Context: an optimization exercise on an open-source flow, tuned for small area and a short achievable clock period. The choices shown serve that exercise and are no tape-out recipe.
At most, simulation tests tie the RTL to the original design; equivalence was not proved.
Some runs may be left out. An edit can pass the tests and still lose a function that they never use.
No functional check of the RTL was part of runs 3 to 6.

[flow/design.v]
module display_comb(
	input wire [3:0] digit,
	output reg [7:0] segCode
);
always @(*) begin
	case (digit)
		4'h0: segCode = 8'b11000000;
		4'h1: segCode = 8'b11111001;
		4'h2: segCode = 8'b10100100;
		4'h3: segCode = 8'b10110000;
		4'h4: segCode = 8'b10011001;
		4'h5: segCode = 8'b10010010;
		4'h6: segCode = 8'b10000010;
		4'h7: segCode = 8'b11111000;
		4'h8: segCode = 8'b10000000;
		4'h9: segCode = 8'b10010000;
		default: segCode = 8'b11111111;
	endcase
end
endmodule
module scoreConverter(
	input wire [13:0] score,
	output wire [3:0] ones,
	output wire [3:0] tens,
	output wire [3:0] hundreds,
	output wire [3:0] thousands
);
function [3:0] add3;
	input [3:0] d;
	case (d)
		4'd5: add3 = 4'd8;
		4'd6: add3 = 4'd9;
		4'd7: add3 = 4'd10;
		4'd8: add3 = 4'd11;
		4'd9: add3 = 4'd12;
		4'd10: add3 = 4'd13;
		4'd11: add3 = 4'd14;
		4'd12: add3 = 4'd15;
		4'd13: add3 = 4'd0;
		4'd14: add3 = 4'd1;
		4'd15: add3 = 4'd2;
		default: add3 = d;
	endcase
endfunction
reg [17:0] bcd;
integer i;
always @(*) begin
	bcd = 18'd0;
	for (i = 13; i >= 0; i = i - 1) begin
		bcd[3:0] = add3(bcd[3:0]);
		bcd[7:4] = add3(bcd[7:4]);
		bcd[11:8] = add3(bcd[11:8]);
		bcd[15:12] = add3(bcd[15:12]);
		bcd = {bcd[16:0], score[i]};
	end
end
assign ones = bcd[3:0];
assign tens = bcd[7:4];
assign hundreds = bcd[11:8];
reg [3:0] th10;
always @(*) begin
	case (bcd[15:12])
		4'd0: th10 = 4'd10;
		4'd1: th10 = 4'd11;
		4'd2: th10 = 4'd12;
		4'd3: th10 = 4'd13;
		4'd4: th10 = 4'd14;
		4'd5: th10 = 4'd15;
		4'd6: th10 = 4'd0;
		4'd7: th10 = 4'd1;
		4'd8: th10 = 4'd2;
		default: th10 = 4'd3;
	endcase
end
assign thousands = bcd[16] ? th10 : bcd[15:12];
endmodule
module vga640x480(
	input wire clk,
	input wire reset,
	output wire [3:0] pcol,
	output wire [3:0] prow,
	input wire pMouse,
	input wire pCat,
	input wire pGoal,
	input wire GameOver,
	output reg hsync,
	output reg vsync,
	output wire [2:0] red,
	output wire [2:0] green,
	output wire [1:0] blue
);
reg [4:0] hcol;
reg [5:0] hsub;
reg [3:0] vrow;
reg [5:0] vsub;
function [15:0] map_row;
	input [3:0] r;
	case (r)
		4'd0:  map_row = 16'b1111111111111111;
		4'd1:  map_row = 16'b1000000110000011;
		4'd2:  map_row = 16'b1100110000110001;
		4'd3:  map_row = 16'b1001100000011101;
		4'd4:  map_row = 16'b1000001011000001;
		4'd5:  map_row = 16'b1010100000010101;
		4'd6:  map_row = 16'b1000101001010001;
		4'd7:  map_row = 16'b1010100000010101;
		4'd8:  map_row = 16'b1000001101000001;
		4'd9:  map_row = 16'b1011100000011101;
		4'd10: map_row = 16'b1000100000110001;
		4'd11: map_row = 16'b1100000110000011;
		default: map_row = 16'b1111111111111111;
	endcase
endfunction
function [5:0] inc6;
	input [5:0] a;
	inc6 = a ^ {&a[4:0], &a[3:0], &a[2:0], &a[1:0], a[0], 1'b1};
endfunction
wire hsub_end = (hsub == 6'd39);
wire line_end = (hcol == 5'd16) & (hsub == 6'd15);    
wire vsub_end = (vsub == 6'd39);
wire frame_end = (vrow == 4'd13);                       
wire [5:0] nhsub = hsub_end ? 6'd0 : inc6(hsub);
wire [4:0] nhcol = ~hsub_end ? hcol : (hcol == 5'd19) ? 5'd0 : hcol ^ {&hcol[3:0], &hcol[2:0], &hcol[1:0], hcol[0], 1'b1};
wire [5:0] nvsub = ~line_end ? vsub : (frame_end | vsub_end) ? 6'd0 : inc6(vsub);
wire [3:0] nvrow = ~line_end ? vrow : frame_end ? 4'd0 : vsub_end ? vrow ^ {&vrow[2:0], &vrow[1:0], vrow[0], 1'b1} : vrow;
wire nhsync = ~(((nhcol == 5'd16) & (nhsub[5] | nhsub[4])) | (nhcol == 5'd17) |
                ((nhcol == 5'd18) & ~nhsub[5]));
wire nvsync = ~((nvrow == 4'd0) & (nvsub[5:1] == 5'd0));
wire nvsub_ge31 = nvsub[5] | (&nvsub[4:0]);
wire nvact = ~((nvrow == 4'd0) & ~nvsub_ge31) & ~((nvrow == 4'd12) & nvsub_ge31) & (nvrow != 4'd13);
wire nhact = ~nhcol[4];
wire [3:0] ncol = nhcol[3:0];
assign pcol = ncol;
assign prow = nvrow;
wire [15:0] nmrow = map_row(nvrow);
wire nwallpix = nmrow[ncol];
reg r, g, b;
always @(*) begin
	r = 1'b0;
	g = 1'b0;
	b = 1'b0;
	if (nvact & nhact) begin
		if (pMouse) begin
			g = 1'b1;
		end else if (pCat) begin
			r = 1'b1;
		end else if (pGoal) begin
			r = 1'b1;
			g = 1'b1;
		end else if (!nwallpix) begin
			r = 1'b1;
			g = ~GameOver;
			b = ~GameOver;
		end else begin
			b = 1'b1;
		end
	end
end
reg red1, green1, blue1;
always @(posedge clk or posedge reset) begin
	if (reset) begin
		hcol <= 5'd16;
		hsub <= 6'd16;
		vrow <= 4'd0;
		vsub <= 6'd0;
		hsync <= 1'b0;
		vsync <= 1'b0;
		red1 <= 1'b0;
		green1 <= 1'b0;
		blue1 <= 1'b0;
	end else begin
		hcol <= nhcol;
		hsub <= nhsub;
		vrow <= nvrow;
		vsub <= nvsub;
		hsync <= nhsync;
		vsync <= nvsync;
		red1 <= r;
		green1 <= g;
		blue1 <= b;
	end
end
assign red = {3{red1}};
assign green = {3{green1}};
assign blue = {2{blue1}};
endmodule
module step_slots(
	input wire clk,
	input wire reset,
	input wire [5:0] cc,
	output wire mslot,
	output wire cslot,
	output reg [3:0] r15,
	output reg [3:0] r12,
	output wire rwall
);
reg [6:0] b2;
reg [1:0] d3_0;
reg [1:0] d3_1;
reg [1:0] d3_2;
reg [1:0] d3_3;
reg [2:0] d5_0;
reg [2:0] d5_1;
reg [2:0] d5_2;
reg [2:0] d7_0;
reg [2:0] d7_1;
reg [3:0] d11_0;
reg [3:0] d11_1;
reg [3:0] q13;
wire q13_fb = ~(q13[3] ^ q13[2]) ^ (q13 == 4'd2);
reg [4:0] q17;
wire q17_fb = ~(q17[4] ^ q17[0]) ^ (q17 == 5'd7);
reg [4:0] q19;
wire q19_fb = ~(q19[4] ^ q19[1]) ^ (q19 == 5'd9);
reg [4:0] q23;
wire q23_fb = ~(q23[4] ^ q23[2]) ^ (q23 == 5'd12);
reg [4:0] q29;
wire q29_fb = ~(q29[4] ^ q29[2]) ^ (q29 == 5'd5);
reg [4:0] q31;
wire q31_fb = ~(q31[4] ^ q31[2]);
reg [5:0] q37;
wire q37_fb = ~(q37[5] ^ q37[4]) ^ (q37 == 6'd16);
reg [5:0] q41;
wire q41_fb = ~(q41[5] ^ q41[4]) ^ (q41 == 6'd58);
reg [5:0] q43;
wire q43_fb = ~(q43[5] ^ q43[0]) ^ (q43 == 6'd29);
reg [5:0] q47;
wire q47_fb = ~(q47[5] ^ q47[4]) ^ (q47 == 6'd6);
reg [5:0] q53;
wire q53_fb = ~(q53[5] ^ q53[0]) ^ (q53 == 6'd23);
reg [5:0] q59;
wire q59_fb = ~(q59[5] ^ q59[0]) ^ (q59 == 6'd36);
reg [5:0] q61;
wire q61_fb = ~(q61[5] ^ q61[0]) ^ (q61 == 6'd10);
reg [6:0] q67;
wire q67_fb = ~(q67[6] ^ q67[5]) ^ (q67 == 7'd123);
reg [6:0] q71;
wire q71_fb = ~(q71[6] ^ q71[4]) ^ (q71 == 7'd71);
reg [6:0] q73;
wire q73_fb = ~(q73[6] ^ q73[1]) ^ (q73 == 7'd23);
reg [6:0] q79;
wire q79_fb = ~(q79[6] ^ q79[3]) ^ (q79 == 7'd58);
reg [6:0] q83;
wire q83_fb = ~(q83[6] ^ q83[3]) ^ (q83 == 7'd38);
reg [6:0] q89;
wire q89_fb = ~(q89[6] ^ q89[5]) ^ (q89 == 7'd89);
reg [6:0] q97;
wire q97_fb = ~(q97[6] ^ q97[3]) ^ (q97 == 7'd126);
reg [6:0] q101;
wire q101_fb = ~(q101[6] ^ q101[2]) ^ (q101 == 7'd96);
reg [6:0] q103;
wire q103_fb = ~(q103[6] ^ q103[0]) ^ (q103 == 7'd59);
reg [6:0] q107;
wire q107_fb = ~(q107[6] ^ q107[0]) ^ (q107 == 7'd99);
reg [6:0] q109;
wire q109_fb = ~(q109[6] ^ q109[2]) ^ (q109 == 7'd105);
reg [6:0] q113;
wire q113_fb = ~(q113[6] ^ q113[0]) ^ (q113 == 7'd60);
reg [6:0] q127;
wire q127_fb = ~(q127[6] ^ q127[2]);
function [1:0] next3;
	input [1:0] d;
	case (d)
		2'd0: next3 = 2'd1;
		2'd1: next3 = 2'd2;
		2'd2: next3 = 2'd0;
		default: next3 = 2'd0;
	endcase
endfunction
function [2:0] next5;
	input [2:0] d;
	case (d)
		3'd0: next5 = 3'd1;
		3'd1: next5 = 3'd2;
		3'd2: next5 = 3'd3;
		3'd3: next5 = 3'd4;
		3'd4: next5 = 3'd0;
		default: next5 = 3'd0;
	endcase
endfunction
function [2:0] next7;
	input [2:0] d;
	case (d)
		3'd0: next7 = 3'd1;
		3'd1: next7 = 3'd2;
		3'd2: next7 = 3'd3;
		3'd3: next7 = 3'd4;
		3'd4: next7 = 3'd5;
		3'd5: next7 = 3'd6;
		3'd6: next7 = 3'd0;
		default: next7 = 3'd0;
	endcase
endfunction
function [3:0] next11;
	input [3:0] d;
	case (d)
		4'd0: next11 = 4'd1;
		4'd1: next11 = 4'd2;
		4'd2: next11 = 4'd3;
		4'd3: next11 = 4'd4;
		4'd4: next11 = 4'd5;
		4'd5: next11 = 4'd6;
		4'd6: next11 = 4'd7;
		4'd7: next11 = 4'd8;
		4'd8: next11 = 4'd9;
		4'd9: next11 = 4'd10;
		4'd10: next11 = 4'd0;
		default: next11 = 4'd0;
	endcase
endfunction
wire wrap = (b2 == 7'd127) & (d3_0 == 2'd1) & (d3_1 == 2'd2) & (d3_2 == 2'd1) & (d3_3 == 2'd0) & (d5_0 == 3'd1) & (d5_1 == 3'd3) & (d5_2 == 3'd3) & (d7_0 == 3'd0) & (d7_1 == 3'd4) & (d11_0 == 4'd7) & (d11_1 == 4'd10) & (q13 == 4'd1);
always @(posedge clk or posedge reset) begin
	if (reset) begin
		b2 <= 7'd0;
		d3_0 <= 2'd0;
		d3_1 <= 2'd0;
		d3_2 <= 2'd0;
		d3_3 <= 2'd0;
		d5_0 <= 3'd0;
		d5_1 <= 3'd0;
		d5_2 <= 3'd0;
		d7_0 <= 3'd0;
		d7_1 <= 3'd0;
		d11_0 <= 4'd0;
		d11_1 <= 4'd0;
		q13 <= 4'd2;
		q17 <= 5'd0;
		q19 <= 5'd9;
		q23 <= 5'd12;
		q29 <= 5'd5;
		q31 <= 5'd0;
		q37 <= 6'd16;
		q41 <= 6'd58;
		q43 <= 6'd8;
		q47 <= 6'd22;
		q53 <= 6'd23;
		q59 <= 6'd36;
		q61 <= 6'd33;
		q67 <= 7'd0;
		q71 <= 7'd71;
		q73 <= 7'd23;
		q79 <= 7'd58;
		q83 <= 7'd38;
		q89 <= 7'd0;
		q97 <= 7'd0;
		q101 <= 7'd49;
		q103 <= 7'd59;
		q107 <= 7'd99;
		q109 <= 7'd105;
		q113 <= 7'd60;
		q127 <= 7'd16;
	end else begin
		b2 <= b2 ^ {&b2[5:0], &b2[4:0], &b2[3:0], &b2[2:0], &b2[1:0], b2[0], 1'b1};
		d3_0 <= next3(d3_0) ^ ({2{wrap}} & 2'd2);
		d3_1 <= (((d3_0 == 2'd2)) ? next3(d3_1) : d3_1) ^ ({2{wrap}} & 2'd2);
		d3_2 <= (((d3_0 == 2'd2) & (d3_1 == 2'd2)) ? next3(d3_2) : d3_2) ^ ({2{wrap}} & 2'd1);
		d3_3 <= (((d3_0 == 2'd2) & (d3_1 == 2'd2) & (d3_2 == 2'd2)) ? next3(d3_3) : d3_3);
		d5_0 <= next5(d5_0) ^ ({3{wrap}} & 3'd2);
		d5_1 <= (((d5_0 == 3'd4)) ? next5(d5_1) : d5_1) ^ ({3{wrap}} & 3'd3);
		d5_2 <= (((d5_0 == 3'd4) & (d5_1 == 3'd4)) ? next5(d5_2) : d5_2) ^ ({3{wrap}} & 3'd3);
		d7_0 <= next7(d7_0) ^ ({3{wrap}} & 3'd1);
		d7_1 <= (((d7_0 == 3'd6)) ? next7(d7_1) : d7_1) ^ ({3{wrap}} & 3'd4);
		d11_0 <= next11(d11_0) ^ ({4{wrap}} & 4'd8);
		d11_1 <= (((d11_0 == 4'd10)) ? next11(d11_1) : d11_1) ^ ({4{wrap}} & 4'd10);
		q13 <= {q13[2:0], q13_fb} ^ ({4{wrap}} & 4'd1);
		q17 <= {q17[3:0], q17_fb} ^ ({5{wrap}} & 5'd2);
		q19 <= {q19[3:0], q19_fb} ^ ({5{wrap}} & 5'd28);
		q23 <= {q23[3:0], q23_fb} ^ ({5{wrap}} & 5'd21);
		q29 <= {q29[3:0], q29_fb} ^ ({5{wrap}} & 5'd10);
		q31 <= {q31[3:0], q31_fb} ^ ({5{wrap}} & 5'd4);
		q37 <= {q37[4:0], q37_fb} ^ ({6{wrap}} & 6'd38);
		q41 <= {q41[4:0], q41_fb} ^ ({6{wrap}} & 6'd21);
		q43 <= {q43[4:0], q43_fb} ^ ({6{wrap}} & 6'd2);
		q47 <= {q47[4:0], q47_fb} ^ ({6{wrap}} & 6'd8);
		q53 <= {q53[4:0], q53_fb} ^ ({6{wrap}} & 6'd1);
		q59 <= {q59[4:0], q59_fb} ^ ({6{wrap}} & 6'd20);
		q61 <= {q61[4:0], q61_fb} ^ ({6{wrap}} & 6'd2);
		q67 <= {q67[5:0], q67_fb} ^ ({7{wrap}} & 7'd64);
		q71 <= {q71[5:0], q71_fb} ^ ({7{wrap}} & 7'd10);
		q73 <= {q73[5:0], q73_fb} ^ ({7{wrap}} & 7'd36);
		q79 <= {q79[5:0], q79_fb} ^ ({7{wrap}} & 7'd3);
		q83 <= {q83[5:0], q83_fb} ^ ({7{wrap}} & 7'd68);
		q89 <= {q89[5:0], q89_fb} ^ ({7{wrap}} & 7'd1);
		q97 <= {q97[5:0], q97_fb} ^ ({7{wrap}} & 7'd80);
		q101 <= {q101[5:0], q101_fb} ^ ({7{wrap}} & 7'd8);
		q103 <= {q103[5:0], q103_fb} ^ ({7{wrap}} & 7'd8);
		q107 <= {q107[5:0], q107_fb} ^ ({7{wrap}} & 7'd5);
		q109 <= {q109[5:0], q109_fb} ^ ({7{wrap}} & 7'd20);
		q113 <= {q113[5:0], q113_fb} ^ ({7{wrap}} & 7'd8);
		q127 <= {q127[5:0], q127_fb} ^ ({7{wrap}} & 7'd4);
	end
end
assign mslot = (~((cc == 6'd1) | (cc == 6'd3) | (cc == 6'd5) | (cc == 6'd7) | (cc == 6'd9) | (cc == 6'd11) | (cc == 6'd13) | (cc == 6'd15) | (cc == 6'd17) | (cc == 6'd19) | (cc == 6'd21) | (cc == 6'd23) | (cc == 6'd25) | (cc == 6'd27) | (cc == 6'd29) | (cc == 6'd31) | (cc == 6'd33) | (cc == 6'd35) | (cc == 6'd37) | (cc == 6'd39) | (cc == 6'd41) | (cc == 6'd43) | (cc == 6'd45) | (cc == 6'd47) | (cc == 6'd49) | (cc == 6'd51) | (cc == 6'd53) | (cc == 6'd55) | (cc == 6'd57) | (cc == 6'd59) | (cc == 6'd61) | (cc == 6'd63)) | (b2[0:0] == 1'd0)) &
	(~((cc == 6'd3) | (cc == 6'd7) | (cc == 6'd11) | (cc == 6'd15) | (cc == 6'd19) | (cc == 6'd23) | (cc == 6'd27) | (cc == 6'd31) | (cc == 6'd35) | (cc == 6'd39) | (cc == 6'd43) | (cc == 6'd47) | (cc == 6'd51) | (cc == 6'd55) | (cc == 6'd59) | (cc == 6'd63)) | (b2[1:0] == 2'd0)) &
	(~((cc == 6'd7) | (cc == 6'd15) | (cc == 6'd23) | (cc == 6'd31) | (cc == 6'd39) | (cc == 6'd47) | (cc == 6'd55) | (cc == 6'd63)) | (b2[2:0] == 3'd0)) &
	(~((cc == 6'd15) | (cc == 6'd31) | (cc == 6'd47) | (cc == 6'd63)) | (b2[3:0] == 4'd0)) &
	(~((cc == 6'd31) | (cc == 6'd63)) | (b2[4:0] == 5'd0)) &
	(~((cc == 6'd63)) | (b2[5:0] == 6'd0)) &
	(~((cc == 6'd63)) | (b2[6:0] == 7'd0)) &
	(~((cc == 6'd1) | (cc == 6'd4) | (cc == 6'd7) | (cc == 6'd10) | (cc == 6'd13) | (cc == 6'd16) | (cc == 6'd19) | (cc == 6'd22) | (cc == 6'd25) | (cc == 6'd28) | (cc == 6'd31) | (cc == 6'd34) | (cc == 6'd37) | (cc == 6'd40) | (cc == 6'd43) | (cc == 6'd46) | (cc == 6'd49) | (cc == 6'd52) | (cc == 6'd55) | (cc == 6'd58) | (cc == 6'd61)) | ((d3_0 == 2'd0))) &
	(~((cc == 6'd7) | (cc == 6'd16) | (cc == 6'd25) | (cc == 6'd34) | (cc == 6'd43) | (cc == 6'd52) | (cc == 6'd61)) | ((d3_0 == 2'd0) & (d3_1 == 2'd0))) &
	(~((cc == 6'd16) | (cc == 6'd43)) | ((d3_0 == 2'd0) & (d3_1 == 2'd0) & (d3_2 == 2'd0))) &
	(~((cc == 6'd16)) | ((d3_0 == 2'd0) & (d3_1 == 2'd0) & (d3_2 == 2'd0) & (d3_3 == 2'd0))) &
	(~((cc == 6'd0) | (cc == 6'd5) | (cc == 6'd10) | (cc == 6'd15) | (cc == 6'd20) | (cc == 6'd25) | (cc == 6'd30) | (cc == 6'd35) | (cc == 6'd40) | (cc == 6'd45) | (cc == 6'd50) | (cc == 6'd55) | (cc == 6'd60)) | ((d5_0 == 3'd0))) &
	(~((cc == 6'd10) | (cc == 6'd35) | (cc == 6'd60)) | ((d5_0 == 3'd0) & (d5_1 == 3'd0))) &
	(~((cc == 6'd60)) | ((d5_0 == 3'd0) & (d5_1 == 3'd0) & (d5_2 == 3'd0))) &
	(~((cc == 6'd5) | (cc == 6'd12) | (cc == 6'd19) | (cc == 6'd26) | (cc == 6'd33) | (cc == 6'd40) | (cc == 6'd47) | (cc == 6'd54) | (cc == 6'd61)) | ((d7_0 == 3'd0))) &
	(~((cc == 6'd33)) | ((d7_0 == 3'd0) & (d7_1 == 3'd0))) &
	(~((cc == 6'd1) | (cc == 6'd12) | (cc == 6'd23) | (cc == 6'd34) | (cc == 6'd45) | (cc == 6'd56)) | ((d11_0 == 4'd0))) &
	(~((cc == 6'd56)) | ((d11_0 == 4'd0) & (d11_1 == 4'd0))) &
	(~((cc == 6'd0) | (cc == 6'd13) | (cc == 6'd26) | (cc == 6'd39) | (cc == 6'd52)) | (q13 == 4'd2)) &
	(~((cc == 6'd3) | (cc == 6'd20) | (cc == 6'd37) | (cc == 6'd54)) | (q17 == 5'd0)) &
	(~((cc == 6'd11) | (cc == 6'd30) | (cc == 6'd49)) | (q19 == 5'd9)) &
	(~((cc == 6'd4) | (cc == 6'd27) | (cc == 6'd50)) | (q23 == 5'd12)) &
	(~((cc == 6'd22) | (cc == 6'd51)) | (q29 == 5'd5)) &
	(~((cc == 6'd28) | (cc == 6'd59)) | (q31 == 5'd0)) &
	(~((cc == 6'd9) | (cc == 6'd46)) | (q37 == 6'd16)) &
	(~((cc == 6'd17) | (cc == 6'd58)) | (q41 == 6'd58)) &
	(~((cc == 6'd21)) | (q43 == 6'd8)) &
	(~((cc == 6'd29)) | (q47 == 6'd22)) &
	(~((cc == 6'd41)) | (q53 == 6'd23)) &
	(~((cc == 6'd53)) | (q59 == 6'd36)) &
	(~((cc == 6'd57)) | (q61 == 6'd33)) &
	(~((cc == 6'd2)) | (q67 == 7'd0)) &
	(~((cc == 6'd6)) | (q71 == 7'd71)) &
	(~((cc == 6'd8)) | (q73 == 7'd23)) &
	(~((cc == 6'd14)) | (q79 == 7'd58)) &
	(~((cc == 6'd18)) | (q83 == 7'd38)) &
	(~((cc == 6'd24)) | (q89 == 7'd0)) &
	(~((cc == 6'd32)) | (q97 == 7'd0)) &
	(~((cc == 6'd36)) | (q101 == 7'd49)) &
	(~((cc == 6'd38)) | (q103 == 7'd59)) &
	(~((cc == 6'd42)) | (q107 == 7'd99)) &
	(~((cc == 6'd44)) | (q109 == 7'd105)) &
	(~((cc == 6'd48)) | (q113 == 7'd60)) &
	(~((cc == 6'd62)) | (q127 == 7'd16));
assign cslot = (~((cc == 6'd1) | (cc == 6'd3) | (cc == 6'd5) | (cc == 6'd7) | (cc == 6'd9) | (cc == 6'd11) | (cc == 6'd13) | (cc == 6'd15) | (cc == 6'd17) | (cc == 6'd19) | (cc == 6'd21) | (cc == 6'd23) | (cc == 6'd25) | (cc == 6'd27) | (cc == 6'd29) | (cc == 6'd31) | (cc == 6'd33) | (cc == 6'd35) | (cc == 6'd37) | (cc == 6'd39) | (cc == 6'd41) | (cc == 6'd43) | (cc == 6'd45) | (cc == 6'd47) | (cc == 6'd49) | (cc == 6'd51) | (cc == 6'd53) | (cc == 6'd55) | (cc == 6'd57) | (cc == 6'd59) | (cc == 6'd61) | (cc == 6'd63)) | (b2[0:0] == 1'd0)) &
	(~((cc == 6'd1) | (cc == 6'd5) | (cc == 6'd9) | (cc == 6'd13) | (cc == 6'd17) | (cc == 6'd21) | (cc == 6'd25) | (cc == 6'd29) | (cc == 6'd33) | (cc == 6'd37) | (cc == 6'd41) | (cc == 6'd45) | (cc == 6'd49) | (cc == 6'd53) | (cc == 6'd57) | (cc == 6'd61)) | (b2[1:0] == 2'd0)) &
	(~((cc == 6'd1) | (cc == 6'd9) | (cc == 6'd17) | (cc == 6'd25) | (cc == 6'd33) | (cc == 6'd41) | (cc == 6'd49) | (cc == 6'd57)) | (b2[2:0] == 3'd0)) &
	(~((cc == 6'd1) | (cc == 6'd17) | (cc == 6'd33) | (cc == 6'd49)) | (b2[3:0] == 4'd0)) &
	(~((cc == 6'd1) | (cc == 6'd33)) | (b2[4:0] == 5'd0)) &
	(~((cc == 6'd1)) | (b2[5:0] == 6'd0)) &
	(~((cc == 6'd2) | (cc == 6'd5) | (cc == 6'd8) | (cc == 6'd11) | (cc == 6'd14) | (cc == 6'd17) | (cc == 6'd20) | (cc == 6'd23) | (cc == 6'd26) | (cc == 6'd29) | (cc == 6'd32) | (cc == 6'd35) | (cc == 6'd38) | (cc == 6'd41) | (cc == 6'd44) | (cc == 6'd47) | (cc == 6'd50) | (cc == 6'd53) | (cc == 6'd56) | (cc == 6'd59) | (cc == 6'd62)) | ((d3_0 == 2'd0))) &
	(~((cc == 6'd2) | (cc == 6'd11) | (cc == 6'd20) | (cc == 6'd29) | (cc == 6'd38) | (cc == 6'd47) | (cc == 6'd56)) | ((d3_0 == 2'd0) & (d3_1 == 2'd0))) &
	(~((cc == 6'd11) | (cc == 6'd38)) | ((d3_0 == 2'd0) & (d3_1 == 2'd0) & (d3_2 == 2'd0))) &
	(~((cc == 6'd0) | (cc == 6'd5) | (cc == 6'd10) | (cc == 6'd15) | (cc == 6'd20) | (cc == 6'd25) | (cc == 6'd30) | (cc == 6'd35) | (cc == 6'd40) | (cc == 6'd45) | (cc == 6'd50) | (cc == 6'd55) | (cc == 6'd60)) | ((d5_0 == 3'd0))) &
	(~((cc == 6'd15) | (cc == 6'd40)) | ((d5_0 == 3'd0) & (d5_1 == 3'd0))) &
	(~((cc == 6'd2) | (cc == 6'd9) | (cc == 6'd16) | (cc == 6'd23) | (cc == 6'd30) | (cc == 6'd37) | (cc == 6'd44) | (cc == 6'd51) | (cc == 6'd58)) | ((d7_0 == 3'd0))) &
	(~((cc == 6'd16)) | ((d7_0 == 3'd0) & (d7_1 == 3'd0))) &
	(~((cc == 6'd10) | (cc == 6'd21) | (cc == 6'd32) | (cc == 6'd43) | (cc == 6'd54)) | ((d11_0 == 4'd0))) &
	(~((cc == 6'd0) | (cc == 6'd13) | (cc == 6'd26) | (cc == 6'd39) | (cc == 6'd52)) | (q13 == 4'd2)) &
	(~((cc == 6'd14) | (cc == 6'd31) | (cc == 6'd48)) | (q17 == 5'd0)) &
	(~((cc == 6'd8) | (cc == 6'd27) | (cc == 6'd46)) | (q19 == 5'd9)) &
	(~((cc == 6'd19) | (cc == 6'd42)) | (q23 == 5'd12)) &
	(~((cc == 6'd7) | (cc == 6'd36)) | (q29 == 5'd5)) &
	(~((cc == 6'd3) | (cc == 6'd34)) | (q31 == 5'd0)) &
	(~((cc == 6'd28)) | (q37 == 6'd16)) &
	(~((cc == 6'd24)) | (q41 == 6'd58)) &
	(~((cc == 6'd22)) | (q43 == 6'd8)) &
	(~((cc == 6'd18)) | (q47 == 6'd22)) &
	(~((cc == 6'd12)) | (q53 == 6'd23)) &
	(~((cc == 6'd6)) | (q59 == 6'd36)) &
	(~((cc == 6'd4)) | (q61 == 6'd33));
always @(*) begin
	case ({d3_0, d5_0})
		{2'd0, 3'd0}: r15 = 4'd0;
		{2'd0, 3'd1}: r15 = 4'd6;
		{2'd0, 3'd2}: r15 = 4'd12;
		{2'd0, 3'd3}: r15 = 4'd3;
		{2'd0, 3'd4}: r15 = 4'd9;
		{2'd1, 3'd0}: r15 = 4'd10;
		{2'd1, 3'd1}: r15 = 4'd1;
		{2'd1, 3'd2}: r15 = 4'd7;
		{2'd1, 3'd3}: r15 = 4'd13;
		{2'd1, 3'd4}: r15 = 4'd4;
		{2'd2, 3'd0}: r15 = 4'd5;
		{2'd2, 3'd1}: r15 = 4'd11;
		{2'd2, 3'd2}: r15 = 4'd2;
		{2'd2, 3'd3}: r15 = 4'd8;
		{2'd2, 3'd4}: r15 = 4'd14;
		default: r15 = 4'd0;
	endcase
	case ({d3_0, b2[1:0]})
		{2'd0, 2'd0}: r12 = 4'd0;
		{2'd0, 2'd1}: r12 = 4'd9;
		{2'd0, 2'd2}: r12 = 4'd6;
		{2'd0, 2'd3}: r12 = 4'd3;
		{2'd1, 2'd0}: r12 = 4'd4;
		{2'd1, 2'd1}: r12 = 4'd1;
		{2'd1, 2'd2}: r12 = 4'd10;
		{2'd1, 2'd3}: r12 = 4'd7;
		{2'd2, 2'd0}: r12 = 4'd8;
		{2'd2, 2'd1}: r12 = 4'd5;
		{2'd2, 2'd2}: r12 = 4'd2;
		{2'd2, 2'd3}: r12 = 4'd11;
		default: r12 = 4'd0;
	endcase
end
wallr rwalls(.d3(d3_0), .d5(d5_0), .b4(b2[1:0]), .w(rwall));
endmodule
module walls4(
	input wire [3:0] x,
	input wire [3:0] y,
	output wire wU,
	output wire wR,
	output wire wD,
	output wire wL
);
assign wU = ~((x[0] & ~x[1] & ~x[3] & y[2]) | (~x[0] & x[3] & y[0] & y[2]) | (~x[0] & x[1] & x[3] & ~y[0]) | (x[0] & ~x[3] & ~y[1] & y[3]) | (~x[1] & x[3] & y[0] & y[1] & ~y[2]) | (x[1] & ~x[3] & y[0] & y[1] & ~y[2]) | (x[0] & ~x[3] & y[1] & y[2]) | (~x[0] & x[1] & x[3] & y[3]) | (~x[1] & ~x[2] & y[1] & y[3]) | (~x[0] & x[2] & ~y[0] & y[1] & ~y[3]) | (~x[1] & ~x[2] & ~y[0] & y[2]) | (x[1] & x[2] & y[1] & y[3]) | (x[1] & ~x[2] & ~y[0] & ~y[2] & ~y[3]) | (x[0] & x[3] & ~y[0] & ~y[2] & ~y[3]) | (~x[2] & ~x[3] & y[0] & y[1]) | (~x[2] & ~x[3] & y[0] & y[2]) | (x[0] & x[2] & ~y[0] & ~y[1] & ~y[3]) | (~x[0] & x[2] & x[3] & ~y[1] & y[3]));
assign wR = ~((~x[0] & ~x[1] & ~y[2]) | (x[0] & x[2] & ~x[3] & y[0]) | (x[0] & x[3] & ~y[1]) | (~x[0] & ~x[3] & ~y[0]) | (~x[1] & ~x[2] & x[3] & y[0]) | (~x[1] & ~x[2] & ~x[3] & ~y[0]) | (~x[2] & y[0] & y[1] & y[3]) | (x[1] & ~x[2] & ~y[0] & ~y[1]) | (x[1] & x[2] & ~x[3] & y[1] & ~y[3]) | (~x[2] & ~y[1] & ~y[2] & ~y[3]) | (~x[1] & x[2] & x[3] & ~y[0] & y[2]) | (x[0] & x[3] & ~y[0] & y[3]) | (~x[0] & ~x[3] & y[2]) | (x[0] & x[1] & x[2] & y[1]) | (~x[0] & ~x[3] & ~y[1] & y[3]) | (x[0] & x[2] & y[0] & ~y[3]));
assign wD = (y[0] & y[1] & y[3]) | (x[0] & x[3] & y[2]) | (~x[0] & ~x[3] & y[2]) | (x[1] & x[3] & ~y[1] & ~y[2] & ~y[3]) | (~x[1] & x[2] & ~x[3] & y[0] & ~y[1] & ~y[2]) | (x[0] & x[3] & ~y[0] & ~y[1]) | (~x[0] & ~x[3] & ~y[0] & ~y[1]) | (x[1] & ~x[2] & ~y[0] & ~y[2] & ~y[3]) | (x[1] & ~x[3] & y[0] & y[1] & ~y[2]) | (~x[1] & ~x[3] & y[1] & y[3]) | (x[0] & x[1] & x[2] & y[1] & y[3]) | (~x[0] & ~x[1] & x[2] & ~y[1] & y[3]) | (x[1] & x[2] & x[3] & y[1] & y[3]) | (~x[0] & ~x[1] & ~x[2] & y[1] & y[3]) | (x[0] & ~x[2] & x[3] & y[0] & y[1]) | (x[1] & ~x[2] & ~x[3] & ~y[1] & y[3]) | (~x[1] & ~x[2] & x[3] & y[0] & y[1] & y[2]) | (~x[0] & x[2] & x[3] & ~y[0] & ~y[2] & ~y[3]);
assign wL = ~((x[1] & ~x[2] & ~x[3] & ~y[0]) | (~x[0] & ~x[2] & x[3] & y[0]) | (x[1] & x[2] & ~x[3] & y[0]) | (x[0] & x[3] & ~y[0]) | (~x[1] & x[2] & ~y[0] & ~y[1]) | (x[2] & ~y[1] & ~y[2] & ~y[3]) | (x[0] & x[1] & ~x[2] & ~y[2]) | (x[2] & y[0] & y[1] & y[3]) | (x[1] & x[2] & x[3] & ~y[0]) | (~x[1] & ~x[2] & x[3] & y[1] & ~y[3]) | (x[0] & x[1] & y[1] & ~y[2]) | (x[1] & x[3] & y[1] & ~y[2]) | (x[0] & x[3] & y[2]) | (~x[1] & x[3] & ~y[1] & y[3]) | (~x[0] & ~x[1] & ~x[2] & y[3]));
endmodule
module wallr(
	input wire [1:0] d3,
	input wire [2:0] d5,
	input wire [1:0] b4,
	output wire w
);
assign w = (~d3[0] & ~d3[1] & ~d5[1] & ~b4[0]) | (~d3[1] & ~d5[0] & d5[1] & ~b4[1]) | (d5[0] & d5[1] & b4[0] & b4[1]) | (d3[1] & ~d5[1] & ~b4[0] & b4[1]) | (~d3[0] & ~d3[1] & ~d5[0] & ~d5[2] & b4[0]) | (d3[0] & d5[2] & b4[1]) | (~d3[0] & ~d3[1] & d5[1] & ~b4[1]) | (d3[1] & d5[2] & b4[1]) | (~d5[0] & d5[1] & b4[0] & ~b4[1]) | (d3[0] & d5[0] & ~d5[1] & b4[0] & ~b4[1]) | (d3[1] & d5[0] & d5[1] & ~b4[0] & ~b4[1]) | (d3[1] & d5[0] & ~d5[1] & b4[0] & ~b4[1]);
endmodule
module Location(
	input wire rightBtn,
	input wire leftBtn,
	input wire upBtn,
	input wire downBtn,
	input wire crightBtn,
	input wire cleftBtn,
	input wire cupBtn,
	input wire cdownBtn,
	input wire clock,
	input wire reset,
	output wire [3:0] CatX,
	output wire [3:0] CatY,
	output wire [3:0] MouseX,
	output wire [3:0] MouseY,
	output wire [3:0] GoalX,
	output wire [3:0] GoalY,
	output wire [13:0] Score,
	output wire GameOver,
	input wire [3:0] pcol,
	input wire [3:0] prow,
	output wire pMouse,
	output wire pCat,
	output wire pGoal,
	output wire nGameOver
);
reg [3:0] mx, my, cx, cy, gx, gy;
reg [13:0] sc;
reg go;
reg [5:0] cc;
wire mslot, cslot;
wire [3:0] r15, r12;
wire rwall;
step_slots steps(
	.clk(clock),
	.reset(reset),
	.cc(cc),
	.mslot(mslot),
	.cslot(cslot),
	.r15(r15),
	.r12(r12),
	.rwall(rwall)
);
function [3:0] inc4;
	input [3:0] a;
	inc4 = a ^ {&a[2:0], &a[1:0], a[0], 1'b1};
endfunction
function [3:0] dec4;
	input [3:0] a;
	dec4 = a ^ {~|a[2:0], ~|a[1:0], ~a[0], 1'b1};
endfunction
function [13:0] add14;
	input [13:0] a;
	input [13:0] b;
	integer i;
	reg c;
	begin
		c = 1'b0;
		for (i = 0; i < 14; i = i + 1) begin
			add14[i] = a[i] ^ b[i] ^ c;
			c = (a[i] & b[i]) | (c & (a[i] ^ b[i]));
		end
	end
endfunction
function [13:0] dec14;
	input [13:0] a;
	integer i;
	reg b;
	begin
		b = 1'b1;
		for (i = 0; i < 14; i = i + 1) begin
			dec14[i] = a[i] ^ b;
			b = b & ~a[i];
		end
	end
endfunction
function [13:0] bonus;
	input [3:0] x;
	input [3:0] y;
	bonus = add14(add14(14'd50, {10'd0, x}), {10'd0, y});
endfunction
wire mact = mslot & ~go;
wire [3:0] myU = dec4(my), myD = inc4(my), mxR = inc4(mx), mxL = dec4(mx);
wire mwU, mwR, mwD, mwL;
walls4 mwalls(.x(mx), .y(my), .wU(mwU), .wR(mwR), .wD(mwD), .wL(mwL));
wire mokU = ~mwU, mokR = ~mwR, mokD = ~mwD, mokL = ~mwL;
wire mbtn = upBtn | rightBtn | downBtn | leftBtn;
wire mgoU = mact & upBtn & mokU;
wire mgoR = mact & ~upBtn & rightBtn & mokR;
wire mgoD = mact & ~upBtn & ~rightBtn & downBtn & mokD;
wire mgoL = mact & ~upBtn & ~rightBtn & ~downBtn & leftBtn & mokL;
wire mstx = ~(mgoR | mgoL);
wire msty = ~(mgoU | mgoD);
wire [3:0] mxn = mgoR ? mxR : (mgoL ? mxL : mx);
wire [3:0] myn = mgoU ? myU : (mgoD ? myD : my);
wire cact = cslot & ~go;
wire [3:0] cyU = dec4(cy), cyD = inc4(cy), cxR = inc4(cx), cxL = dec4(cx);
wire cwU, cwR, cwD, cwL;
walls4 cwalls(.x(cx), .y(cy), .wU(cwU), .wR(cwR), .wD(cwD), .wL(cwL));
wire cokU = ~cwU, cokR = ~cwR, cokD = ~cwD, cokL = ~cwL;
wire cgoU = cact & cupBtn & cokU;
wire cgoR = cact & ~cupBtn & crightBtn & cokR;
wire cgoD = cact & ~cupBtn & ~crightBtn & cdownBtn & cokD;
wire cgoL = cact & ~cupBtn & ~crightBtn & ~cdownBtn & cleftBtn & cokL;
wire cstx = ~(cgoR | cgoL);
wire csty = ~(cgoU | cgoD);
wire [3:0] cxn = cgoR ? cxR : (cgoL ? cxL : cx);
wire [3:0] cyn = cgoU ? cyU : (cgoD ? cyD : cy);
function [4:0] diff;
	input [3:0] a;
	input [3:0] b;
	integer i;
	reg c;
	begin
		c = 1'b1;
		for (i = 0; i < 4; i = i + 1) begin
			diff[i] = a[i] ^ ~b[i] ^ c;
			c = (a[i] & ~b[i]) | (c & (a[i] ^ ~b[i]));
		end
		diff[4] = ~c;
	end
endfunction
wire [4:0] dmcx = diff(mx, cx), dmcy = diff(my, cy);
wire eqx = (((mstx & cstx) | (mgoR & cgoR) | (mgoL & cgoL)) & (dmcx == 5'd0)) |
           (((mstx & cgoR) | (mgoL & cstx)) & (dmcx == 5'd1)) |
           (((mstx & cgoL) | (mgoR & cstx)) & (dmcx == 5'd31)) |
           (mgoL & cgoR & (dmcx == 5'd2)) | (mgoR & cgoL & (dmcx == 5'd30));
wire eqy = (((msty & csty) | (mgoD & cgoD) | (mgoU & cgoU)) & (dmcy == 5'd0)) |
           (((msty & cgoD) | (mgoU & csty)) & (dmcy == 5'd1)) |
           (((msty & cgoU) | (mgoD & csty)) & (dmcy == 5'd31)) |
           (mgoU & cgoD & (dmcy == 5'd2)) | (mgoD & cgoU & (dmcy == 5'd30));
wire caught = cact & eqx & eqy;
wire [4:0] dcgx = diff(cx, gx), dcgy = diff(cy, gy);
wire cg0x = (dcgx == 5'd0), cgpx = (dcgx == 5'd1), cgmx = (dcgx == 5'd31);
wire cg0y = (dcgy == 5'd0), cgpy = (dcgy == 5'd1), cgmy = (dcgy == 5'd31);
wire nearx = (cstx & (cg0x | cgpx | cgmx)) | (cgoR & (cg0x | cgmx | (dcgx == 5'd30))) |
             (cgoL & (cg0x | cgpx | (dcgx == 5'd2)));
wire neary = (csty & (cg0y | cgpy | cgmy)) | (cgoD & (cg0y | cgmy | (dcgy == 5'd30))) |
             (cgoU & (cg0y | cgpy | (dcgy == 5'd2)));
wire near = nearx & neary;
wire [4:0] dmgx = diff(mx, gx), dmgy = diff(my, gy), dmrx = diff(mx, r15), dmry = diff(my, r12);
wire eatgx = (mstx & (dmgx == 5'd0)) | (mgoR & (dmgx == 5'd31)) | (mgoL & (dmgx == 5'd1));
wire eatgy = (msty & (dmgy == 5'd0)) | (mgoD & (dmgy == 5'd31)) | (mgoU & (dmgy == 5'd1));
wire eatrx = (mstx & (dmrx == 5'd0)) | (mgoR & (dmrx == 5'd31)) | (mgoL & (dmrx == 5'd1));
wire eatry = (msty & (dmry == 5'd0)) | (mgoD & (dmry == 5'd31)) | (mgoU & (dmry == 5'd1));
wire eatg = eatgx & eatgy, eatr = eatrx & eatry;
wire eat = near ? eatr : eatg;
wire dec = mact & (|sc) & (mbtn | (sc == 14'd1));
wire [13:0] scm1 = dec14(sc);
wire [13:0] addg = add14(sc, bonus(gx, gy));
wire [13:0] addr = add14(sc, bonus(r15, r12));
wire [13:0] addg1 = dec14(addg);
wire [13:0] addr1 = dec14(addr);
wire [13:0] scd = dec ? scm1 : sc;
wire [13:0] sc2 = near ? (eatr ? (dec ? addr1 : addr) : scd) : (eatg ? (dec ? addg1 : addg) : scd);
reg gw;
wire gwall = gw;
wire gmove = near | eatg | gwall;
always @(posedge clock or posedge reset) begin
	if (reset) begin
		mx <= 4'd5;
		my <= 4'd3;
		cx <= 4'd9;
		cy <= 4'd11;
		gx <= 4'd14;
		gy <= 4'd10;
		sc <= 14'd0;
		go <= 1'b0;
		gw <= 1'b0;
		cc <= 6'd0;
	end else begin
		mx <= mxn;
		my <= myn;
		cx <= cxn;
		cy <= cyn;
		if (gmove) begin
			gx <= r15;
			gw <= rwall;
			gy <= r12;
		end
		sc <= sc2;
		go <= go | caught;
		if (eat) cc <= cc ^ {&cc[4:0], &cc[3:0], &cc[2:0], &cc[1:0], cc[0], 1'b1};
	end
end
assign CatX = cx;
assign CatY = cy;
assign MouseX = mx;
assign MouseY = my;
assign GoalX = gx;
assign GoalY = gy;
assign Score = sc;
assign GameOver = go;
wire [4:0] dpmx = diff(pcol, mx), dpmy = diff(prow, my), dpcx = diff(pcol, cx), dpcy = diff(prow, cy);
assign pMouse = ((mstx & (dpmx == 5'd0)) | (mgoR & (dpmx == 5'd1)) | (mgoL & (dpmx == 5'd31))) &
                ((msty & (dpmy == 5'd0)) | (mgoD & (dpmy == 5'd1)) | (mgoU & (dpmy == 5'd31)));
assign pCat = ((cstx & (dpcx == 5'd0)) | (cgoR & (dpcx == 5'd1)) | (cgoL & (dpcx == 5'd31))) &
              ((csty & (dpcy == 5'd0)) | (cgoD & (dpcy == 5'd1)) | (cgoU & (dpcy == 5'd31)));
assign pGoal = gmove ? ((pcol == r15) & (prow == r12)) : ((pcol == gx) & (prow == gy));
assign nGameOver = go | caught;
endmodule
module top_fsm(
	input clk,
	input reset,
	input rightBtn,
	input leftBtn,
	input upBtn,
	input downBtn,
	input crightBtn,
	input cleftBtn,
	input cupBtn,
	input cdownBtn,
	output reg [7:0] segCode,
	output wire [3:0] an,
	output wire [2:0] red,
	output wire [2:0] green,
	output wire [1:0] blue,
	output wire hsync,
	output wire vsync,
	output wire [3:0] catX,
	output wire [3:0] catY,
	output wire [3:0] mouseX,
	output wire [3:0] mouseY,
	output wire [3:0] goalX,
	output wire [3:0] goalY,
	output wire [13:0] score,
	output wire gameOver
);
wire [3:0] pcol, prow;
wire pMouse, pCat, pGoal, nGameOver;
Location locate(
	.rightBtn(rightBtn),
	.leftBtn(leftBtn),
	.upBtn(upBtn),
	.downBtn(downBtn),
	.crightBtn(crightBtn),
	.cleftBtn(cleftBtn),
	.cupBtn(cupBtn),
	.cdownBtn(cdownBtn),
	.clock(clk),
	.reset(reset),
	.CatX(catX),
	.CatY(catY),
	.MouseX(mouseX),
	.MouseY(mouseY),
	.GoalX(goalX),
	.GoalY(goalY),
	.Score(score),
	.GameOver(gameOver),
	.pcol(pcol),
	.prow(prow),
	.pMouse(pMouse),
	.pCat(pCat),
	.pGoal(pGoal),
	.nGameOver(nGameOver)
);
wire [3:0] ones, tens, hundreds, thousands;
scoreConverter converter(
	.score(score),
	.ones(ones),
	.tens(tens),
	.hundreds(hundreds),
	.thousands(thousands)
);
vga640x480 drawScreen(
	.clk(clk),
	.reset(reset),
	.pcol(pcol),
	.prow(prow),
	.pMouse(pMouse),
	.pCat(pCat),
	.pGoal(pGoal),
	.GameOver(nGameOver),
	.hsync(hsync),
	.vsync(vsync),
	.red(red),
	.green(green),
	.blue(blue)
);
reg [1:0] count;
always @(posedge clk or posedge reset) begin
	if (reset)
		count <= 2'b00;
	else
		count <= {count[1] ^ count[0], ~count[0]};
end
reg [3:0] digit;
always @(*) begin
	case (count)
		2'd0: digit = ones;
		2'd1: digit = tens;
		2'd2: digit = hundreds;
		default: digit = thousands;
	endcase
end
wire [7:0] seg;
display_comb decode(
	.digit(digit),
	.segCode(seg)
);
reg [1:0] shown;
always @(posedge clk) begin
	segCode <= seg;
	shown <= count;
end
assign an = (shown == 2'd0) ? 4'b1110 :
            (shown == 2'd1) ? 4'b1101 :
            (shown == 2'd2) ? 4'b1011 : 4'b0111;
endmodule
[flow/flow/run.sh]
#!/bin/bash
# The standard layout (standard.sh), with these changes in how it is
# made, not in what it is held to:
# - synthesis leaves adders as plain gates for ABC (no full/half-adder cell
#   extraction) and maps the logic with flow/abc_area.script, an
#   area-oriented ABC script; registers are mapped before ABC, so they are as
#   in the standard synthesis; the rest of the flow uses ORFS's own scripts;
# - the ports are buffered with a plain buffer instead of ORFS's default
#   pick, a delay cell (every port still gets its own buffer);
# - ORFS's timing repair aims for 69.6 ns of setup slack at the design's
#   90 ns clock, so that it speeds up the paths that set the achieved period.
set -euo pipefail
export BUFFER_PORTS_ARGS="-buffer_cell sky130_fd_sc_hd__buf_2"
export SETUP_SLACK_MARGIN=69.6
rm -rf synth_scripts
cp -r "$FLOW_HOME/scripts" synth_scripts
cp flow/abc_area.script synth_scripts/abc_area.script
ADDER_MAP_FILE= SCRIPTS_DIR="$PWD/synth_scripts" bash standard.sh synth > synth.log 2>&1
bash standard.sh > standard.log 2>&1
[flow/flow/abc_area.script]
strash
dc2
strash
dch -f
amap
mfs2 -W 4 -M 5000
strash
dch -f
amap
topo
stime -c
[flow/standard.sh]
#!/bin/bash
# synth_recipe.tcl (not shown) runs the flow's synth.tcl, then flattens the netlist and writes it again
# the make line also repeats each setting of config.mk as NAME=value (left out here)
make -C /OpenROAD-flow-scripts/flow DESIGN_CONFIG=/design/flow/config.mk WORK_HOME=/design/flow/orfs CLKGATE_MAP_FILE= SYNTH_SCRIPT=/design/flow/synth_recipe.tcl "${@:-finish}"
[flow/config.mk]
export PLATFORM = sky130hd
export DESIGN_NAME = top_fsm
export DESIGN_NICKNAME = top_fsm
export VERILOG_FILES = /design/flow/design.v
export SDC_FILE = /design/flow/constraint.sdc
export NUM_CORES = 4
export LEC_CHECK = 0
export ABC_AREA = 1
export CAP_MARGIN = 20
export CORE_MARGIN = 2
export CORE_UTILIZATION = 72
export CTS_CLUSTER_DIAMETER = 80
export CTS_CLUSTER_SIZE = 25
export SLEW_MARGIN = 20
[flow/constraint.sdc]
create_clock -name core_clock -period 90.0 [get_ports {clk}]
set_input_delay 18.0000 -clock core_clock [delete_from_list [all_inputs] [get_ports {clk}]]
set_output_delay 18.0000 -clock core_clock [all_outputs]
set_load 0.01 [all_outputs]
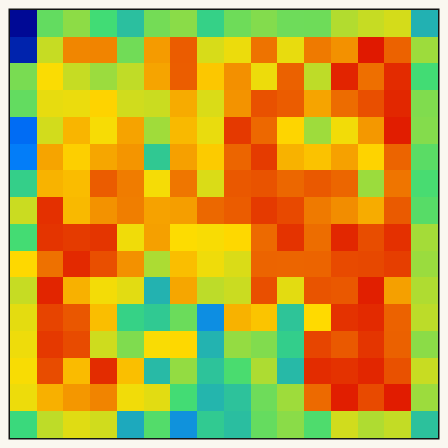
*Cell area per tile, run 1*
The die is cut into 16 by 16 equal tiles; dark blue is low, red is high, 0 to 100% covered.
52% of the tiles are over 75% full. 0.40% of the tiles are nearly empty. The fullest tile reaches 97%.

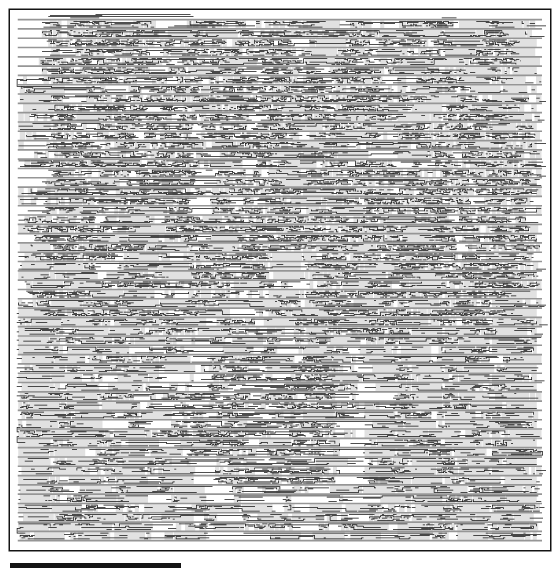
*Metal 1, run 1*
Bar = 50 um. Supply wires on this layer in gray. Cells faint in the background.
The longest straight run is 55.2 um. The wires run mostly horizontal.
GR Util met1: 0.575
Vias: 18,747
final wirelength: 53,300 um

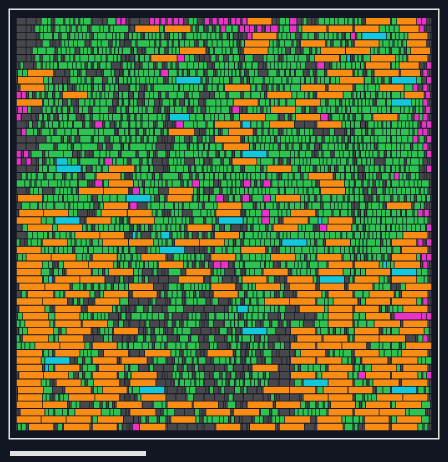
*Placement by cell class, run 1*
Bar = 50 um. Fill, decap, tap and diode cells in gray.
other buffers and delay cells: drawn in magenta, cells 97, share of their area 3.1%. flip-flops: drawn in orange, cells 283, share of their area 39%. clock drivers and dummy loads: drawn in cyan, cells 29, share of their area 2.9%. all other logic: drawn in green, cells 1,990, share of their area 55%.
Seq area share: 0.381
Core Box Area: 0.0233 mm^2

==> impl_metrics.py, run 1 <==
metrics = {
    "timing": {
        "setup_tns_ns": 0,
        "max_freq_ghz": 0.0489,
        "clock_skew_ns": 0.0245,
        "period_share": 0.227,
        "worst_slack_ns": 69.55,
    },
    "finish": {
        "nMultiInputCombCells": 1739,
        "area_growth_pct": 9.86,
        "layout.cells.most_common": "nor2_1",
        "n_all_inverters": 251,
        "clkbuf_count": 23,
        "top_register": "locate.sc",
        "fin_nets": 2399,
        "signal_buffers": 97,
        "fin_area_mm2": 0.0187,
    },
    "routing": {
        "wl_met2_um": 23300,
        "met3WireLength_um": 6700,
        "wl_per_cell_um": 19.6,
    },
    "setup_path": {
        "worstPathCellList": "buf_2 > or3_4 > nor3_4 > buf_4 > nor2_4 > a32oi_1 > nand4b_1 > o41ai_1 > o211ai_1 > buf_4 > nand2_2 > nor2_4 > inv_4 > o22ai_2 > or2_0 > nor2_1 > nor2_1",
        "critPathBufInv": 4,
        "slowest_stage": "or3_4",
        "required_ns": 90.45,
        "r2r-start": "locate.sc[13]",
        "r2r-end": "segCode[5]",
        "path_depth": 17,
        "rr_worst_depth": 50,
    },
    "synthesis": {
        "yosys.cell_types.count": 57,
        "yosysTopAreaCell": "dfrtp_1",
        "syn-cell-area_mm2": 0.0170,
        "synth_top_area_frac": 0.291,
        "synthMostInstantiatedCell": "nor2_1",
        "synth.top_cells.by_count": "nor2_1 (507), clkinv_1 (251), nand2_1 (223)",
    },
    "min_path": {
        "min_from": "locate.steps.q107[5]",
    },
    "grt": {
        "grt_util_met2": 0.640,
        "grt_most_used_layer": "met2",
        "grt.total_usage": 0.414,
        "grt_max_degree": 195,
    },
    "placement": {
        "placedCellCount": 2673,
        "gp_congestion": 1.08,
    },
    "clocking": {
        "clockBufferDepth": 3,
        "clock-sinks": 283,
        "cts_root_buf": "clkbuf_16",
    },
    "run_status": {
        "status": "no timing/DRC/antenna violations",
    },
    "floorplanning": {
        "die_y_um": 158,
    },
}
### Routed clock nets over the placement, run 1

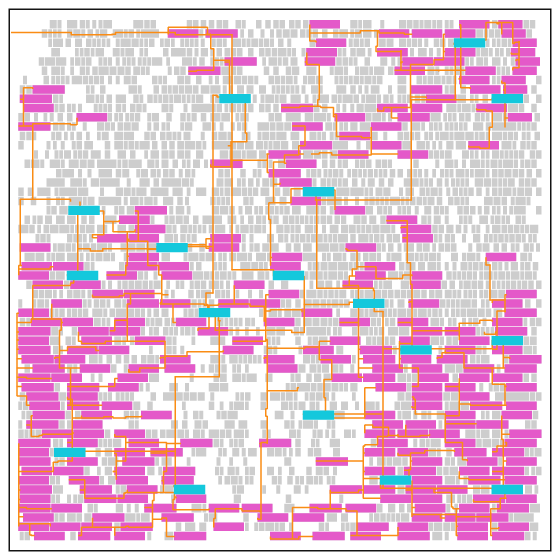

==> inputs of run 2 (changes only) <==
--- a/flow/design.v
+++ b/flow/design.v
@@ -208,53 +208,53 @@
 reg [3:0] d11_1;
 reg [3:0] q13;
-wire q13_fb = ~(q13[3] ^ q13[2]) ^ (q13 == 4'd2);
+wire q13_fb = ~(q13[3] ^ q13[2]) ^ (~q13[2] & q13[1] & ~q13[0]);
 reg [4:0] q17;
-wire q17_fb = ~(q17[4] ^ q17[0]) ^ (q17 == 5'd7);
+wire q17_fb = ~(q17[4] ^ q17[0]) ^ (~q17[4] & ~q17[3] & q17[2] & q17[1]);
 reg [4:0] q19;
-wire q19_fb = ~(q19[4] ^ q19[1]) ^ (q19 == 5'd9);
+wire q19_fb = ~(q19[4] ^ q19[1]) ^ (~q19[4] & ~q19[2] & ~q19[1] & q19[0]);
 reg [4:0] q23;
-wire q23_fb = ~(q23[4] ^ q23[2]) ^ (q23 == 5'd12);
+wire q23_fb = ~(q23[4] ^ q23[2]) ^ (~q23[4] & q23[3] & q23[2] & ~q23[0]);
 reg [4:0] q29;
-wire q29_fb = ~(q29[4] ^ q29[2]) ^ (q29 == 5'd5);
+wire q29_fb = ~(q29[4] ^ q29[2]) ^ (~q29[3] & q29[2] & ~q29[1] & q29[0]);
 reg [4:0] q31;
 wire q31_fb = ~(q31[4] ^ q31[2]);
 reg [5:0] q37;
-wire q37_fb = ~(q37[5] ^ q37[4]) ^ (q37 == 6'd16);
+wire q37_fb = ~(q37[5] ^ q37[4]) ^ (~q37[3] & ~q37[2] & ~q37[1] & ~q37[0]);
 reg [5:0] q41;
-wire q41_fb = ~(q41[5] ^ q41[4]) ^ (q41 == 6'd58);
+wire q41_fb = ~(q41[5] ^ q41[4]) ^ (q41[4] & q41[3] & ~q41[2] & ~q41[0]);
 reg [5:0] q43;
-wire q43_fb = ~(q43[5] ^ q43[0]) ^ (q43 == 6'd29);
+wire q43_fb = ~(q43[5] ^ q43[0]) ^ (~q43[5] & q43[4] & q43[3] & q43[2] & ~q43[1]);
 reg [5:0] q47;
-wire q47_fb = ~(q47[5] ^ q47[4]) ^ (q47 == 6'd6);
+wire q47_fb = ~(q47[5] ^ q47[4]) ^ (~q47[4] & ~q47[3] & q47[2] & ~q47[0]);
 reg [5:0] q53;
-wire q53_fb = ~(q53[5] ^ q53[0]) ^ (q53 == 6'd23);
+wire q53_fb = ~(q53[5] ^ q53[0]) ^ (q53[4] & ~q53[3] & q53[2] & q53[1] & q53[0]);
 reg [5:0] q59;
-wire q59_fb = ~(q59[5] ^ q59[0]) ^ (q59 == 6'd36);
+wire q59_fb = ~(q59[5] ^ q59[0]) ^ (~q59[4] & ~q59[3] & q59[2] & ~q59[1] & ~q59[0]);
 reg [5:0] q61;
-wire q61_fb = ~(q61[5] ^ q61[0]) ^ (q61 == 6'd10);
+wire q61_fb = ~(q61[5] ^ q61[0]) ^ (~q61[4] & q61[3] & ~q61[2] & q61[1] & ~q61[0]);
 reg [6:0] q67;
-wire q67_fb = ~(q67[6] ^ q67[5]) ^ (q67 == 7'd123);
+wire q67_fb = ~(q67[6] ^ q67[5]) ^ (q67[6] & q67[5] & ~q67[2] & q67[0]);
 reg [6:0] q71;
-wire q71_fb = ~(q71[6] ^ q71[4]) ^ (q71 == 7'd71);
+wire q71_fb = ~(q71[6] ^ q71[4]) ^ (q71[6] & ~q71[5] & ~q71[4] & ~q71[3] & q71[2] & q71[1]);
 reg [6:0] q73;
-wire q73_fb = ~(q73[6] ^ q73[1]) ^ (q73 == 7'd23);
+wire q73_fb = ~(q73[6] ^ q73[1]) ^ (~q73[6] & q73[4] & ~q73[3] & q73[2] & q73[0]);
 reg [6:0] q79;
-wire q79_fb = ~(q79[6] ^ q79[3]) ^ (q79 == 7'd58);
+wire q79_fb = ~(q79[6] ^ q79[3]) ^ (~q79[6] & q79[5] & q79[4] & q79[3] & q79[1] & ~q79[0]);
 reg [6:0] q83;
-wire q83_fb = ~(q83[6] ^ q83[3]) ^ (q83 == 7'd38);
+wire q83_fb = ~(q83[6] ^ q83[3]) ^ (q83[5] & ~q83[3] & q83[2] & q83[1]);
 reg [6:0] q89;
-wire q89_fb = ~(q89[6] ^ q89[5]) ^ (q89 == 7'd89);
+wire q89_fb = ~(q89[6] ^ q89[5]) ^ (~q89[5] & q89[4] & ~q89[2] & ~q89[1] & q89[0]);
 reg [6:0] q97;
-wire q97_fb = ~(q97[6] ^ q97[3]) ^ (q97 == 7'd126);
+wire q97_fb = ~(q97[6] ^ q97[3]) ^ (q97[6] & q97[5] & q97[4] & q97[2] & q97[1]);
 reg [6:0] q101;
-wire q101_fb = ~(q101[6] ^ q101[2]) ^ (q101 == 7'd96);
+wire q101_fb = ~(q101[6] ^ q101[2]) ^ (~q101[4] & ~q101[3] & ~q101[2] & ~q101[1] & ~q101[0]);
 reg [6:0] q103;
-wire q103_fb = ~(q103[6] ^ q103[0]) ^ (q103 == 7'd59);
+wire q103_fb = ~(q103[6] ^ q103[0]) ^ (~q103[6] & q103[5] & q103[4] & q103[3] & ~q103[2] & q103[1]);
 reg [6:0] q107;
-wire q107_fb = ~(q107[6] ^ q107[0]) ^ (q107 == 7'd99);
+wire q107_fb = ~(q107[6] ^ q107[0]) ^ (q107[5] & ~q107[4] & ~q107[3] & ~q107[2] & q107[1] & q107[0]);
 reg [6:0] q109;
-wire q109_fb = ~(q109[6] ^ q109[2]) ^ (q109 == 7'd105);
+wire q109_fb = ~(q109[6] ^ q109[2]) ^ (q109[5] & ~q109[4] & q109[3] & ~q109[2] & ~q109[1] & q109[0]);
 reg [6:0] q113;
-wire q113_fb = ~(q113[6] ^ q113[0]) ^ (q113 == 7'd60);
+wire q113_fb = ~(q113[6] ^ q113[0]) ^ (q113[5] & q113[4] & q113[3] & q113[2] & ~q113[0]);
 reg [6:0] q127;
 wire q127_fb = ~(q127[6] ^ q127[2]);
@@ -409,30 +409,30 @@
 	(~((cc == 6'd1) | (cc == 6'd12) | (cc == 6'd23) | (cc == 6'd34) | (cc == 6'd45) | (cc == 6'd56)) | ((d11_0 == 4'd0))) &
 	(~((cc == 6'd56)) | ((d11_0 == 4'd0) & (d11_1 == 4'd0))) &
-	(~((cc == 6'd0) | (cc == 6'd13) | (cc == 6'd26) | (cc == 6'd39) | (cc == 6'd52)) | (q13 == 4'd2)) &
-	(~((cc == 6'd3) | (cc == 6'd20) | (cc == 6'd37) | (cc == 6'd54)) | (q17 == 5'd0)) &
-	(~((cc == 6'd11) | (cc == 6'd30) | (cc == 6'd49)) | (q19 == 5'd9)) &
-	(~((cc == 6'd4) | (cc == 6'd27) | (cc == 6'd50)) | (q23 == 5'd12)) &
-	(~((cc == 6'd22) | (cc == 6'd51)) | (q29 == 5'd5)) &
-	(~((cc == 6'd28) | (cc == 6'd59)) | (q31 == 5'd0)) &
-	(~((cc == 6'd9) | (cc == 6'd46)) | (q37 == 6'd16)) &
-	(~((cc == 6'd17) | (cc == 6'd58)) | (q41 == 6'd58)) &
-	(~((cc == 6'd21)) | (q43 == 6'd8)) &
-	(~((cc == 6'd29)) | (q47 == 6'd22)) &
-	(~((cc == 6'd41)) | (q53 == 6'd23)) &
-	(~((cc == 6'd53)) | (q59 == 6'd36)) &
-	(~((cc == 6'd57)) | (q61 == 6'd33)) &
-	(~((cc == 6'd2)) | (q67 == 7'd0)) &
-	(~((cc == 6'd6)) | (q71 == 7'd71)) &
-	(~((cc == 6'd8)) | (q73 == 7'd23)) &
-	(~((cc == 6'd14)) | (q79 == 7'd58)) &
-	(~((cc == 6'd18)) | (q83 == 7'd38)) &
-	(~((cc == 6'd24)) | (q89 == 7'd0)) &
-	(~((cc == 6'd32)) | (q97 == 7'd0)) &
-	(~((cc == 6'd36)) | (q101 == 7'd49)) &
-	(~((cc == 6'd38)) | (q103 == 7'd59)) &
-	(~((cc == 6'd42)) | (q107 == 7'd99)) &
-	(~((cc == 6'd44)) | (q109 == 7'd105)) &
-	(~((cc == 6'd48)) | (q113 == 7'd60)) &
-	(~((cc == 6'd62)) | (q127 == 7'd16));
+	(~((cc == 6'd0) | (cc == 6'd13) | (cc == 6'd26) | (cc == 6'd39) | (cc == 6'd52)) | (~q13[2] & q13[1] & ~q13[0])) &
+	(~((cc == 6'd3) | (cc == 6'd20) | (cc == 6'd37) | (cc == 6'd54)) | (~q17[4] & ~q17[3] & ~q17[1] & ~q17[0])) &
+	(~((cc == 6'd11) | (cc == 6'd30) | (cc == 6'd49)) | (~q19[4] & ~q19[2] & ~q19[1] & q19[0])) &
+	(~((cc == 6'd4) | (cc == 6'd27) | (cc == 6'd50)) | (~q23[4] & q23[3] & q23[2] & ~q23[0])) &
+	(~((cc == 6'd22) | (cc == 6'd51)) | (~q29[3] & q29[2] & ~q29[1] & q29[0])) &
+	(~((cc == 6'd28) | (cc == 6'd59)) | (~q31[4] & ~q31[3] & ~q31[2] & ~q31[1] & ~q31[0])) &
+	(~((cc == 6'd9) | (cc == 6'd46)) | (~q37[3] & ~q37[2] & ~q37[1] & ~q37[0])) &
+	(~((cc == 6'd17) | (cc == 6'd58)) | (q41[4] & q41[3] & ~q41[2] & ~q41[0])) &
+	(~((cc == 6'd21)) | (~q43[4] & q43[3] & ~q43[2] & ~q43[1] & ~q43[0])) &
+	(~((cc == 6'd29)) | (~q47[5] & q47[4] & ~q47[3] & q47[1] & ~q47[0])) &
+	(~((cc == 6'd41)) | (q53[4] & ~q53[3] & q53[2] & q53[1] & q53[0])) &
+	(~((cc == 6'd53)) | (~q59[4] & ~q59[3] & q59[2] & ~q59[1] & ~q59[0])) &
+	(~((cc == 6'd57)) | (q61[5] & ~q61[4] & ~q61[3] & ~q61[2] & ~q61[1] & q61[0])) &
+	(~((cc == 6'd2)) | (~q67[6] & ~q67[5] & ~q67[4] & ~q67[3] & ~q67[2] & ~q67[0])) &
+	(~((cc == 6'd6)) | (q71[6] & ~q71[5] & ~q71[4] & ~q71[3] & q71[2] & q71[1])) &
+	(~((cc == 6'd8)) | (~q73[6] & q73[4] & ~q73[3] & q73[2] & q73[0])) &
+	(~((cc == 6'd14)) | (~q79[6] & q79[5] & q79[4] & q79[3] & q79[1] & ~q79[0])) &
+	(~((cc == 6'd18)) | (q83[5] & ~q83[3] & q83[2] & q83[1])) &
+	(~((cc == 6'd24)) | (~q89[6] & ~q89[5] & ~q89[4] & ~q89[1] & ~q89[0])) &
+	(~((cc == 6'd32)) | (~q97[6] & ~q97[5] & ~q97[4] & ~q97[3] & ~q97[2] & ~q97[1] & ~q97[0])) &
+	(~((cc == 6'd36)) | (q101[5] & q101[4] & ~q101[3] & ~q101[2] & ~q101[1] & q101[0])) &
+	(~((cc == 6'd38)) | (~q103[6] & q103[5] & q103[4] & q103[3] & ~q103[2] & q103[1])) &
+	(~((cc == 6'd42)) | (q107[5] & ~q107[4] & ~q107[3] & ~q107[2] & q107[1] & q107[0])) &
+	(~((cc == 6'd44)) | (q109[5] & ~q109[4] & q109[3] & ~q109[2] & ~q109[1] & q109[0])) &
+	(~((cc == 6'd48)) | (q113[5] & q113[4] & q113[3] & q113[2] & ~q113[0])) &
+	(~((cc == 6'd62)) | (~q127[6] & ~q127[5] & q127[4] & ~q127[3] & ~q127[2] & ~q127[1] & ~q127[0]));
 assign cslot = (~((cc == 6'd1) | (cc == 6'd3) | (cc == 6'd5) | (cc == 6'd7) | (cc == 6'd9) | (cc == 6'd11) | (cc == 6'd13) | (cc == 6'd15) | (cc == 6'd17) | (cc == 6'd19) | (cc == 6'd21) | (cc == 6'd23) | (cc == 6'd25) | (cc == 6'd27) | (cc == 6'd29) | (cc == 6'd31) | (cc == 6'd33) | (cc == 6'd35) | (cc == 6'd37) | (cc == 6'd39) | (cc == 6'd41) | (cc == 6'd43) | (cc == 6'd45) | (cc == 6'd47) | (cc == 6'd49) | (cc == 6'd51) | (cc == 6'd53) | (cc == 6'd55) | (cc == 6'd57) | (cc == 6'd59) | (cc == 6'd61) | (cc == 6'd63)) | (b2[0:0] == 1'd0)) &
 	(~((cc == 6'd1) | (cc == 6'd5) | (cc == 6'd9) | (cc == 6'd13) | (cc == 6'd17) | (cc == 6'd21) | (cc == 6'd25) | (cc == 6'd29) | (cc == 6'd33) | (cc == 6'd37) | (cc == 6'd41) | (cc == 6'd45) | (cc == 6'd49) | (cc == 6'd53) | (cc == 6'd57) | (cc == 6'd61)) | (b2[1:0] == 2'd0)) &
@@ -449,17 +449,17 @@
 	(~((cc == 6'd16)) | ((d7_0 == 3'd0) & (d7_1 == 3'd0))) &
 	(~((cc == 6'd10) | (cc == 6'd21) | (cc == 6'd32) | (cc == 6'd43) | (cc == 6'd54)) | ((d11_0 == 4'd0))) &
-	(~((cc == 6'd0) | (cc == 6'd13) | (cc == 6'd26) | (cc == 6'd39) | (cc == 6'd52)) | (q13 == 4'd2)) &
-	(~((cc == 6'd14) | (cc == 6'd31) | (cc == 6'd48)) | (q17 == 5'd0)) &
-	(~((cc == 6'd8) | (cc == 6'd27) | (cc == 6'd46)) | (q19 == 5'd9)) &
-	(~((cc == 6'd19) | (cc == 6'd42)) | (q23 == 5'd12)) &
-	(~((cc == 6'd7) | (cc == 6'd36)) | (q29 == 5'd5)) &
-	(~((cc == 6'd3) | (cc == 6'd34)) | (q31 == 5'd0)) &
-	(~((cc == 6'd28)) | (q37 == 6'd16)) &
-	(~((cc == 6'd24)) | (q41 == 6'd58)) &
-	(~((cc == 6'd22)) | (q43 == 6'd8)) &
-	(~((cc == 6'd18)) | (q47 == 6'd22)) &
-	(~((cc == 6'd12)) | (q53 == 6'd23)) &
-	(~((cc == 6'd6)) | (q59 == 6'd36)) &
-	(~((cc == 6'd4)) | (q61 == 6'd33));
+	(~((cc == 6'd0) | (cc == 6'd13) | (cc == 6'd26) | (cc == 6'd39) | (cc == 6'd52)) | (~q13[2] & q13[1] & ~q13[0])) &
+	(~((cc == 6'd14) | (cc == 6'd31) | (cc == 6'd48)) | (~q17[4] & ~q17[3] & ~q17[1] & ~q17[0])) &
+	(~((cc == 6'd8) | (cc == 6'd27) | (cc == 6'd46)) | (~q19[4] & ~q19[2] & ~q19[1] & q19[0])) &
+	(~((cc == 6'd19) | (cc == 6'd42)) | (~q23[4] & q23[3] & q23[2] & ~q23[0])) &
+	(~((cc == 6'd7) | (cc == 6'd36)) | (~q29[3] & q29[2] & ~q29[1] & q29[0])) &
+	(~((cc == 6'd3) | (cc == 6'd34)) | (~q31[4] & ~q31[3] & ~q31[2] & ~q31[1] & ~q31[0])) &
+	(~((cc == 6'd28)) | (~q37[3] & ~q37[2] & ~q37[1] & ~q37[0])) &
+	(~((cc == 6'd24)) | (q41[4] & q41[3] & ~q41[2] & ~q41[0])) &
+	(~((cc == 6'd22)) | (~q43[4] & q43[3] & ~q43[2] & ~q43[1] & ~q43[0])) &
+	(~((cc == 6'd18)) | (~q47[5] & q47[4] & ~q47[3] & q47[1] & ~q47[0])) &
+	(~((cc == 6'd12)) | (q53[4] & ~q53[3] & q53[2] & q53[1] & q53[0])) &
+	(~((cc == 6'd6)) | (~q59[4] & ~q59[3] & q59[2] & ~q59[1] & ~q59[0])) &
+	(~((cc == 6'd4)) | (q61[5] & ~q61[4] & ~q61[3] & ~q61[2] & ~q61[1] & q61[0]));
 always @(*) begin
 	case ({d3_0, d5_0})
==> flow/flow/abc_area.script (replaced) <==
strash
dc2
strash
dch -f
amap
mfs2 -W 4 -M 5000
strash
dc2
strash
dch -f
amap
mfs2 -W 4 -M 5000
strash
dch -f
amap
topo
stime -c
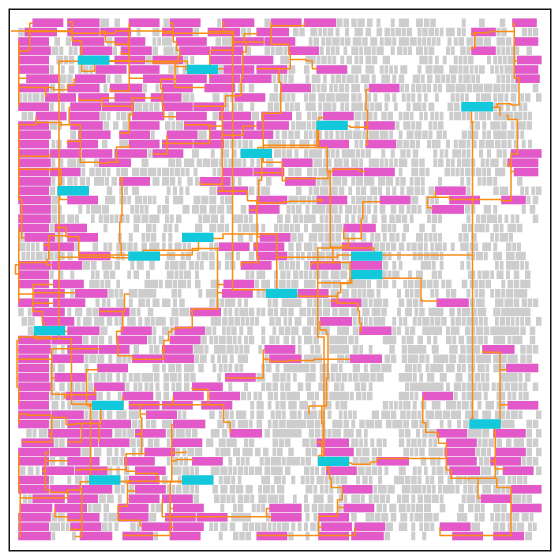
*Routed clock nets over the placement, run 2*
cells driving clock nets: drawn in cyan, count 17. flip-flops: drawn in magenta, count 283. clock wires: drawn in orange, length 3,060 um.
Position of the flops: spread over the die. There are 18 routed clock nets.
Clk Latency, worst-skew pair: 0.53 ns
skew final: 0.0218 ns

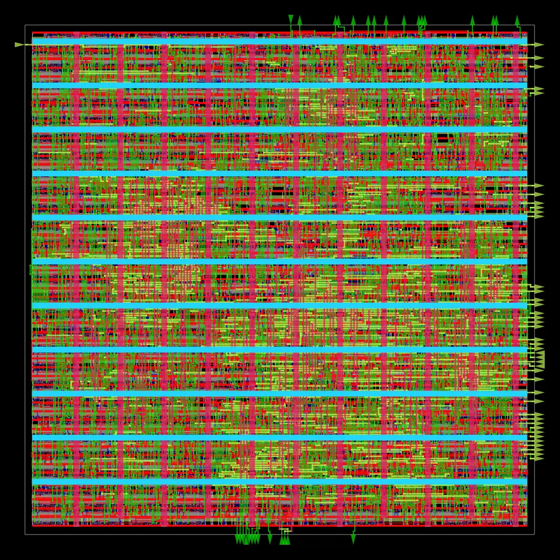
*Finished layout with every layer on, run 2*
Die Y: 157 um
Final Util: 0.808

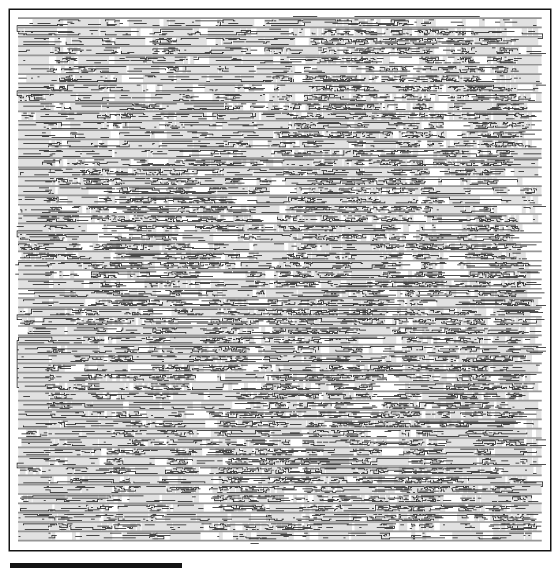
*Metal 1, run 2*
Bar = 50 um. Supply wires on this layer in gray. Cells faint in the background.
The layer holds 37% of the routed length. The longest straight run is 36.3 um. 2,301 nets have wire on it. The wires run mostly horizontal. The layer carries 18,900 um of wire.
Vias: 18,450
GR Util met1: 0.500

==> run 2 against run 1 <==
Final area rose by 0.37%. Maximum frequency rose by 0.11%. Global-route usage fell by 0.85 points. Wire length fell by 3.6%. Area after synthesis fell by 0.59%. Clock skew fell by 0.0027 ns. Die area fell by 0.57%. Critical path type unchanged.
==> impl_metrics.py, run 2 <==
metrics = {
    "timing": {
        "setup_tns_ns": 0,
        "slew_viol_final": 0,
        "period_share": 0.227,
        "max_freq_ghz": 0.0489,
        "worst_slack_ns": 69.57,
    },
    "placement": {
        "gp_congestion": 1.05,
        "dp_slack_ns": 68.30,
        "placedCellCount": 2678,
    },
    "clocking": {
        "clock-sinks": 283,
        "cts_root_buf": "clkbuf_16",
        "clockBufferDepth": 3,
    },
    "finish": {
        "top_register": "locate.sc",
        "signal_buffers": 104,
        "n_all_inverters": 242,
        "area_growth_pct": 10.9,
        "nMultiInputCombCells": 1755,
        "layout.cells.most_common": "nor2_1",
        "seq_share": 0.380,
        "fin_nets": 2413,
        "fin_area_mm2": 0.0188,
        "largest_register_ffs": 14,
    },
    "run_status": {
        "status": "no timing/DRC/antenna violations",
    },
    "grt": {
        "grt.total_usage": 0.406,
        "grt_most_used_layer": "met2",
        "grt_util_met2": 0.666,
        "grt_max_degree": 188,
    },
    "setup_path": {
        "r2r-start": "locate.sc[11]",
        "rr_worst_depth": 52,
        "startpoint": "upBtn",
        "slowest_stage": "nor4b_4",
        "worstPathCellList": "buf_2 > nor4b_4 > clkinv_1 > o41ai_2 > o2111ai_2 > nor2_4 > clkinv_1 > o22ai_1 > nor2_1 > a21oi_1",
        "critPathBufInv": 3,
        "required_ns": 90.46,
    },
    "routing": {
        "met3WireLength_um": 5180,
        "drt_iter0_drc": 2749,
        "wl_um": 51400,
        "wl_per_cell_um": 18.8,
        "wl_met2_um": 23900,
        "drcViolationCount": 0,
    },
    "synthesis": {
        "syn-cell-area_mm2": 0.0169,
        "synth.top_cells.by_count": "nor2_1 (534), clkinv_1 (242), nand2_1 (225)",
        "synth_top_area_frac": 0.292,
        "yosysTopAreaCell": "dfrtp_1",
        "synthMostInstantiatedCell": "nor2_1",
        "yosys.cell_types.count": 55,
    },
    "floorplanning": {
        "core-area_mm2": 0.0233,
    },
    "min_path": {
        "min_from": "locate.steps.q89[3]",
        "min_path_type": "flip-flop to flip-flop",
    },
}
### Cell area per tile, run 2

The die is cut into 16 by 16 equal tiles; dark blue is low, red is high, 0 to 100% covered.
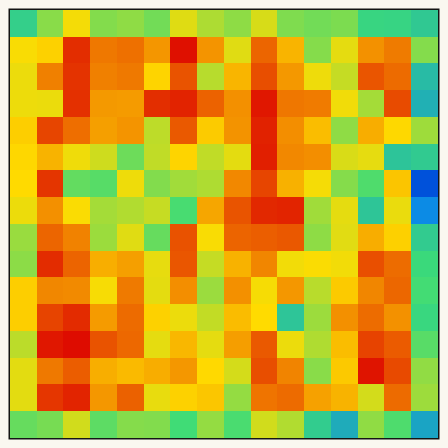

## Run 3: files that changed since run 2, shown whole
removed: flow/flow/run.sh
removed: flow/flow/abc_area.script
removed: flow/standard.sh
==> flow/design.v <==
`timescale 1ns / 1ps
module display_comb(
	input wire [3:0] digit,
	output wire [7:0] segCode
);
reg[7:0]seven;
always @ (*) begin
	if(digit == 4'h0)
		seven = 8'b11000000;
	else if (digit == 4'h1)
		seven = 8'b11111001;
	else if (digit == 4'h2)
		seven = 8'b10100100;
	else if (digit == 4'h3)
		seven = 8'b10110000;
	else if (digit == 4'h4)
		seven = 8'b10011001;
	else if (digit == 4'h5)
		seven =8'b10010010;
	else if (digit == 4'h6)
		seven = 8'b10000010;
	else if (digit == 4'h7)
		seven = 8'b11111000;
	else if (digit == 4'h8)
		seven = 8'b10000000;
	else if (digit == 4'h9)
		seven = 8'b10010000;
	else
		seven=8'b11111111;
end
assign segCode = seven; 
endmodule
`timescale 1ns / 1ps
module scoreConverter( input wire [13:0] score,
	output wire [7:0] onesDis,
	output wire [7:0] tensDis,
	output wire [7:0] hundredsDis,
	output wire [7:0] thousandsDis
    );
reg [7:0] onesTemp;
reg [7:0] tensTemp;
reg [7:0] hundredsTemp;
reg [7:0] thousandsTemp;
reg [13:0] scoreTemp;
always @ (*)
begin
	thousandsTemp = score / 1000;
	scoreTemp = score - thousandsTemp*1000;
	hundredsTemp = scoreTemp/100;
	scoreTemp = scoreTemp - hundredsTemp*100;
	tensTemp = scoreTemp/10;
	onesTemp = scoreTemp - tensTemp * 10;
end
	assign onesDis = onesTemp;
	assign tensDis = tensTemp;
	assign hundredsDis = hundredsTemp;
	assign thousandsDis = thousandsTemp;
endmodule
`timescale 1ns / 1ps
module vga640x480(
	input wire clk,			 
	input wire reset,			 
	input wire [3:0] CatX,
	input wire [3:0] CatY,
	input wire [3:0] MouseX,
	input wire [3:0] MouseY,
	input wire [3:0] GoalX,
	input wire [3:0] GoalY,
	input wire GameOver,
	output wire hsync,		 
	output wire vsync,		 
	output reg [2:0] red,	 
	output reg [2:0] green,  
	output reg [1:0] blue	 
	);
parameter hpixels = 800; 
parameter vlines = 521;  
parameter hpulse = 96; 	 
parameter vpulse = 2; 	 
parameter hbp = 144; 	 
parameter hfp = 784; 	 
parameter vbp = 31; 		 
parameter vfp = 511; 	 
reg [9:0] hc;
reg [9:0] vc;
function [15:0] map_row;
	input [3:0] r;
	case (r)
		4'd0:  map_row = 16'b1111111111111111;
		4'd1:  map_row = 16'b1000000110000011;
		4'd2:  map_row = 16'b1100110000110001;
		4'd3:  map_row = 16'b1001100000011101;
		4'd4:  map_row = 16'b1000001011000001;
		4'd5:  map_row = 16'b1010100000010101;
		4'd6:  map_row = 16'b1000101001010001;
		4'd7:  map_row = 16'b1010100000010101;
		4'd8:  map_row = 16'b1000001101000001;
		4'd9:  map_row = 16'b1011100000011101;
		4'd10: map_row = 16'b1000100000110001;
		4'd11: map_row = 16'b1100000110000011;
		default: map_row = 16'b1111111111111111;
	endcase
endfunction
function map_bit;
	input [3:0] r;
	input [3:0] c;
	reg [15:0] row;
	begin
		row = map_row(r);
		map_bit = row[c];
	end
endfunction
always @(posedge clk or posedge reset)
begin
	if (reset == 1)
	begin
		hc <= 0;
		vc <= 0;
	end
	else
	begin
		if (hc < hpixels - 1)
			hc <= hc + 1;
		else
		begin
			hc <= 0;
			if (vc < vlines - 1)
				vc <= vc + 1;
			else
				vc <= 0;
		end
	end
end
assign hsync = (hc < hpulse) ? 0:1;
assign vsync = (vc < vpulse) ? 0:1;
always @(*)
begin
	if (vc >= vbp && vc < vfp)
	begin
		if(hc >= hbp || hc >= hfp)
			begin
				red = 3'b000;
				green = 3'b000;
				blue = 2'b00;
			end
		if(hc >= hbp && hc < (hbp+640)   && (hc-hbp)/40 == MouseX && vc/40 == MouseY)
		begin
			red = 3'b000;
			green = 3'b111;
			blue = 2'b00;
		end
		else if(hc >= hbp && hc < (hbp+640)   && (hc-hbp)/40 == CatX && vc/40 == CatY)
		begin
			red = 3'b111;
			green = 3'b000;
			blue = 2'b00;
		end
		else if(hc >= hbp && hc < (hbp+640)   && (hc-hbp)/40 == GoalX && vc/40 == GoalY)
		begin
			red = 3'b111;
			green = 3'b111;
			blue = 2'b00;
		end
		else if(hc >= hbp && hc < (hbp+640) && map_bit((vc)/40, (hc-hbp)/40) == 0)
		begin
		if(GameOver)
			begin
				red = 3'b111;
				green = 3'b000;
				blue = 2'b00;
			end
		else
			begin
				red = 3'b111;
				green = 3'b111;
				blue = 2'b11;
			end
		end
		else if(hc >= hbp && hc < (hbp+640) && map_bit((vc)/40, (hc-hbp)/40) == 1)
		begin
			red = 3'b000;
			green = 3'b000;
			blue = 2'b11;
		end
		else
			begin
			red = 0;
			green = 0;
			blue = 0;
			end
	end
	else
		begin
			red = 0;
			green = 0;
			blue = 0;
		end
end
endmodule
`timescale 1ns / 1ps
module Location( input wire rightBtn,
input wire leftBtn,
input wire upBtn,
input wire downBtn,
input wire crightBtn,
input wire cleftBtn,
input wire cupBtn,
input wire cdownBtn,
	input wire clock,
	input wire reset,
	output wire [3:0]CatX,
	output wire [3:0] CatY,
	output wire [3:0]MouseX,
	output wire [3:0] MouseY,
	output wire [3:0] GoalX,
	output wire [3:0] GoalY,
	output wire [13:0] Score,
	output wire GameOver
    );
reg[3:0] catX;
reg[3:0] catY;
reg[3:0] mouseX;
reg[3:0] mouseY;
reg[13:0] score;
reg gameOver;
reg[3:0] goalX;
reg[3:0] goalY;
reg[5:0] cheeseCount;
reg[32:0] count;
reg[3:0] catX_q;
reg[3:0] catY_q;
reg[3:0] mouseX_q;
reg[3:0] mouseY_q;
reg[13:0] score_q;
reg gameOver_q;
reg[3:0] goalX_q;
reg[3:0] goalY_q;
reg[5:0] cheeseCount_q;
function [15:0] map_row;
	input [3:0] r;
	case (r)
		4'd0:  map_row = 16'b1111111111111111;
		4'd1:  map_row = 16'b1000000110000011;
		4'd2:  map_row = 16'b1100110000110001;
		4'd3:  map_row = 16'b1001100000011101;
		4'd4:  map_row = 16'b1000001011000001;
		4'd5:  map_row = 16'b1010100000010101;
		4'd6:  map_row = 16'b1000101001010001;
		4'd7:  map_row = 16'b1010100000010101;
		4'd8:  map_row = 16'b1000001101000001;
		4'd9:  map_row = 16'b1011100000011101;
		4'd10: map_row = 16'b1000100000110001;
		4'd11: map_row = 16'b1100000110000011;
		default: map_row = 16'b1111111111111111;
	endcase
endfunction
function map_bit;
	input [3:0] r;
	input [3:0] c;
	reg [15:0] row;
	begin
		row = map_row(r);
		map_bit = row[c];
	end
endfunction
always @(posedge clock or posedge reset)
	begin
		if(reset)
		begin
			mouseX = 5;
			mouseY = 3;
			catX = 9;
			catY = 11;
			goalX = 14;
			goalY = 10;
			count <= 0;
			cheeseCount = 0;
			gameOver = 0;
			score = 0;
			mouseX_q <= mouseX;
			mouseY_q <= mouseY;
			catX_q <= catX;
			catY_q <= catY;
			goalX_q <= goalX;
			goalY_q <= goalY;
			cheeseCount_q <= cheeseCount;
			gameOver_q <= gameOver;
			score_q <= score;
		end
		else
			begin
				mouseX = mouseX_q;
				mouseY = mouseY_q;
				catX = catX_q;
				catY = catY_q;
				goalX = goalX_q;
				goalY = goalY_q;
				cheeseCount = cheeseCount_q;
				gameOver = gameOver_q;
				score = score_q;
				if (!gameOver)
					begin
					if(count%(cheeseCount+65) == 0)
							begin
								if(score > 0) 
									score = score -1;
								if(upBtn)
									begin
										if(!map_bit(mouseY-1, mouseX))
											begin
												mouseY = mouseY - 1;
											end
									end
								else if(rightBtn)
									begin
										if(!map_bit(mouseY, mouseX+1))
											begin
												mouseX = mouseX + 1;
											end
									end
								else if(downBtn)
									begin
										if(!map_bit(mouseY+1, mouseX))
											begin
												mouseY = mouseY + 1;
											end
										end
								else if(leftBtn)
									begin
										if(!map_bit(mouseY, mouseX-1))
											begin
												mouseX = mouseX - 1;
											end
									end
								else  
									begin
										if(score > 0)
											score = score +1; 
									end
							end	
						if(count%(65 - cheeseCount) == 0)
							begin
								if(cupBtn)
									begin
									if(!map_bit(catY-1, catX))
										begin
											catY = catY - 1;
										end
									end
								else if(crightBtn)
									begin 
									if(!map_bit(catY, catX+1))
										begin
											catX = catX + 1;
										end
									end
								else if(cdownBtn)
									begin
									if(!map_bit(catY+1, catX))
										begin
											catY = catY + 1;
										end
										end
								else if(cleftBtn)
									begin
									if(!map_bit(catY, catX-1))
										begin
											catX = catX - 1;
										end
									end
								else  
									begin
										score = score;
									end
								if(catX == mouseX && mouseY == catY)
										gameOver = 1;
									end
							end
						if((catX <= goalX+1 || goalX+1 < goalX) && (catX >= goalX-1 || goalX<goalX-1)  && (catY <= goalY +1 || goalY > goalY +1) && (catY >= goalY-1 || goalY  < goalY-1))
							begin
								goalX = count%15;
								goalY = count%12;
							end
						if(mouseX == goalX && mouseY == goalY)
							begin
								score = 50+score+goalX+goalY;
								if(cheeseCount < 64)
									cheeseCount = cheeseCount + 1;
								goalX = count%15;
								goalY = count%12;
							end
						if(map_bit(goalY, goalX))  
							begin
								goalX = count%15;
								goalY = count%12;
							end
						count <= count+1;
				mouseX_q <= mouseX;
				mouseY_q <= mouseY;
				catX_q <= catX;
				catY_q <= catY;
				goalX_q <= goalX;
				goalY_q <= goalY;
				cheeseCount_q <= cheeseCount;
				gameOver_q <= gameOver;
				score_q <= score;
			end
	end
	assign CatX = catX_q;
	assign  CatY = catY_q;
	assign MouseX = mouseX_q;
	assign  MouseY = mouseY_q;
	assign GoalX = goalX_q;
	assign  GoalY = goalY_q;
	assign Score = score_q;
	assign GameOver = gameOver_q;
endmodule
`timescale 1ns / 1ps
module top_fsm(
	input clk,
	input reset,
	input rightBtn,
	input leftBtn,
	input upBtn,
	input downBtn,
	input crightBtn,
	input cleftBtn,
	input cupBtn,
	input cdownBtn,
	output reg [7:0] segCode,
	output reg [3:0] an,
	output wire [2:0] red,	 
	output wire [2:0] green, 
	output wire [1:0] blue,	 
	output wire hsync,		 
	output wire vsync,
	output wire [3:0] catX,
	output wire [3:0] catY,
	output wire [3:0] mouseX,
	output wire [3:0] mouseY,
	output wire [3:0] goalX,
	output wire [3:0] goalY,
	output wire [13:0] score,
	output wire gameOver
);
wire [3:0] thousands;
wire [3:0] hundreds;
wire [3:0] tens;
wire [3:0] ones;
wire [7:0] thousandsDis;
wire [7:0] hundredsDis;
wire [7:0] tensDis;
wire [7:0] onesDis;
wire [3:0]CatX;
wire [3:0] CatY;
wire [3:0]MouseX;
wire [3:0] MouseY;
wire [3:0] GoalX;
wire [3:0] GoalY;
wire [13:0] Score;
wire GameOver;
Location locate(
	.rightBtn(rightBtn),
	.leftBtn(leftBtn),
	.upBtn(upBtn),
	.downBtn(downBtn),
	.crightBtn(crightBtn),
	.cleftBtn(cleftBtn),
	.cupBtn(cupBtn),
	.cdownBtn(cdownBtn),
	.clock(clk),
	.reset(reset),
	.CatX(CatX),
	.CatY(CatY),
	.MouseX(MouseX),
	.MouseY(MouseY),
	.GoalX(GoalX),
	.GoalY(GoalY),
	.Score(Score),
	.GameOver(GameOver)
);
assign catX = CatX;
assign catY = CatY;
assign mouseX = MouseX;
assign mouseY = MouseY;
assign goalX = GoalX;
assign goalY = GoalY;
assign score = Score;
assign gameOver = GameOver;
wire [7:0] ones8, tens8, hundreds8, thousands8;
scoreConverter converter(
	.score(Score),
	.onesDis(ones8),
	.tensDis(tens8),
	.hundredsDis(hundreds8),
	.thousandsDis(thousands8)
	);
assign ones = ones8[3:0];
assign tens = tens8[3:0];
assign hundreds = hundreds8[3:0];
assign thousands = thousands8[3:0];
display_comb thousandsPlace(
	.digit(thousands),
	.segCode(thousandsDis)
	);
display_comb hundredsPlace(
	.digit(hundreds),
	.segCode(hundredsDis)
	);
display_comb tensPlace(
	.digit(tens),
	.segCode(tensDis)
	);
display_comb onesPlace(
	.digit(ones),
	.segCode(onesDis)
	);
vga640x480 drawScreen(
	.clk(clk),
	.reset(reset),
	.CatX(CatX),
	.CatY(CatY),
	.MouseX(MouseX),
	.MouseY(MouseY),
	.GoalX(GoalX),
	.GoalY(GoalY),
	.GameOver(GameOver),
	.hsync(hsync),
	.vsync(vsync),
	.red(red),
	.green(green),
	.blue(blue)
);	
reg [1:0] count;
always @ (posedge clk or posedge reset)
begin
	if (reset)
		count <= 2'b00;
	else
		count <= count + 1;
end
always @ (posedge clk)
begin
	if (count == 0) begin
		an <= 4'b1110;
		segCode = onesDis;
	end
	else if (count == 1) begin
		an <= 4'b1101;
		segCode = tensDis;
	end
	else if (count == 2) begin
		an <= 4'b1011;
		segCode = hundredsDis;
	end
	else begin
		an <= 4'b0111;
		segCode = thousandsDis;
	end		
end
endmodule
==> flow/run.sh <==
#!/bin/bash
# synth_recipe.tcl (not shown) runs the flow's synth.tcl, then flattens the netlist and writes it again
# the make line also repeats each setting of config.mk as NAME=value (left out here)
make -C /OpenROAD-flow-scripts/flow DESIGN_CONFIG=/design/flow/config.mk WORK_HOME=/design/flow/orfs CLKGATE_MAP_FILE= SYNTH_SCRIPT=/design/flow/synth_recipe.tcl finish
==> flow/config.mk <==
export PLATFORM = sky130hd
export DESIGN_NAME = top_fsm
export DESIGN_NICKNAME = top_fsm
export VERILOG_FILES = /design/flow/design.v
export SDC_FILE = /design/flow/constraint.sdc
export NUM_CORES = 4
export LEC_CHECK = 0
export CAP_MARGIN = 20
export CORE_MARGIN = 2
export CORE_UTILIZATION = 40
export SLEW_MARGIN = 20
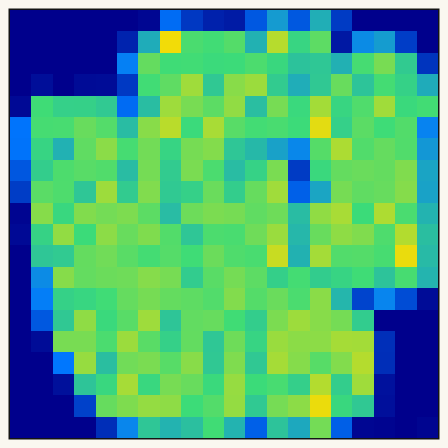
*Cell area per tile, run 3*
The die is cut into 20 by 20 equal tiles; dark blue is low, red is high, 0 to 100% covered.
The fullest tile reaches 73%. The mean over all tiles is 41%. The emptiest ninth of the die: top left.
Initial Util: 0.402
Core Box Area: 0.156 mm^2
Final Util: 0.434

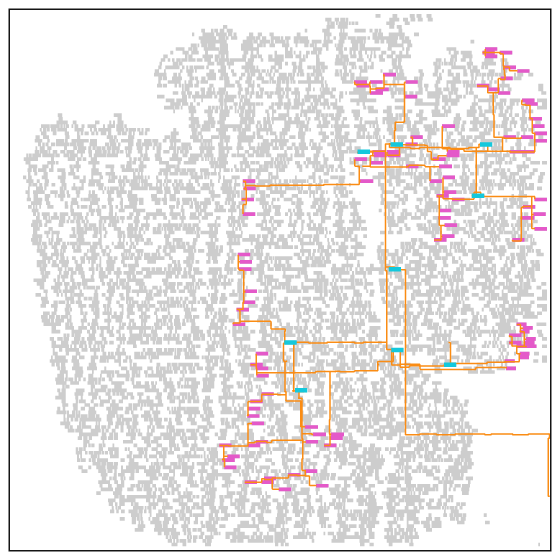
*Routed clock nets over the placement, run 3*
cells driving clock nets: drawn in cyan, count 9. flip-flops: drawn in magenta, count 111. clock wires: drawn in orange, length 2,660 um.
There are 10 routed clock nets.
skew final: 0.0204 ns
Clk Latency, worst-skew pair: 0.43 ns

==> run 3 against run 2 <==
Sequential share of layout area is 34 points lower. Global-route usage is 17 points lower. Die area grew to 6.5 times the previous value. Critical endpoint is now locate.goalY_q[3]. Utilization is 37 points lower. Synthesized cell count grew to 4.0 times the previous value. Non-clock buffer count is 237 higher. Via count grew to 3.8 times the previous value. Worst hold slack better by 0.13 ns. Register-to-register slack worse by 74 ns.
==> impl_metrics.py, run 3 <==
metrics = {
    "synthesis": {
        "synth_warnings": 5,
        "synth_compound_area_frac": 0.319,
        "yosysTopAreaCell": "ha_1",
        "synthAdderAreaFrac": 0.134,
        "syn-cell-area_mm2": 0.0628,
        "synth.top_cells.by_count": "nor2_1 (926), nand2_1 (812), ha_1 (615)",
        "synthMostInstantiatedCell": "nor2_1",
        "yosys.cell_types.count": 147,
        "synthArstFlopShare": 0.901,
    },
    "finish": {
        "area_growth_pct": 7.99,
        "top_register": "locate.count",
        "n_all_inverters": 308,
        "fin_area_mm2": 0.0678,
        "largest_register_ffs": 33,
        "nMultiInputCombCells": 8376,
        "fin_nets": 9793,
        "signal_buffers": 341,
        "layout.cells.most_common": "nor2_1",
    },
    "placement": {
        "placedCellCount": 11125,
        "dp_slack_ns": -1.82,
        "gp_congestion": 0.964,
    },
    "clocking": {
        "clock-sinks": 111,
        "cts_tree": "built",
        "clockBufferDepth": 2,
        "cts_root_buf": "clkbuf_16",
    },
    "setup_path": {
        "critPathBufInv": 16,
        "path_depth": 418,
        "rr_worst_depth": 418,
        "slowest_stage": "or4_4",
        "startpoint": "locate.count[1]",
        "required_ns": 90.34,
        "r2r-start": "locate.count[1]",
    },
    "floorplanning": {
        "die_y_um": 400,
    },
    "routing": {
        "drt_iter0_drc": 5818,
        "met3WireLength_um": 8760,
        "wl_um": 199000,
        "drcViolationCount": 0,
        "wl_per_cell_um": 17.8,
        "vias": 69655,
        "wl_met2_um": 91600,
    },
    "timing": {
        "worst_slack_ns": 6.12,
        "hold_viol_final": 0,
        "slew_viol_final": 0,
        "period_share": 0.932,
        "setup_tns_ns": 0,
        "max_freq_ghz": 0.0119,
    },
    "grt": {
        "met1_usage": 0.329,
        "grt_util_met2": 0.399,
        "grt_most_used_layer": "met2",
        "grt_pass1_vias": 63904,
        "grt.total_usage": 0.236,
        "use_met3": 0.0128,
        "grt_max_degree": 62,
    },
    "min_path": {
        "min_path_type": "flip-flop to flip-flop",
        "worstHoldPathCells": 1,
        "min_from": "count[0]",
    },
    "run_status": {
        "status": "no timing/DRC/antenna violations",
    },
}
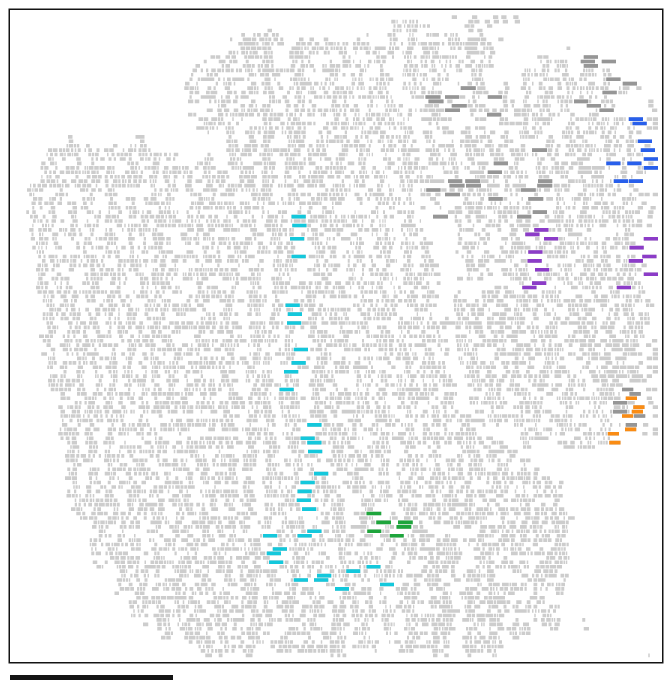
*Register map, names as in the netlist, run 3*
Bar = 100 um. Other sequential cells in the stronger gray, the rest of the logic in the fainter gray.
locate.score_q: drawn in purple, placed flops 14. locate.cheeseCount_q: drawn in green, placed flops 6, where bottom middle. drawScreen.hc: drawn in blue, placed flops 10, where top right. segCode: drawn in orange, placed flops 7. locate.count: drawn in cyan, placed flops 33.
Seq area share: 0.0405

### Finished layout with every layer on, run 3

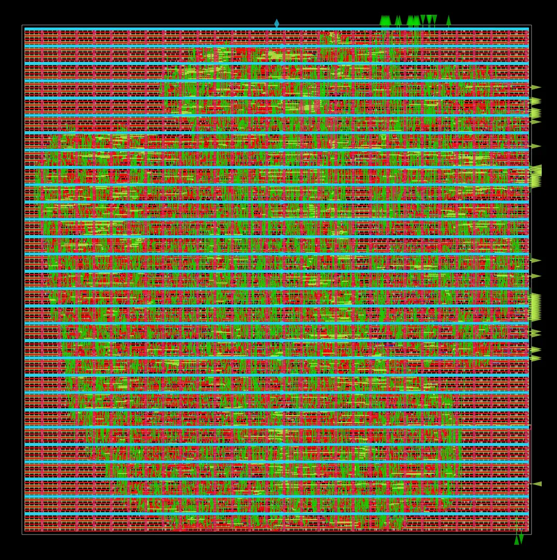

## Run 4: large edit since run 3, in outline
flow/design.v: 561 -> 652 lines; modules unchanged: 0
  display_comb: edited, 31 -> 20 lines
  scoreConverter: edited, 25 -> 24 lines
  vga640x480: edited, 140 -> 100 lines
  step_slots: new, 276 lines
  Location: edited, 217 -> 131 lines
  top_fsm: edited, 143 -> 101 lines
==> module top_fsm as of run 4 <==
module top_fsm(
	input clk,
	input reset,
	input rightBtn,
	input leftBtn,
	input upBtn,
	input downBtn,
	input crightBtn,
	input cleftBtn,
	input cupBtn,
	input cdownBtn,
	output reg [7:0] segCode,
	output wire [3:0] an,
	output wire [2:0] red,
	output wire [2:0] green,
	output wire [1:0] blue,
	output wire hsync,
	output wire vsync,
	output wire [3:0] catX,
	output wire [3:0] catY,
	output wire [3:0] mouseX,
	output wire [3:0] mouseY,
	output wire [3:0] goalX,
	output wire [3:0] goalY,
	output wire [13:0] score,
	output wire gameOver
);
Location locate(
	.rightBtn(rightBtn),
	.leftBtn(leftBtn),
	.upBtn(upBtn),
	.downBtn(downBtn),
	.crightBtn(crightBtn),
	.cleftBtn(cleftBtn),
	.cupBtn(cupBtn),
	.cdownBtn(cdownBtn),
	.clock(clk),
	.reset(reset),
	.CatX(catX),
	.CatY(catY),
	.MouseX(mouseX),
	.MouseY(mouseY),
	.GoalX(goalX),
	.GoalY(goalY),
	.Score(score),
	.GameOver(gameOver)
);
wire [3:0] ones, tens, hundreds, thousands;
scoreConverter converter(
	.score(score),
	.ones(ones),
	.tens(tens),
	.hundreds(hundreds),
	.thousands(thousands)
);
vga640x480 drawScreen(
	.clk(clk),
	.reset(reset),
	.CatX(catX),
	.CatY(catY),
	.MouseX(mouseX),
	.MouseY(mouseY),
	.GoalX(goalX),
	.GoalY(goalY),
	.GameOver(gameOver),
	.hsync(hsync),
	.vsync(vsync),
	.red(red),
	.green(green),
	.blue(blue)
);
reg [1:0] count;
always @(posedge clk or posedge reset) begin
	if (reset)
		count <= 2'b00;
	else
		count <= count + 2'b01;
end
reg [3:0] digit;
always @(*) begin
	case (count)
		2'd0: digit = ones;
		2'd1: digit = tens;
		2'd2: digit = hundreds;
		default: digit = thousands;
	endcase
end
wire [7:0] seg;
display_comb decode(
	.digit(digit),
	.segCode(seg)
);
reg [1:0] shown;
always @(posedge clk) begin
	segCode <= seg;
	shown <= count;
end
assign an = (shown == 2'd0) ? 4'b1110 :
            (shown == 2'd1) ? 4'b1101 :
            (shown == 2'd2) ? 4'b1011 : 4'b0111;
endmodule
==> module Location as of run 4 <==
module Location(
	input wire rightBtn,
	input wire leftBtn,
	input wire upBtn,
	input wire downBtn,
	input wire crightBtn,
	input wire cleftBtn,
	input wire cupBtn,
	input wire cdownBtn,
	input wire clock,
	input wire reset,
	output wire [3:0] CatX,
	output wire [3:0] CatY,
	output wire [3:0] MouseX,
	output wire [3:0] MouseY,
	output wire [3:0] GoalX,
	output wire [3:0] GoalY,
	output wire [13:0] Score,
	output wire GameOver
);
reg [3:0] mx, my, cx, cy, gx, gy;
reg [13:0] sc;
reg go;
reg [5:0] cc;
wire mslot, cslot;
wire [3:0] r15, r12;
step_slots steps(
	.clk(clock),
	.reset(reset),
	.cc(cc),
	.mslot(mslot),
	.cslot(cslot),
	.r15(r15),
	.r12(r12)
);
function [15:0] map_row;
	input [3:0] r;
	case (r)
		4'd0:  map_row = 16'b1111111111111111;
		4'd1:  map_row = 16'b1000000110000011;
		4'd2:  map_row = 16'b1100110000110001;
		4'd3:  map_row = 16'b1001100000011101;
		4'd4:  map_row = 16'b1000001011000001;
		4'd5:  map_row = 16'b1010100000010101;
		4'd6:  map_row = 16'b1000101001010001;
		4'd7:  map_row = 16'b1010100000010101;
		4'd8:  map_row = 16'b1000001101000001;
		4'd9:  map_row = 16'b1011100000011101;
		4'd10: map_row = 16'b1000100000110001;
		4'd11: map_row = 16'b1100000110000011;
		default: map_row = 16'b1111111111111111;
	endcase
endfunction
function map_bit;
	input [3:0] r;
	input [3:0] c;
	reg [15:0] row;
	begin
		row = map_row(r);
		map_bit = row[c];
	end
endfunction
wire mact = mslot & ~go;
wire [3:0] myU = my - 4'd1, myD = my + 4'd1, mxR = mx + 4'd1, mxL = mx - 4'd1;
wire mokU = ~map_bit(myU, mx);
wire mokR = ~map_bit(my, mxR);
wire mokD = ~map_bit(myD, mx);
wire mokL = ~map_bit(my, mxL);
wire mbtn = upBtn | rightBtn | downBtn | leftBtn;
wire mgoU = mact & upBtn & mokU;
wire mgoR = mact & ~upBtn & rightBtn & mokR;
wire mgoD = mact & ~upBtn & ~rightBtn & downBtn & mokD;
wire mgoL = mact & ~upBtn & ~rightBtn & ~downBtn & leftBtn & mokL;
wire [3:0] mxn = mgoR ? mxR : (mgoL ? mxL : mx);
wire [3:0] myn = mgoU ? myU : (mgoD ? myD : my);
wire cact = cslot & ~go;
wire [3:0] cyU = cy - 4'd1, cyD = cy + 4'd1, cxR = cx + 4'd1, cxL = cx - 4'd1;
wire cokU = ~map_bit(cyU, cx);
wire cokR = ~map_bit(cy, cxR);
wire cokD = ~map_bit(cyD, cx);
wire cokL = ~map_bit(cy, cxL);
wire cgoU = cact & cupBtn & cokU;
wire cgoR = cact & ~cupBtn & crightBtn & cokR;
wire cgoD = cact & ~cupBtn & ~crightBtn & cdownBtn & cokD;
wire cgoL = cact & ~cupBtn & ~crightBtn & ~cdownBtn & cleftBtn & cokL;
wire [3:0] cxn = cgoR ? cxR : (cgoL ? cxL : cx);
wire [3:0] cyn = cgoU ? cyU : (cgoD ? cyD : cy);
wire caught = cact & (cxn == mxn) & (cyn == myn);
wire near = ({1'b0, cxn} <= {1'b0, gx} + 5'd1) & ({1'b0, cxn} + 5'd1 >= {1'b0, gx}) &
            ({1'b0, cyn} <= {1'b0, gy} + 5'd1) & ({1'b0, cyn} + 5'd1 >= {1'b0, gy});
wire [3:0] g1x = near ? r15 : gx;
wire [3:0] g1y = near ? r12 : gy;
wire eat = (mxn == g1x) & (myn == g1y);
wire dec = mact & (sc != 14'd0) & (mbtn | (sc == 14'd1));
wire [13:0] sc1 = sc - {13'd0, dec};
wire [13:0] sc2 = eat ? sc1 + 14'd50 + {10'd0, g1x} + {10'd0, g1y} : sc1;
wire gmove = near | eat | map_bit(gy, gx);
always @(posedge clock or posedge reset) begin
	if (reset) begin
		mx <= 4'd5;
		my <= 4'd3;
		cx <= 4'd9;
		cy <= 4'd11;
		gx <= 4'd14;
		gy <= 4'd10;
		sc <= 14'd0;
		go <= 1'b0;
		cc <= 6'd0;
	end else begin
		mx <= mxn;
		my <= myn;
		cx <= cxn;
		cy <= cyn;
		if (gmove) begin
			gx <= r15;
			gy <= r12;
		end
		sc <= sc2;
		go <= go | caught;
		cc <= cc + {5'd0, eat};
	end
end
assign CatX = cx;
assign CatY = cy;
assign MouseX = mx;
assign MouseY = my;
assign GoalX = gx;
assign GoalY = gy;
assign Score = sc;
assign GameOver = go;
endmodule
==> module scoreConverter as of run 4 <==
module scoreConverter(
	input wire [13:0] score,
	output wire [3:0] ones,
	output wire [3:0] tens,
	output wire [3:0] hundreds,
	output wire [3:0] thousands
);
reg [17:0] bcd;
integer i;
always @(*) begin
	bcd = 18'd0;
	for (i = 13; i >= 0; i = i - 1) begin
		if (bcd[3:0] >= 4'd5) bcd[3:0] = bcd[3:0] + 4'd3;
		if (bcd[7:4] >= 4'd5) bcd[7:4] = bcd[7:4] + 4'd3;
		if (bcd[11:8] >= 4'd5) bcd[11:8] = bcd[11:8] + 4'd3;
		if (bcd[15:12] >= 4'd5) bcd[15:12] = bcd[15:12] + 4'd3;
		bcd = {bcd[16:0], score[i]};
	end
end
assign ones = bcd[3:0];
assign tens = bcd[7:4];
assign hundreds = bcd[11:8];
assign thousands = bcd[16] ? bcd[15:12] + 4'd10 : bcd[15:12];
endmodule
==> module display_comb as of run 4 <==
module display_comb(
	input wire [3:0] digit,
	output reg [7:0] segCode
);
always @(*) begin
	case (digit)
		4'h0: segCode = 8'b11000000;
		4'h1: segCode = 8'b11111001;
		4'h2: segCode = 8'b10100100;
		4'h3: segCode = 8'b10110000;
		4'h4: segCode = 8'b10011001;
		4'h5: segCode = 8'b10010010;
		4'h6: segCode = 8'b10000010;
		4'h7: segCode = 8'b11111000;
		4'h8: segCode = 8'b10000000;
		4'h9: segCode = 8'b10010000;
		default: segCode = 8'b11111111;
	endcase
end
endmodule
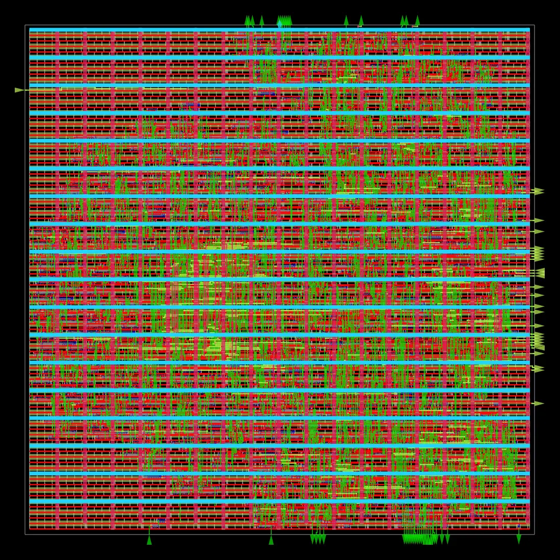
*Finished layout with every layer on, run 4*
row count: 90
Final Util: 0.440
post-route non-filler standard cell count: 3,757

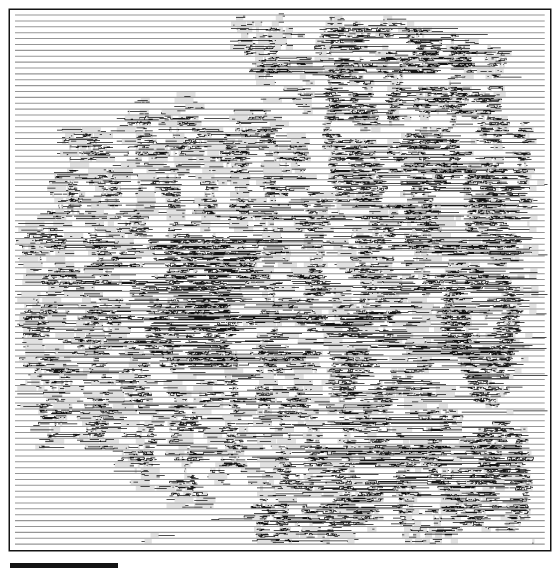
*Metal 1, run 4*
Bar = 50 um. Supply wires on this layer in gray. Cells faint in the background.
2,889 nets have wire on it. The layer holds 46% of the routed length. The wires run mostly horizontal.
Vias: 21,591
GR Util met1: 0.270
final wirelength: 63,200 um

==> run 4 against run 3 <==
Non-clock buffer count is 252 lower. Highest routed layer unchanged. Via count is 69% lower. Maximum frequency grew to 3.5 times the previous value. Worst hold slack worse by 0.036 ns. Die area is 61% lower. Clock-buffer cell count is 37 higher. Worst setup slack better by 60 ns.
==> impl_metrics.py, run 4 <==
metrics = {
    "floorplanning": {
        "core-area_mm2": 0.0600,
        "start_util": 0.403,
    },
    "min_path": {
        "min_path_type": "flip-flop to flip-flop",
        "min_from": "count[0]",
    },
    "synthesis": {
        "yosysTopAreaCell": "dfrtp_1",
        "synth_compound_area_frac": 0.195,
        "synth.top_cells.by_count": "nor2_1 (351), dfrtp_1 (252), nand2_1 (216)",
        "synthMostInstantiatedCell": "nor2_1",
        "synthArstFlopShare": 0.968,
        "synthAdderAreaFrac": 0.102,
        "synth_warnings": 6,
    },
    "grt": {
        "grt.total_usage": 0.198,
        "grt_pass1_vias": 20519,
        "grt_max_degree": 143,
        "use_met3": 0.0193,
        "grt_util_met2": 0.338,
    },
    "setup_path": {
        "rr_worst_depth": 56,
        "critPathBufInv": 2,
        "r2r-start": "locate.sc[12]",
        "slowest_stage": "a221oi_2",
    },
    "finish": {
        "layout.cells.most_common": "nor2_1",
        "top_register": "locate.sc",
        "fin_nets": 3158,
        "largest_register_ffs": 14,
        "nMultiInputCombCells": 2356,
        "area_growth_pct": 9.26,
        "signal_buffers": 89,
    },
    "clocking": {
        "clkLatencyLatePin_ns": 0.60,
        "cts_root_buf": "clkbuf_16",
        "clockBufferDepth": 3,
        "clock-sinks": 277,
    },
    "placement": {
        "gp_congestion": 0.938,
        "placedCellCount": 3702,
    },
    "routing": {
        "wl_met2_um": 30000,
        "wl_per_cell_um": 16.8,
        "drt_iter0_drc": 1543,
    },
    "timing": {
        "slew_viol_final": 0,
        "max_freq_ghz": 0.0413,
        "worst_slack_ns": 65.78,
        "period_share": 0.269,
    },
    "run_status": {
        "status": "no timing/DRC/antenna violations",
    },
}
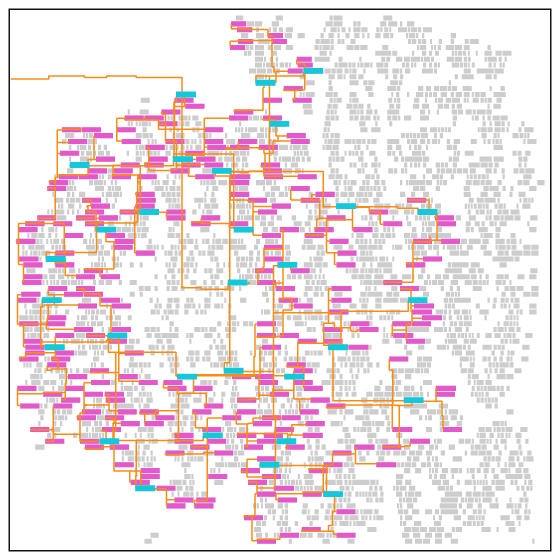
*Routed clock nets over the placement, run 4*
flip-flops: drawn in magenta, count 277. clock wires: drawn in orange, length 4,080 um. cells driving clock nets: drawn in cyan, count 30.
There are 31 routed clock nets.

### Placement by cell class, run 4

Bar = 50 um. Fill, decap, tap and diode cells in gray.
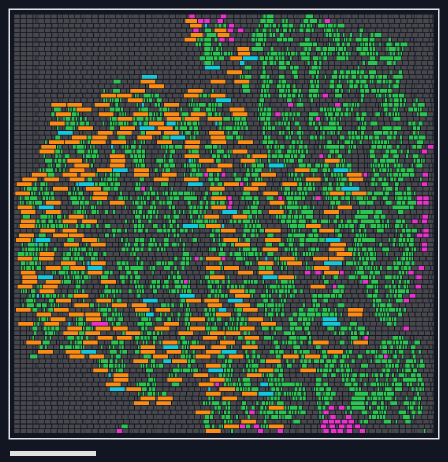

==> run 5: too many edits to list; what changed since run 4 <==
flow/design.v: 652 -> 825 lines; modules unchanged: 1
  scoreConverter: edited, 24 -> 56 lines
  vga640x480: edited, 100 -> 105 lines
  step_slots: edited, 276 -> 352 lines
  Location: edited, 131 -> 191 lines
  top_fsm: edited, 101 -> 101 lines
==> module scoreConverter as of run 5 <==
module scoreConverter(
	input wire [13:0] score,
	output wire [3:0] ones,
	output wire [3:0] tens,
	output wire [3:0] hundreds,
	output wire [3:0] thousands
);
function [3:0] add3;
	input [3:0] d;
	case (d)
		4'd5: add3 = 4'd8;
		4'd6: add3 = 4'd9;
		4'd7: add3 = 4'd10;
		4'd8: add3 = 4'd11;
		4'd9: add3 = 4'd12;
		4'd10: add3 = 4'd13;
		4'd11: add3 = 4'd14;
		4'd12: add3 = 4'd15;
		4'd13: add3 = 4'd0;
		4'd14: add3 = 4'd1;
		4'd15: add3 = 4'd2;
		default: add3 = d;
	endcase
endfunction
reg [17:0] bcd;
integer i;
always @(*) begin
	bcd = 18'd0;
	for (i = 13; i >= 0; i = i - 1) begin
		bcd[3:0] = add3(bcd[3:0]);
		bcd[7:4] = add3(bcd[7:4]);
		bcd[11:8] = add3(bcd[11:8]);
		bcd[15:12] = add3(bcd[15:12]);
		bcd = {bcd[16:0], score[i]};
	end
end
assign ones = bcd[3:0];
assign tens = bcd[7:4];
assign hundreds = bcd[11:8];
reg [3:0] th10;
always @(*) begin
	case (bcd[15:12])
		4'd0: th10 = 4'd10;
		4'd1: th10 = 4'd11;
		4'd2: th10 = 4'd12;
		4'd3: th10 = 4'd13;
		4'd4: th10 = 4'd14;
		4'd5: th10 = 4'd15;
		4'd6: th10 = 4'd0;
		4'd7: th10 = 4'd1;
		4'd8: th10 = 4'd2;
		default: th10 = 4'd3;
	endcase
end
assign thousands = bcd[16] ? th10 : bcd[15:12];
endmodule
==> module top_fsm as of run 5 <==
module top_fsm(
	input clk,
	input reset,
	input rightBtn,
	input leftBtn,
	input upBtn,
	input downBtn,
	input crightBtn,
	input cleftBtn,
	input cupBtn,
	input cdownBtn,
	output reg [7:0] segCode,
	output wire [3:0] an,
	output wire [2:0] red,
	output wire [2:0] green,
	output wire [1:0] blue,
	output wire hsync,
	output wire vsync,
	output wire [3:0] catX,
	output wire [3:0] catY,
	output wire [3:0] mouseX,
	output wire [3:0] mouseY,
	output wire [3:0] goalX,
	output wire [3:0] goalY,
	output wire [13:0] score,
	output wire gameOver
);
Location locate(
	.rightBtn(rightBtn),
	.leftBtn(leftBtn),
	.upBtn(upBtn),
	.downBtn(downBtn),
	.crightBtn(crightBtn),
	.cleftBtn(cleftBtn),
	.cupBtn(cupBtn),
	.cdownBtn(cdownBtn),
	.clock(clk),
	.reset(reset),
	.CatX(catX),
	.CatY(catY),
	.MouseX(mouseX),
	.MouseY(mouseY),
	.GoalX(goalX),
	.GoalY(goalY),
	.Score(score),
	.GameOver(gameOver)
);
wire [3:0] ones, tens, hundreds, thousands;
scoreConverter converter(
	.score(score),
	.ones(ones),
	.tens(tens),
	.hundreds(hundreds),
	.thousands(thousands)
);
vga640x480 drawScreen(
	.clk(clk),
	.reset(reset),
	.CatX(catX),
	.CatY(catY),
	.MouseX(mouseX),
	.MouseY(mouseY),
	.GoalX(goalX),
	.GoalY(goalY),
	.GameOver(gameOver),
	.hsync(hsync),
	.vsync(vsync),
	.red(red),
	.green(green),
	.blue(blue)
);
reg [1:0] count;
always @(posedge clk or posedge reset) begin
	if (reset)
		count <= 2'b00;
	else
		count <= {count[1] ^ count[0], ~count[0]};
end
reg [3:0] digit;
always @(*) begin
	case (count)
		2'd0: digit = ones;
		2'd1: digit = tens;
		2'd2: digit = hundreds;
		default: digit = thousands;
	endcase
end
wire [7:0] seg;
display_comb decode(
	.digit(digit),
	.segCode(seg)
);
reg [1:0] shown;
always @(posedge clk) begin
	segCode <= seg;
	shown <= count;
end
assign an = (shown == 2'd0) ? 4'b1110 :
            (shown == 2'd1) ? 4'b1101 :
            (shown == 2'd2) ? 4'b1011 : 4'b0111;
endmodule
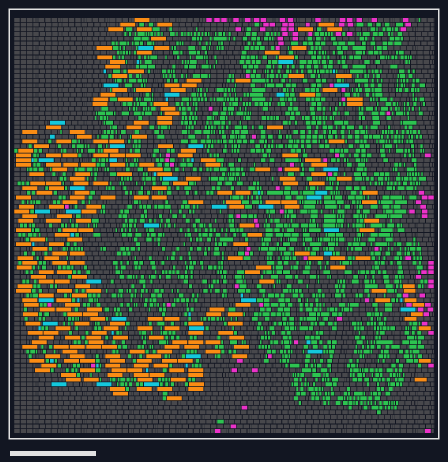
*Placement by cell class, run 5*
Bar = 50 um. Fill, decap, tap and diode cells in gray.
other buffers and delay cells: drawn in magenta, cells 105, share of their area 3.8%. all other logic: drawn in green, cells 2,414, share of their area 65%. flip-flops: drawn in orange, cells 277, share of their area 27%. clock drivers and dummy loads: drawn in cyan, cells 57, share of their area 3.7%.
Seq area share: 0.265
Core Box Area: 0.0592 mm^2
final instance area: 0.0261 mm^2

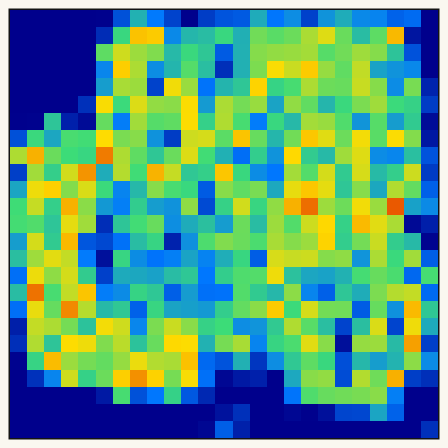
*Cell area per tile, run 5*
The die is cut into 25 by 25 equal tiles; dark blue is low, red is high, 0 to 100% covered.
15% of the tiles are nearly empty. 5.9% of the tiles are over 75% full. The emptiest ninth of the die: top left. The fullest tile reaches 90%.

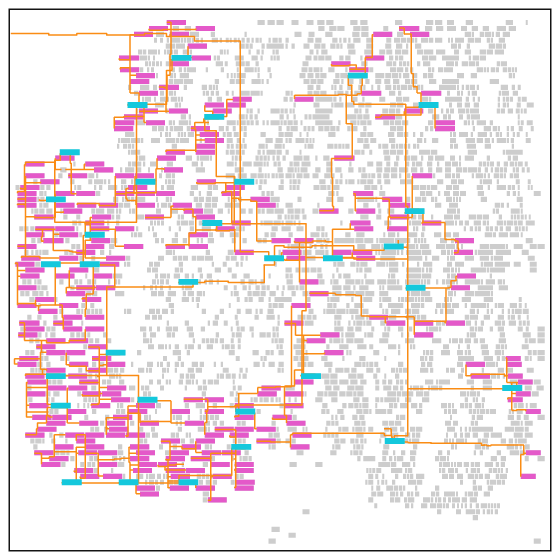
*Routed clock nets over the placement, run 5*
clock wires: drawn in orange, length 4,170 um. flip-flops: drawn in magenta, count 277. cells driving clock nets: drawn in cyan, count 31.
There are 32 routed clock nets. Position of the flops: spread over the die.
Clk Latency, worst-skew pair: 0.61 ns
skew final: 0.0241 ns

==> run 5 against run 4 <==
Largest cell class unchanged. Highest routed layer unchanged. Die area decreased by 0.51%. Register-to-register slack improved by 6.1 ns. Critical path type is now flip-flop to output pin. Final cell count decreased by 3.5%. Final area decreased by 1.2%. Still clean. Critical path depth decreased by 13.
==> impl_metrics.py, run 5 <==
metrics = {
    "synthesis": {
        "synthMostInstantiatedCell": "dfrtp_1",
        "yosysTopAreaCell": "dfrtp_1",
        "synth.top_cells.by_count": "dfrtp_1 (250), nor2_1 (240), nand2_1 (233)",
        "synthArstFlopShare": 0.968,
    },
    "grt": {
        "grt.total_usage": 0.218,
        "grt_util_met2": 0.351,
        "grt_pass1_vias": 20713,
    },
    "placement": {
        "placedCellCount": 3569,
    },
    "timing": {
        "worst_slack_ns": 68.00,
    },
    "setup_path": {
        "critPathBufInv": 2,
        "slowest_stage": "dfrtp_1",
    },
    "finish": {
        "final_util": 0.441,
        "fin_cells": 3626,
        "area_growth_pct": 8.51,
    },
    "clocking": {
        "clockBufferDepth": 3,
        "clock-sinks": 277,
    },
    "floorplanning": {
        "row_count": 89,
        "start_util": 0.406,
    },
    "routing": {
        "vias": 21543,
        "wl_met2_um": 31700,
        "wl_um": 69500,
    },
    "run_status": {
        "status": "no timing/DRC/antenna violations",
    },
    "min_path": {
        "min_path_type": "flip-flop to flip-flop",
    },
}
### Metal 1, run 5

Bar = 50 um. Supply wires on this layer in gray. Cells faint in the background.
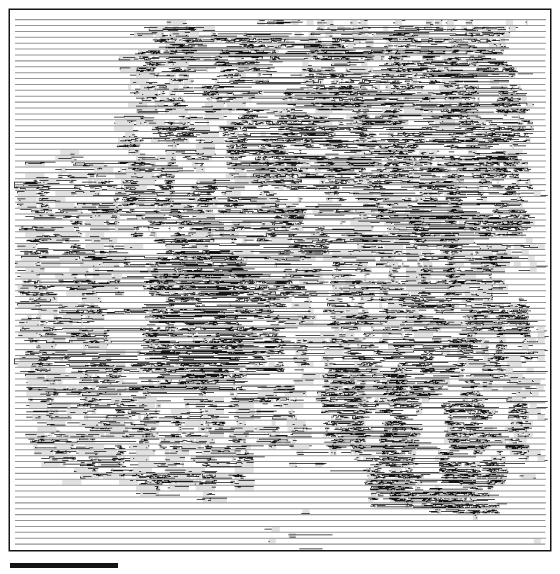

==> inputs of run 6 (changes only) <==
--- a/flow/design.v
+++ b/flow/design.v
@@ -85,9 +85,9 @@
 	input wire [3:0] GoalY,
 	input wire GameOver,
-	output wire hsync,
-	output wire vsync,
-	output reg [2:0] red,
-	output reg [2:0] green,
-	output reg [1:0] blue
+	output reg hsync,
+	output reg vsync,
+	output wire [2:0] red,
+	output wire [2:0] green,
+	output wire [1:0] blue
 );
 reg [4:0] hcol;
@@ -121,4 +121,40 @@
 wire vsub_end = (vsub == 6'd39);
 wire frame_end = (vrow == 4'd13);                       
+wire [5:0] nhsub = hsub_end ? 6'd0 : inc6(hsub);
+wire [4:0] nhcol = ~hsub_end ? hcol : (hcol == 5'd19) ? 5'd0 : hcol ^ {&hcol[3:0], &hcol[2:0], &hcol[1:0], hcol[0], 1'b1};
+wire [5:0] nvsub = ~line_end ? vsub : (frame_end | vsub_end) ? 6'd0 : inc6(vsub);
+wire [3:0] nvrow = ~line_end ? vrow : frame_end ? 4'd0 : vsub_end ? vrow ^ {&vrow[2:0], &vrow[1:0], vrow[0], 1'b1} : vrow;
+wire nhsync = ~(((nhcol == 5'd16) & (nhsub[5] | nhsub[4])) | (nhcol == 5'd17) |
+                ((nhcol == 5'd18) & ~nhsub[5]));
+wire nvsync = ~((nvrow == 4'd0) & (nvsub[5:1] == 5'd0));
+wire nvsub_ge31 = nvsub[5] | (&nvsub[4:0]);
+wire nvact = ~((nvrow == 4'd0) & ~nvsub_ge31) & ~((nvrow == 4'd12) & nvsub_ge31) & (nvrow != 4'd13);
+wire nhact = ~nhcol[4];
+wire [3:0] ncol = nhcol[3:0];
+wire [15:0] nmrow = map_row(nvrow);
+wire nwallpix = nmrow[ncol];
+reg r, g, b;
+always @(*) begin
+	r = 1'b0;
+	g = 1'b0;
+	b = 1'b0;
+	if (nvact & nhact) begin
+		if (ncol == MouseX && nvrow == MouseY) begin
+			g = 1'b1;
+		end else if (ncol == CatX && nvrow == CatY) begin
+			r = 1'b1;
+		end else if (ncol == GoalX && nvrow == GoalY) begin
+			r = 1'b1;
+			g = 1'b1;
+		end else if (!nwallpix) begin
+			r = 1'b1;
+			g = ~GameOver;
+			b = ~GameOver;
+		end else begin
+			b = 1'b1;
+		end
+	end
+end
+reg red1, green1, blue1;
 always @(posedge clk or posedge reset) begin
 	if (reset) begin
@@ -127,56 +163,24 @@
 		vrow <= 4'd0;
 		vsub <= 6'd0;
+		hsync <= 1'b0;
+		vsync <= 1'b0;
+		red1 <= 1'b0;
+		green1 <= 1'b0;
+		blue1 <= 1'b0;
 	end else begin
-		if (hsub_end) begin
-			hsub <= 6'd0;
-			hcol <= (hcol == 5'd19) ? 5'd0 : hcol ^ {&hcol[3:0], &hcol[2:0], &hcol[1:0], hcol[0], 1'b1};
-		end else
-			hsub <= inc6(hsub);
-		if (line_end) begin
-			if (frame_end) begin
-				vrow <= 4'd0;
-				vsub <= 6'd0;
-			end else if (vsub_end) begin
-				vrow <= vrow ^ {&vrow[2:0], &vrow[1:0], vrow[0], 1'b1};
-				vsub <= 6'd0;
-			end else
-				vsub <= inc6(vsub);
-		end
-	end
-end
-assign hsync = ~(((hcol == 5'd16) & (hsub[5] | hsub[4])) | (hcol == 5'd17) |
-                 ((hcol == 5'd18) & ~hsub[5]));
-assign vsync = ~((vrow == 4'd0) & (vsub[5:1] == 5'd0));
-wire vsub_ge31 = vsub[5] | (&vsub[4:0]);
-wire vact = ~((vrow == 4'd0) & ~vsub_ge31) & ~((vrow == 4'd12) & vsub_ge31) & (vrow != 4'd13);
-wire hact = ~hcol[4];
-wire [3:0] col = hcol[3:0];
-wire [15:0] mrow = map_row(vrow);
-wire wallpix = mrow[col];
-always @(*) begin
-	red = 3'b000;
-	green = 3'b000;
-	blue = 2'b00;
-	if (vact & hact) begin
-		if (col == MouseX && vrow == MouseY) begin
-			green = 3'b111;
-		end else if (col == CatX && vrow == CatY) begin
-			red = 3'b111;
-		end else if (col == GoalX && vrow == GoalY) begin
-			red = 3'b111;
-			green = 3'b111;
-		end else if (!wallpix) begin
-			if (GameOver) begin
-				red = 3'b111;
-			end else begin
-				red = 3'b111;
-				green = 3'b111;
-				blue = 2'b11;
-			end
-		end else begin
-			blue = 2'b11;
-		end
+		hcol <= nhcol;
+		hsub <= nhsub;
+		vrow <= nvrow;
+		vsub <= nvsub;
+		hsync <= nhsync;
+		vsync <= nvsync;
+		red1 <= r;
+		green1 <= g;
+		blue1 <= b;
 	end
 end
+assign red = {3{red1}};
+assign green = {3{green1}};
+assign blue = {2{blue1}};
 endmodule
 module step_slots(
@@ -550,5 +554,12 @@
 	output wire [3:0] GoalY,
 	output wire [13:0] Score,
-	output wire GameOver
+	output wire GameOver,
+	output wire [3:0] nCatX,
+	output wire [3:0] nCatY,
+	output wire [3:0] nMouseX,
+	output wire [3:0] nMouseY,
+	output wire [3:0] nGoalX,
+	output wire [3:0] nGoalY,
+	output wire nGameOver
 );
 reg [3:0] mx, my, cx, cy, gx, gy;
@@ -722,4 +733,11 @@
 assign Score = sc;
 assign GameOver = go;
+assign nCatX = cxn;
+assign nCatY = cyn;
+assign nMouseX = mxn;
+assign nMouseY = myn;
+assign nGoalX = gmove ? r15 : gx;
+assign nGoalY = gmove ? r12 : gy;
+assign nGameOver = go | caught;
 endmodule
 module top_fsm(
@@ -750,4 +768,6 @@
 	output wire gameOver
 );
+wire [3:0] nCatX, nCatY, nMouseX, nMouseY, nGoalX, nGoalY;
+wire nGameOver;
 Location locate(
 	.rightBtn(rightBtn),
@@ -768,5 +788,12 @@
 	.GoalY(goalY),
 	.Score(score),
-	.GameOver(gameOver)
+	.GameOver(gameOver),
+	.nCatX(nCatX),
+	.nCatY(nCatY),
+	.nMouseX(nMouseX),
+	.nMouseY(nMouseY),
+	.nGoalX(nGoalX),
+	.nGoalY(nGoalY),
+	.nGameOver(nGameOver)
 );
 wire [3:0] ones, tens, hundreds, thousands;
@@ -781,11 +808,11 @@
 	.clk(clk),
 	.reset(reset),
-	.CatX(catX),
-	.CatY(catY),
-	.MouseX(mouseX),
-	.MouseY(mouseY),
-	.GoalX(goalX),
-	.GoalY(goalY),
-	.GameOver(gameOver),
+	.CatX(nCatX),
+	.CatY(nCatY),
+	.MouseX(nMouseX),
+	.MouseY(nMouseY),
+	.GoalX(nGoalX),
+	.GoalY(nGoalY),
+	.GameOver(nGameOver),
 	.hsync(hsync),
 	.vsync(vsync),
--- a/flow/config.mk
+++ b/flow/config.mk
@@ -6,4 +6,5 @@
 export NUM_CORES = 4
 export LEC_CHECK = 0
+export ABC_AREA = 1
 export CAP_MARGIN = 20
 export CORE_MARGIN = 2
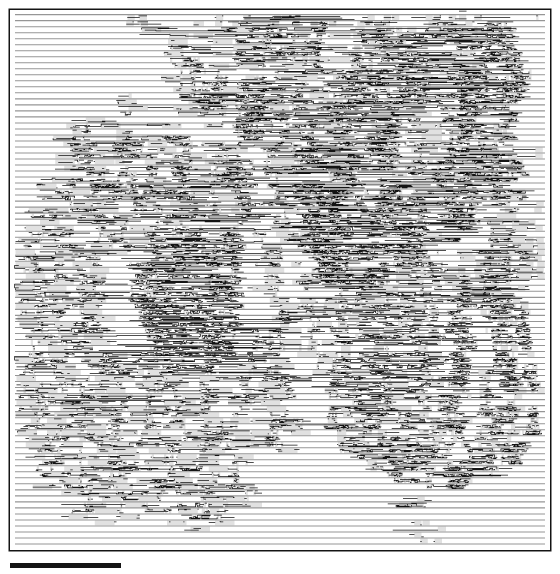
*Metal 1, run 6*
Bar = 50 um. Supply wires on this layer in gray. Cells faint in the background.
The layer carries 29.6 mm of wire. The wires run mostly horizontal. The layer holds 46% of the routed length. 3,209 nets have wire on it. The longest straight run is 73.6 um.
final wirelength: 64,200 um
GR Util met1: 0.292

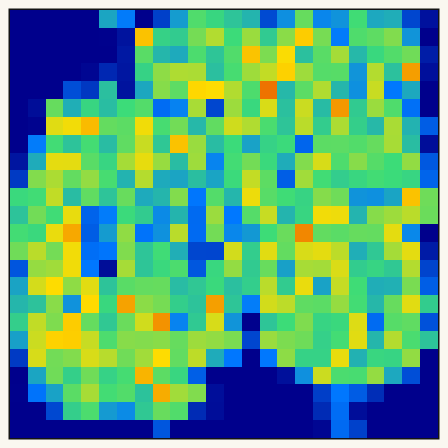
*Cell area per tile, run 6*
The die is cut into 24 by 24 equal tiles; dark blue is low, red is high, 0 to 100% covered.
3.8% of the tiles are over 75% full. 15% of the tiles are nearly empty. The emptiest ninth of the die: top left. The fullest tile reaches 87%. The mean over all tiles is 41%.

==> run 6 against run 5 <==
Still clean. Critical path type is now input port to flip-flop. Area after synthesis shrank 4.1%. First-iteration DRC count down 7.4%. Utilization up 0.68 points. Sequential cell count increased by 5. Worst hold slack got worse by 0.026 ns. Clock-buffer cell count up 6. Via count shrank 0.29%. Critical endpoint is now locate.sc[13].
==> impl_metrics.py, run 6 <==
metrics = {
    "setup_path": {
        "critPathBufInv": 4,
        "critPathArrivalTime_ns": 21.83,
        "worstPathCellList": "clkdlybuf4s50_1 > inv_1 > a211oi_1 > nand2_1 > nand3_1 > o211ai_2 > nand2_2 > nand2_1 > nand2_1 > clkinv_1 > o311ai_0 > inv_1",
        "slowest_stage": "clkinv_1",
    },
    "floorplanning": {
        "core-area_mm2": 0.0574,
        "die_y_um": 244,
        "start_util": 0.402,
        "row_count": 88,
        "die_w_um": 244,
    },
    "finish": {
        "n_all_inverters": 543,
        "layout.cells.most_common": "nand2_1",
        "area_growth_pct": 11.2,
        "seq_share": 0.274,
        "final_util": 0.447,
        "final-clk-cell-share": 0.0478,
        "fin_cells": 4063,
        "fin_area_mm2": 0.0257,
    },
    "timing": {
        "hold_slack_ns": 0.408,
        "setup_tns_ns": 0,
        "worst_slack_ns": 68.59,
        "clock_skew_ns": 0.0488,
    },
    "placement": {
        "placedCellCount": 4000,
    },
    "synthesis": {
        "synth.top_cells.by_count": "nand2_1 (553), inv_1 (499), nor2_1 (435)",
        "synthMostInstantiatedCell": "nand2_1",
        "yosysTopAreaCell": "dfrtp_1",
        "synthArstFlopShare": 0.968,
    },
    "clocking": {
        "clockBufferDepth": 3,
        "clock-sinks": 282,
        "clkLatencyLatePin_ns": 0.57,
    },
    "grt": {
        "grt_pass1_vias": 20150,
        "grt_util_met2": 0.342,
        "grt.total_usage": 0.214,
    },
    "min_path": {
        "min_path_type": "flip-flop to flip-flop",
    },
    "routing": {
        "met3WireLength_um": 3880,
        "wl_met2_um": 28400,
        "vias": 21480,
    },
    "job": {
        "maxCapViolCount": 0,
    },
    "run_status": {
        "status": "no timing/DRC/antenna violations",
    },
}
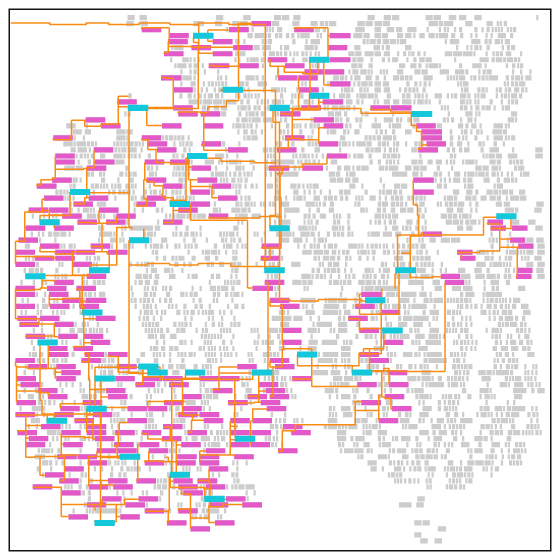
*Routed clock nets over the placement, run 6*
flip-flops: drawn in magenta, count 282. clock wires: drawn in orange, length 4,510 um. cells driving clock nets: drawn in cyan, count 36.
There are 37 routed clock nets.

[re-timing with driven ports]
No port has a modelled driver above. Below, the same layouts with a new extraction and two added sets of constraints.
Step 1 assumes that a clkbuf_16 drives the clock port and a buf_2 every other input.
Step 2 times the ports against the registers' clock, not the clock port: input delays grow and output delays shrink by t, the midpoint of the rising clock arrivals with the driver on.
Three values: no drivers, after step 1, after step 2; two values: the first two.
run | t, ns | setup slack, ns | worst setup path after step 2
run 1 | 0.568 | 69.546 / 69.577 / 69.009 | input to register
run 2 | 0.571 | 69.568 / 69.577 / 69.006 | input to register
run 3 | 0.486 | 6.117 / 6.117 / 6.117 | register to register
run 4 | 0.629 | 65.785 / 65.803 / 65.174 | input to register
run 5 | 0.654 | 67.999 / 67.941 / 68.292 | input to register
run 6 | 0.609 | 68.589 / 68.625 / 68.016 | input to register
After both steps setup and hold are still met in every run listed. The setup slack of run 4, which loses most, moves by +0.018 ns with the drivers and by -0.611 ns with both steps.
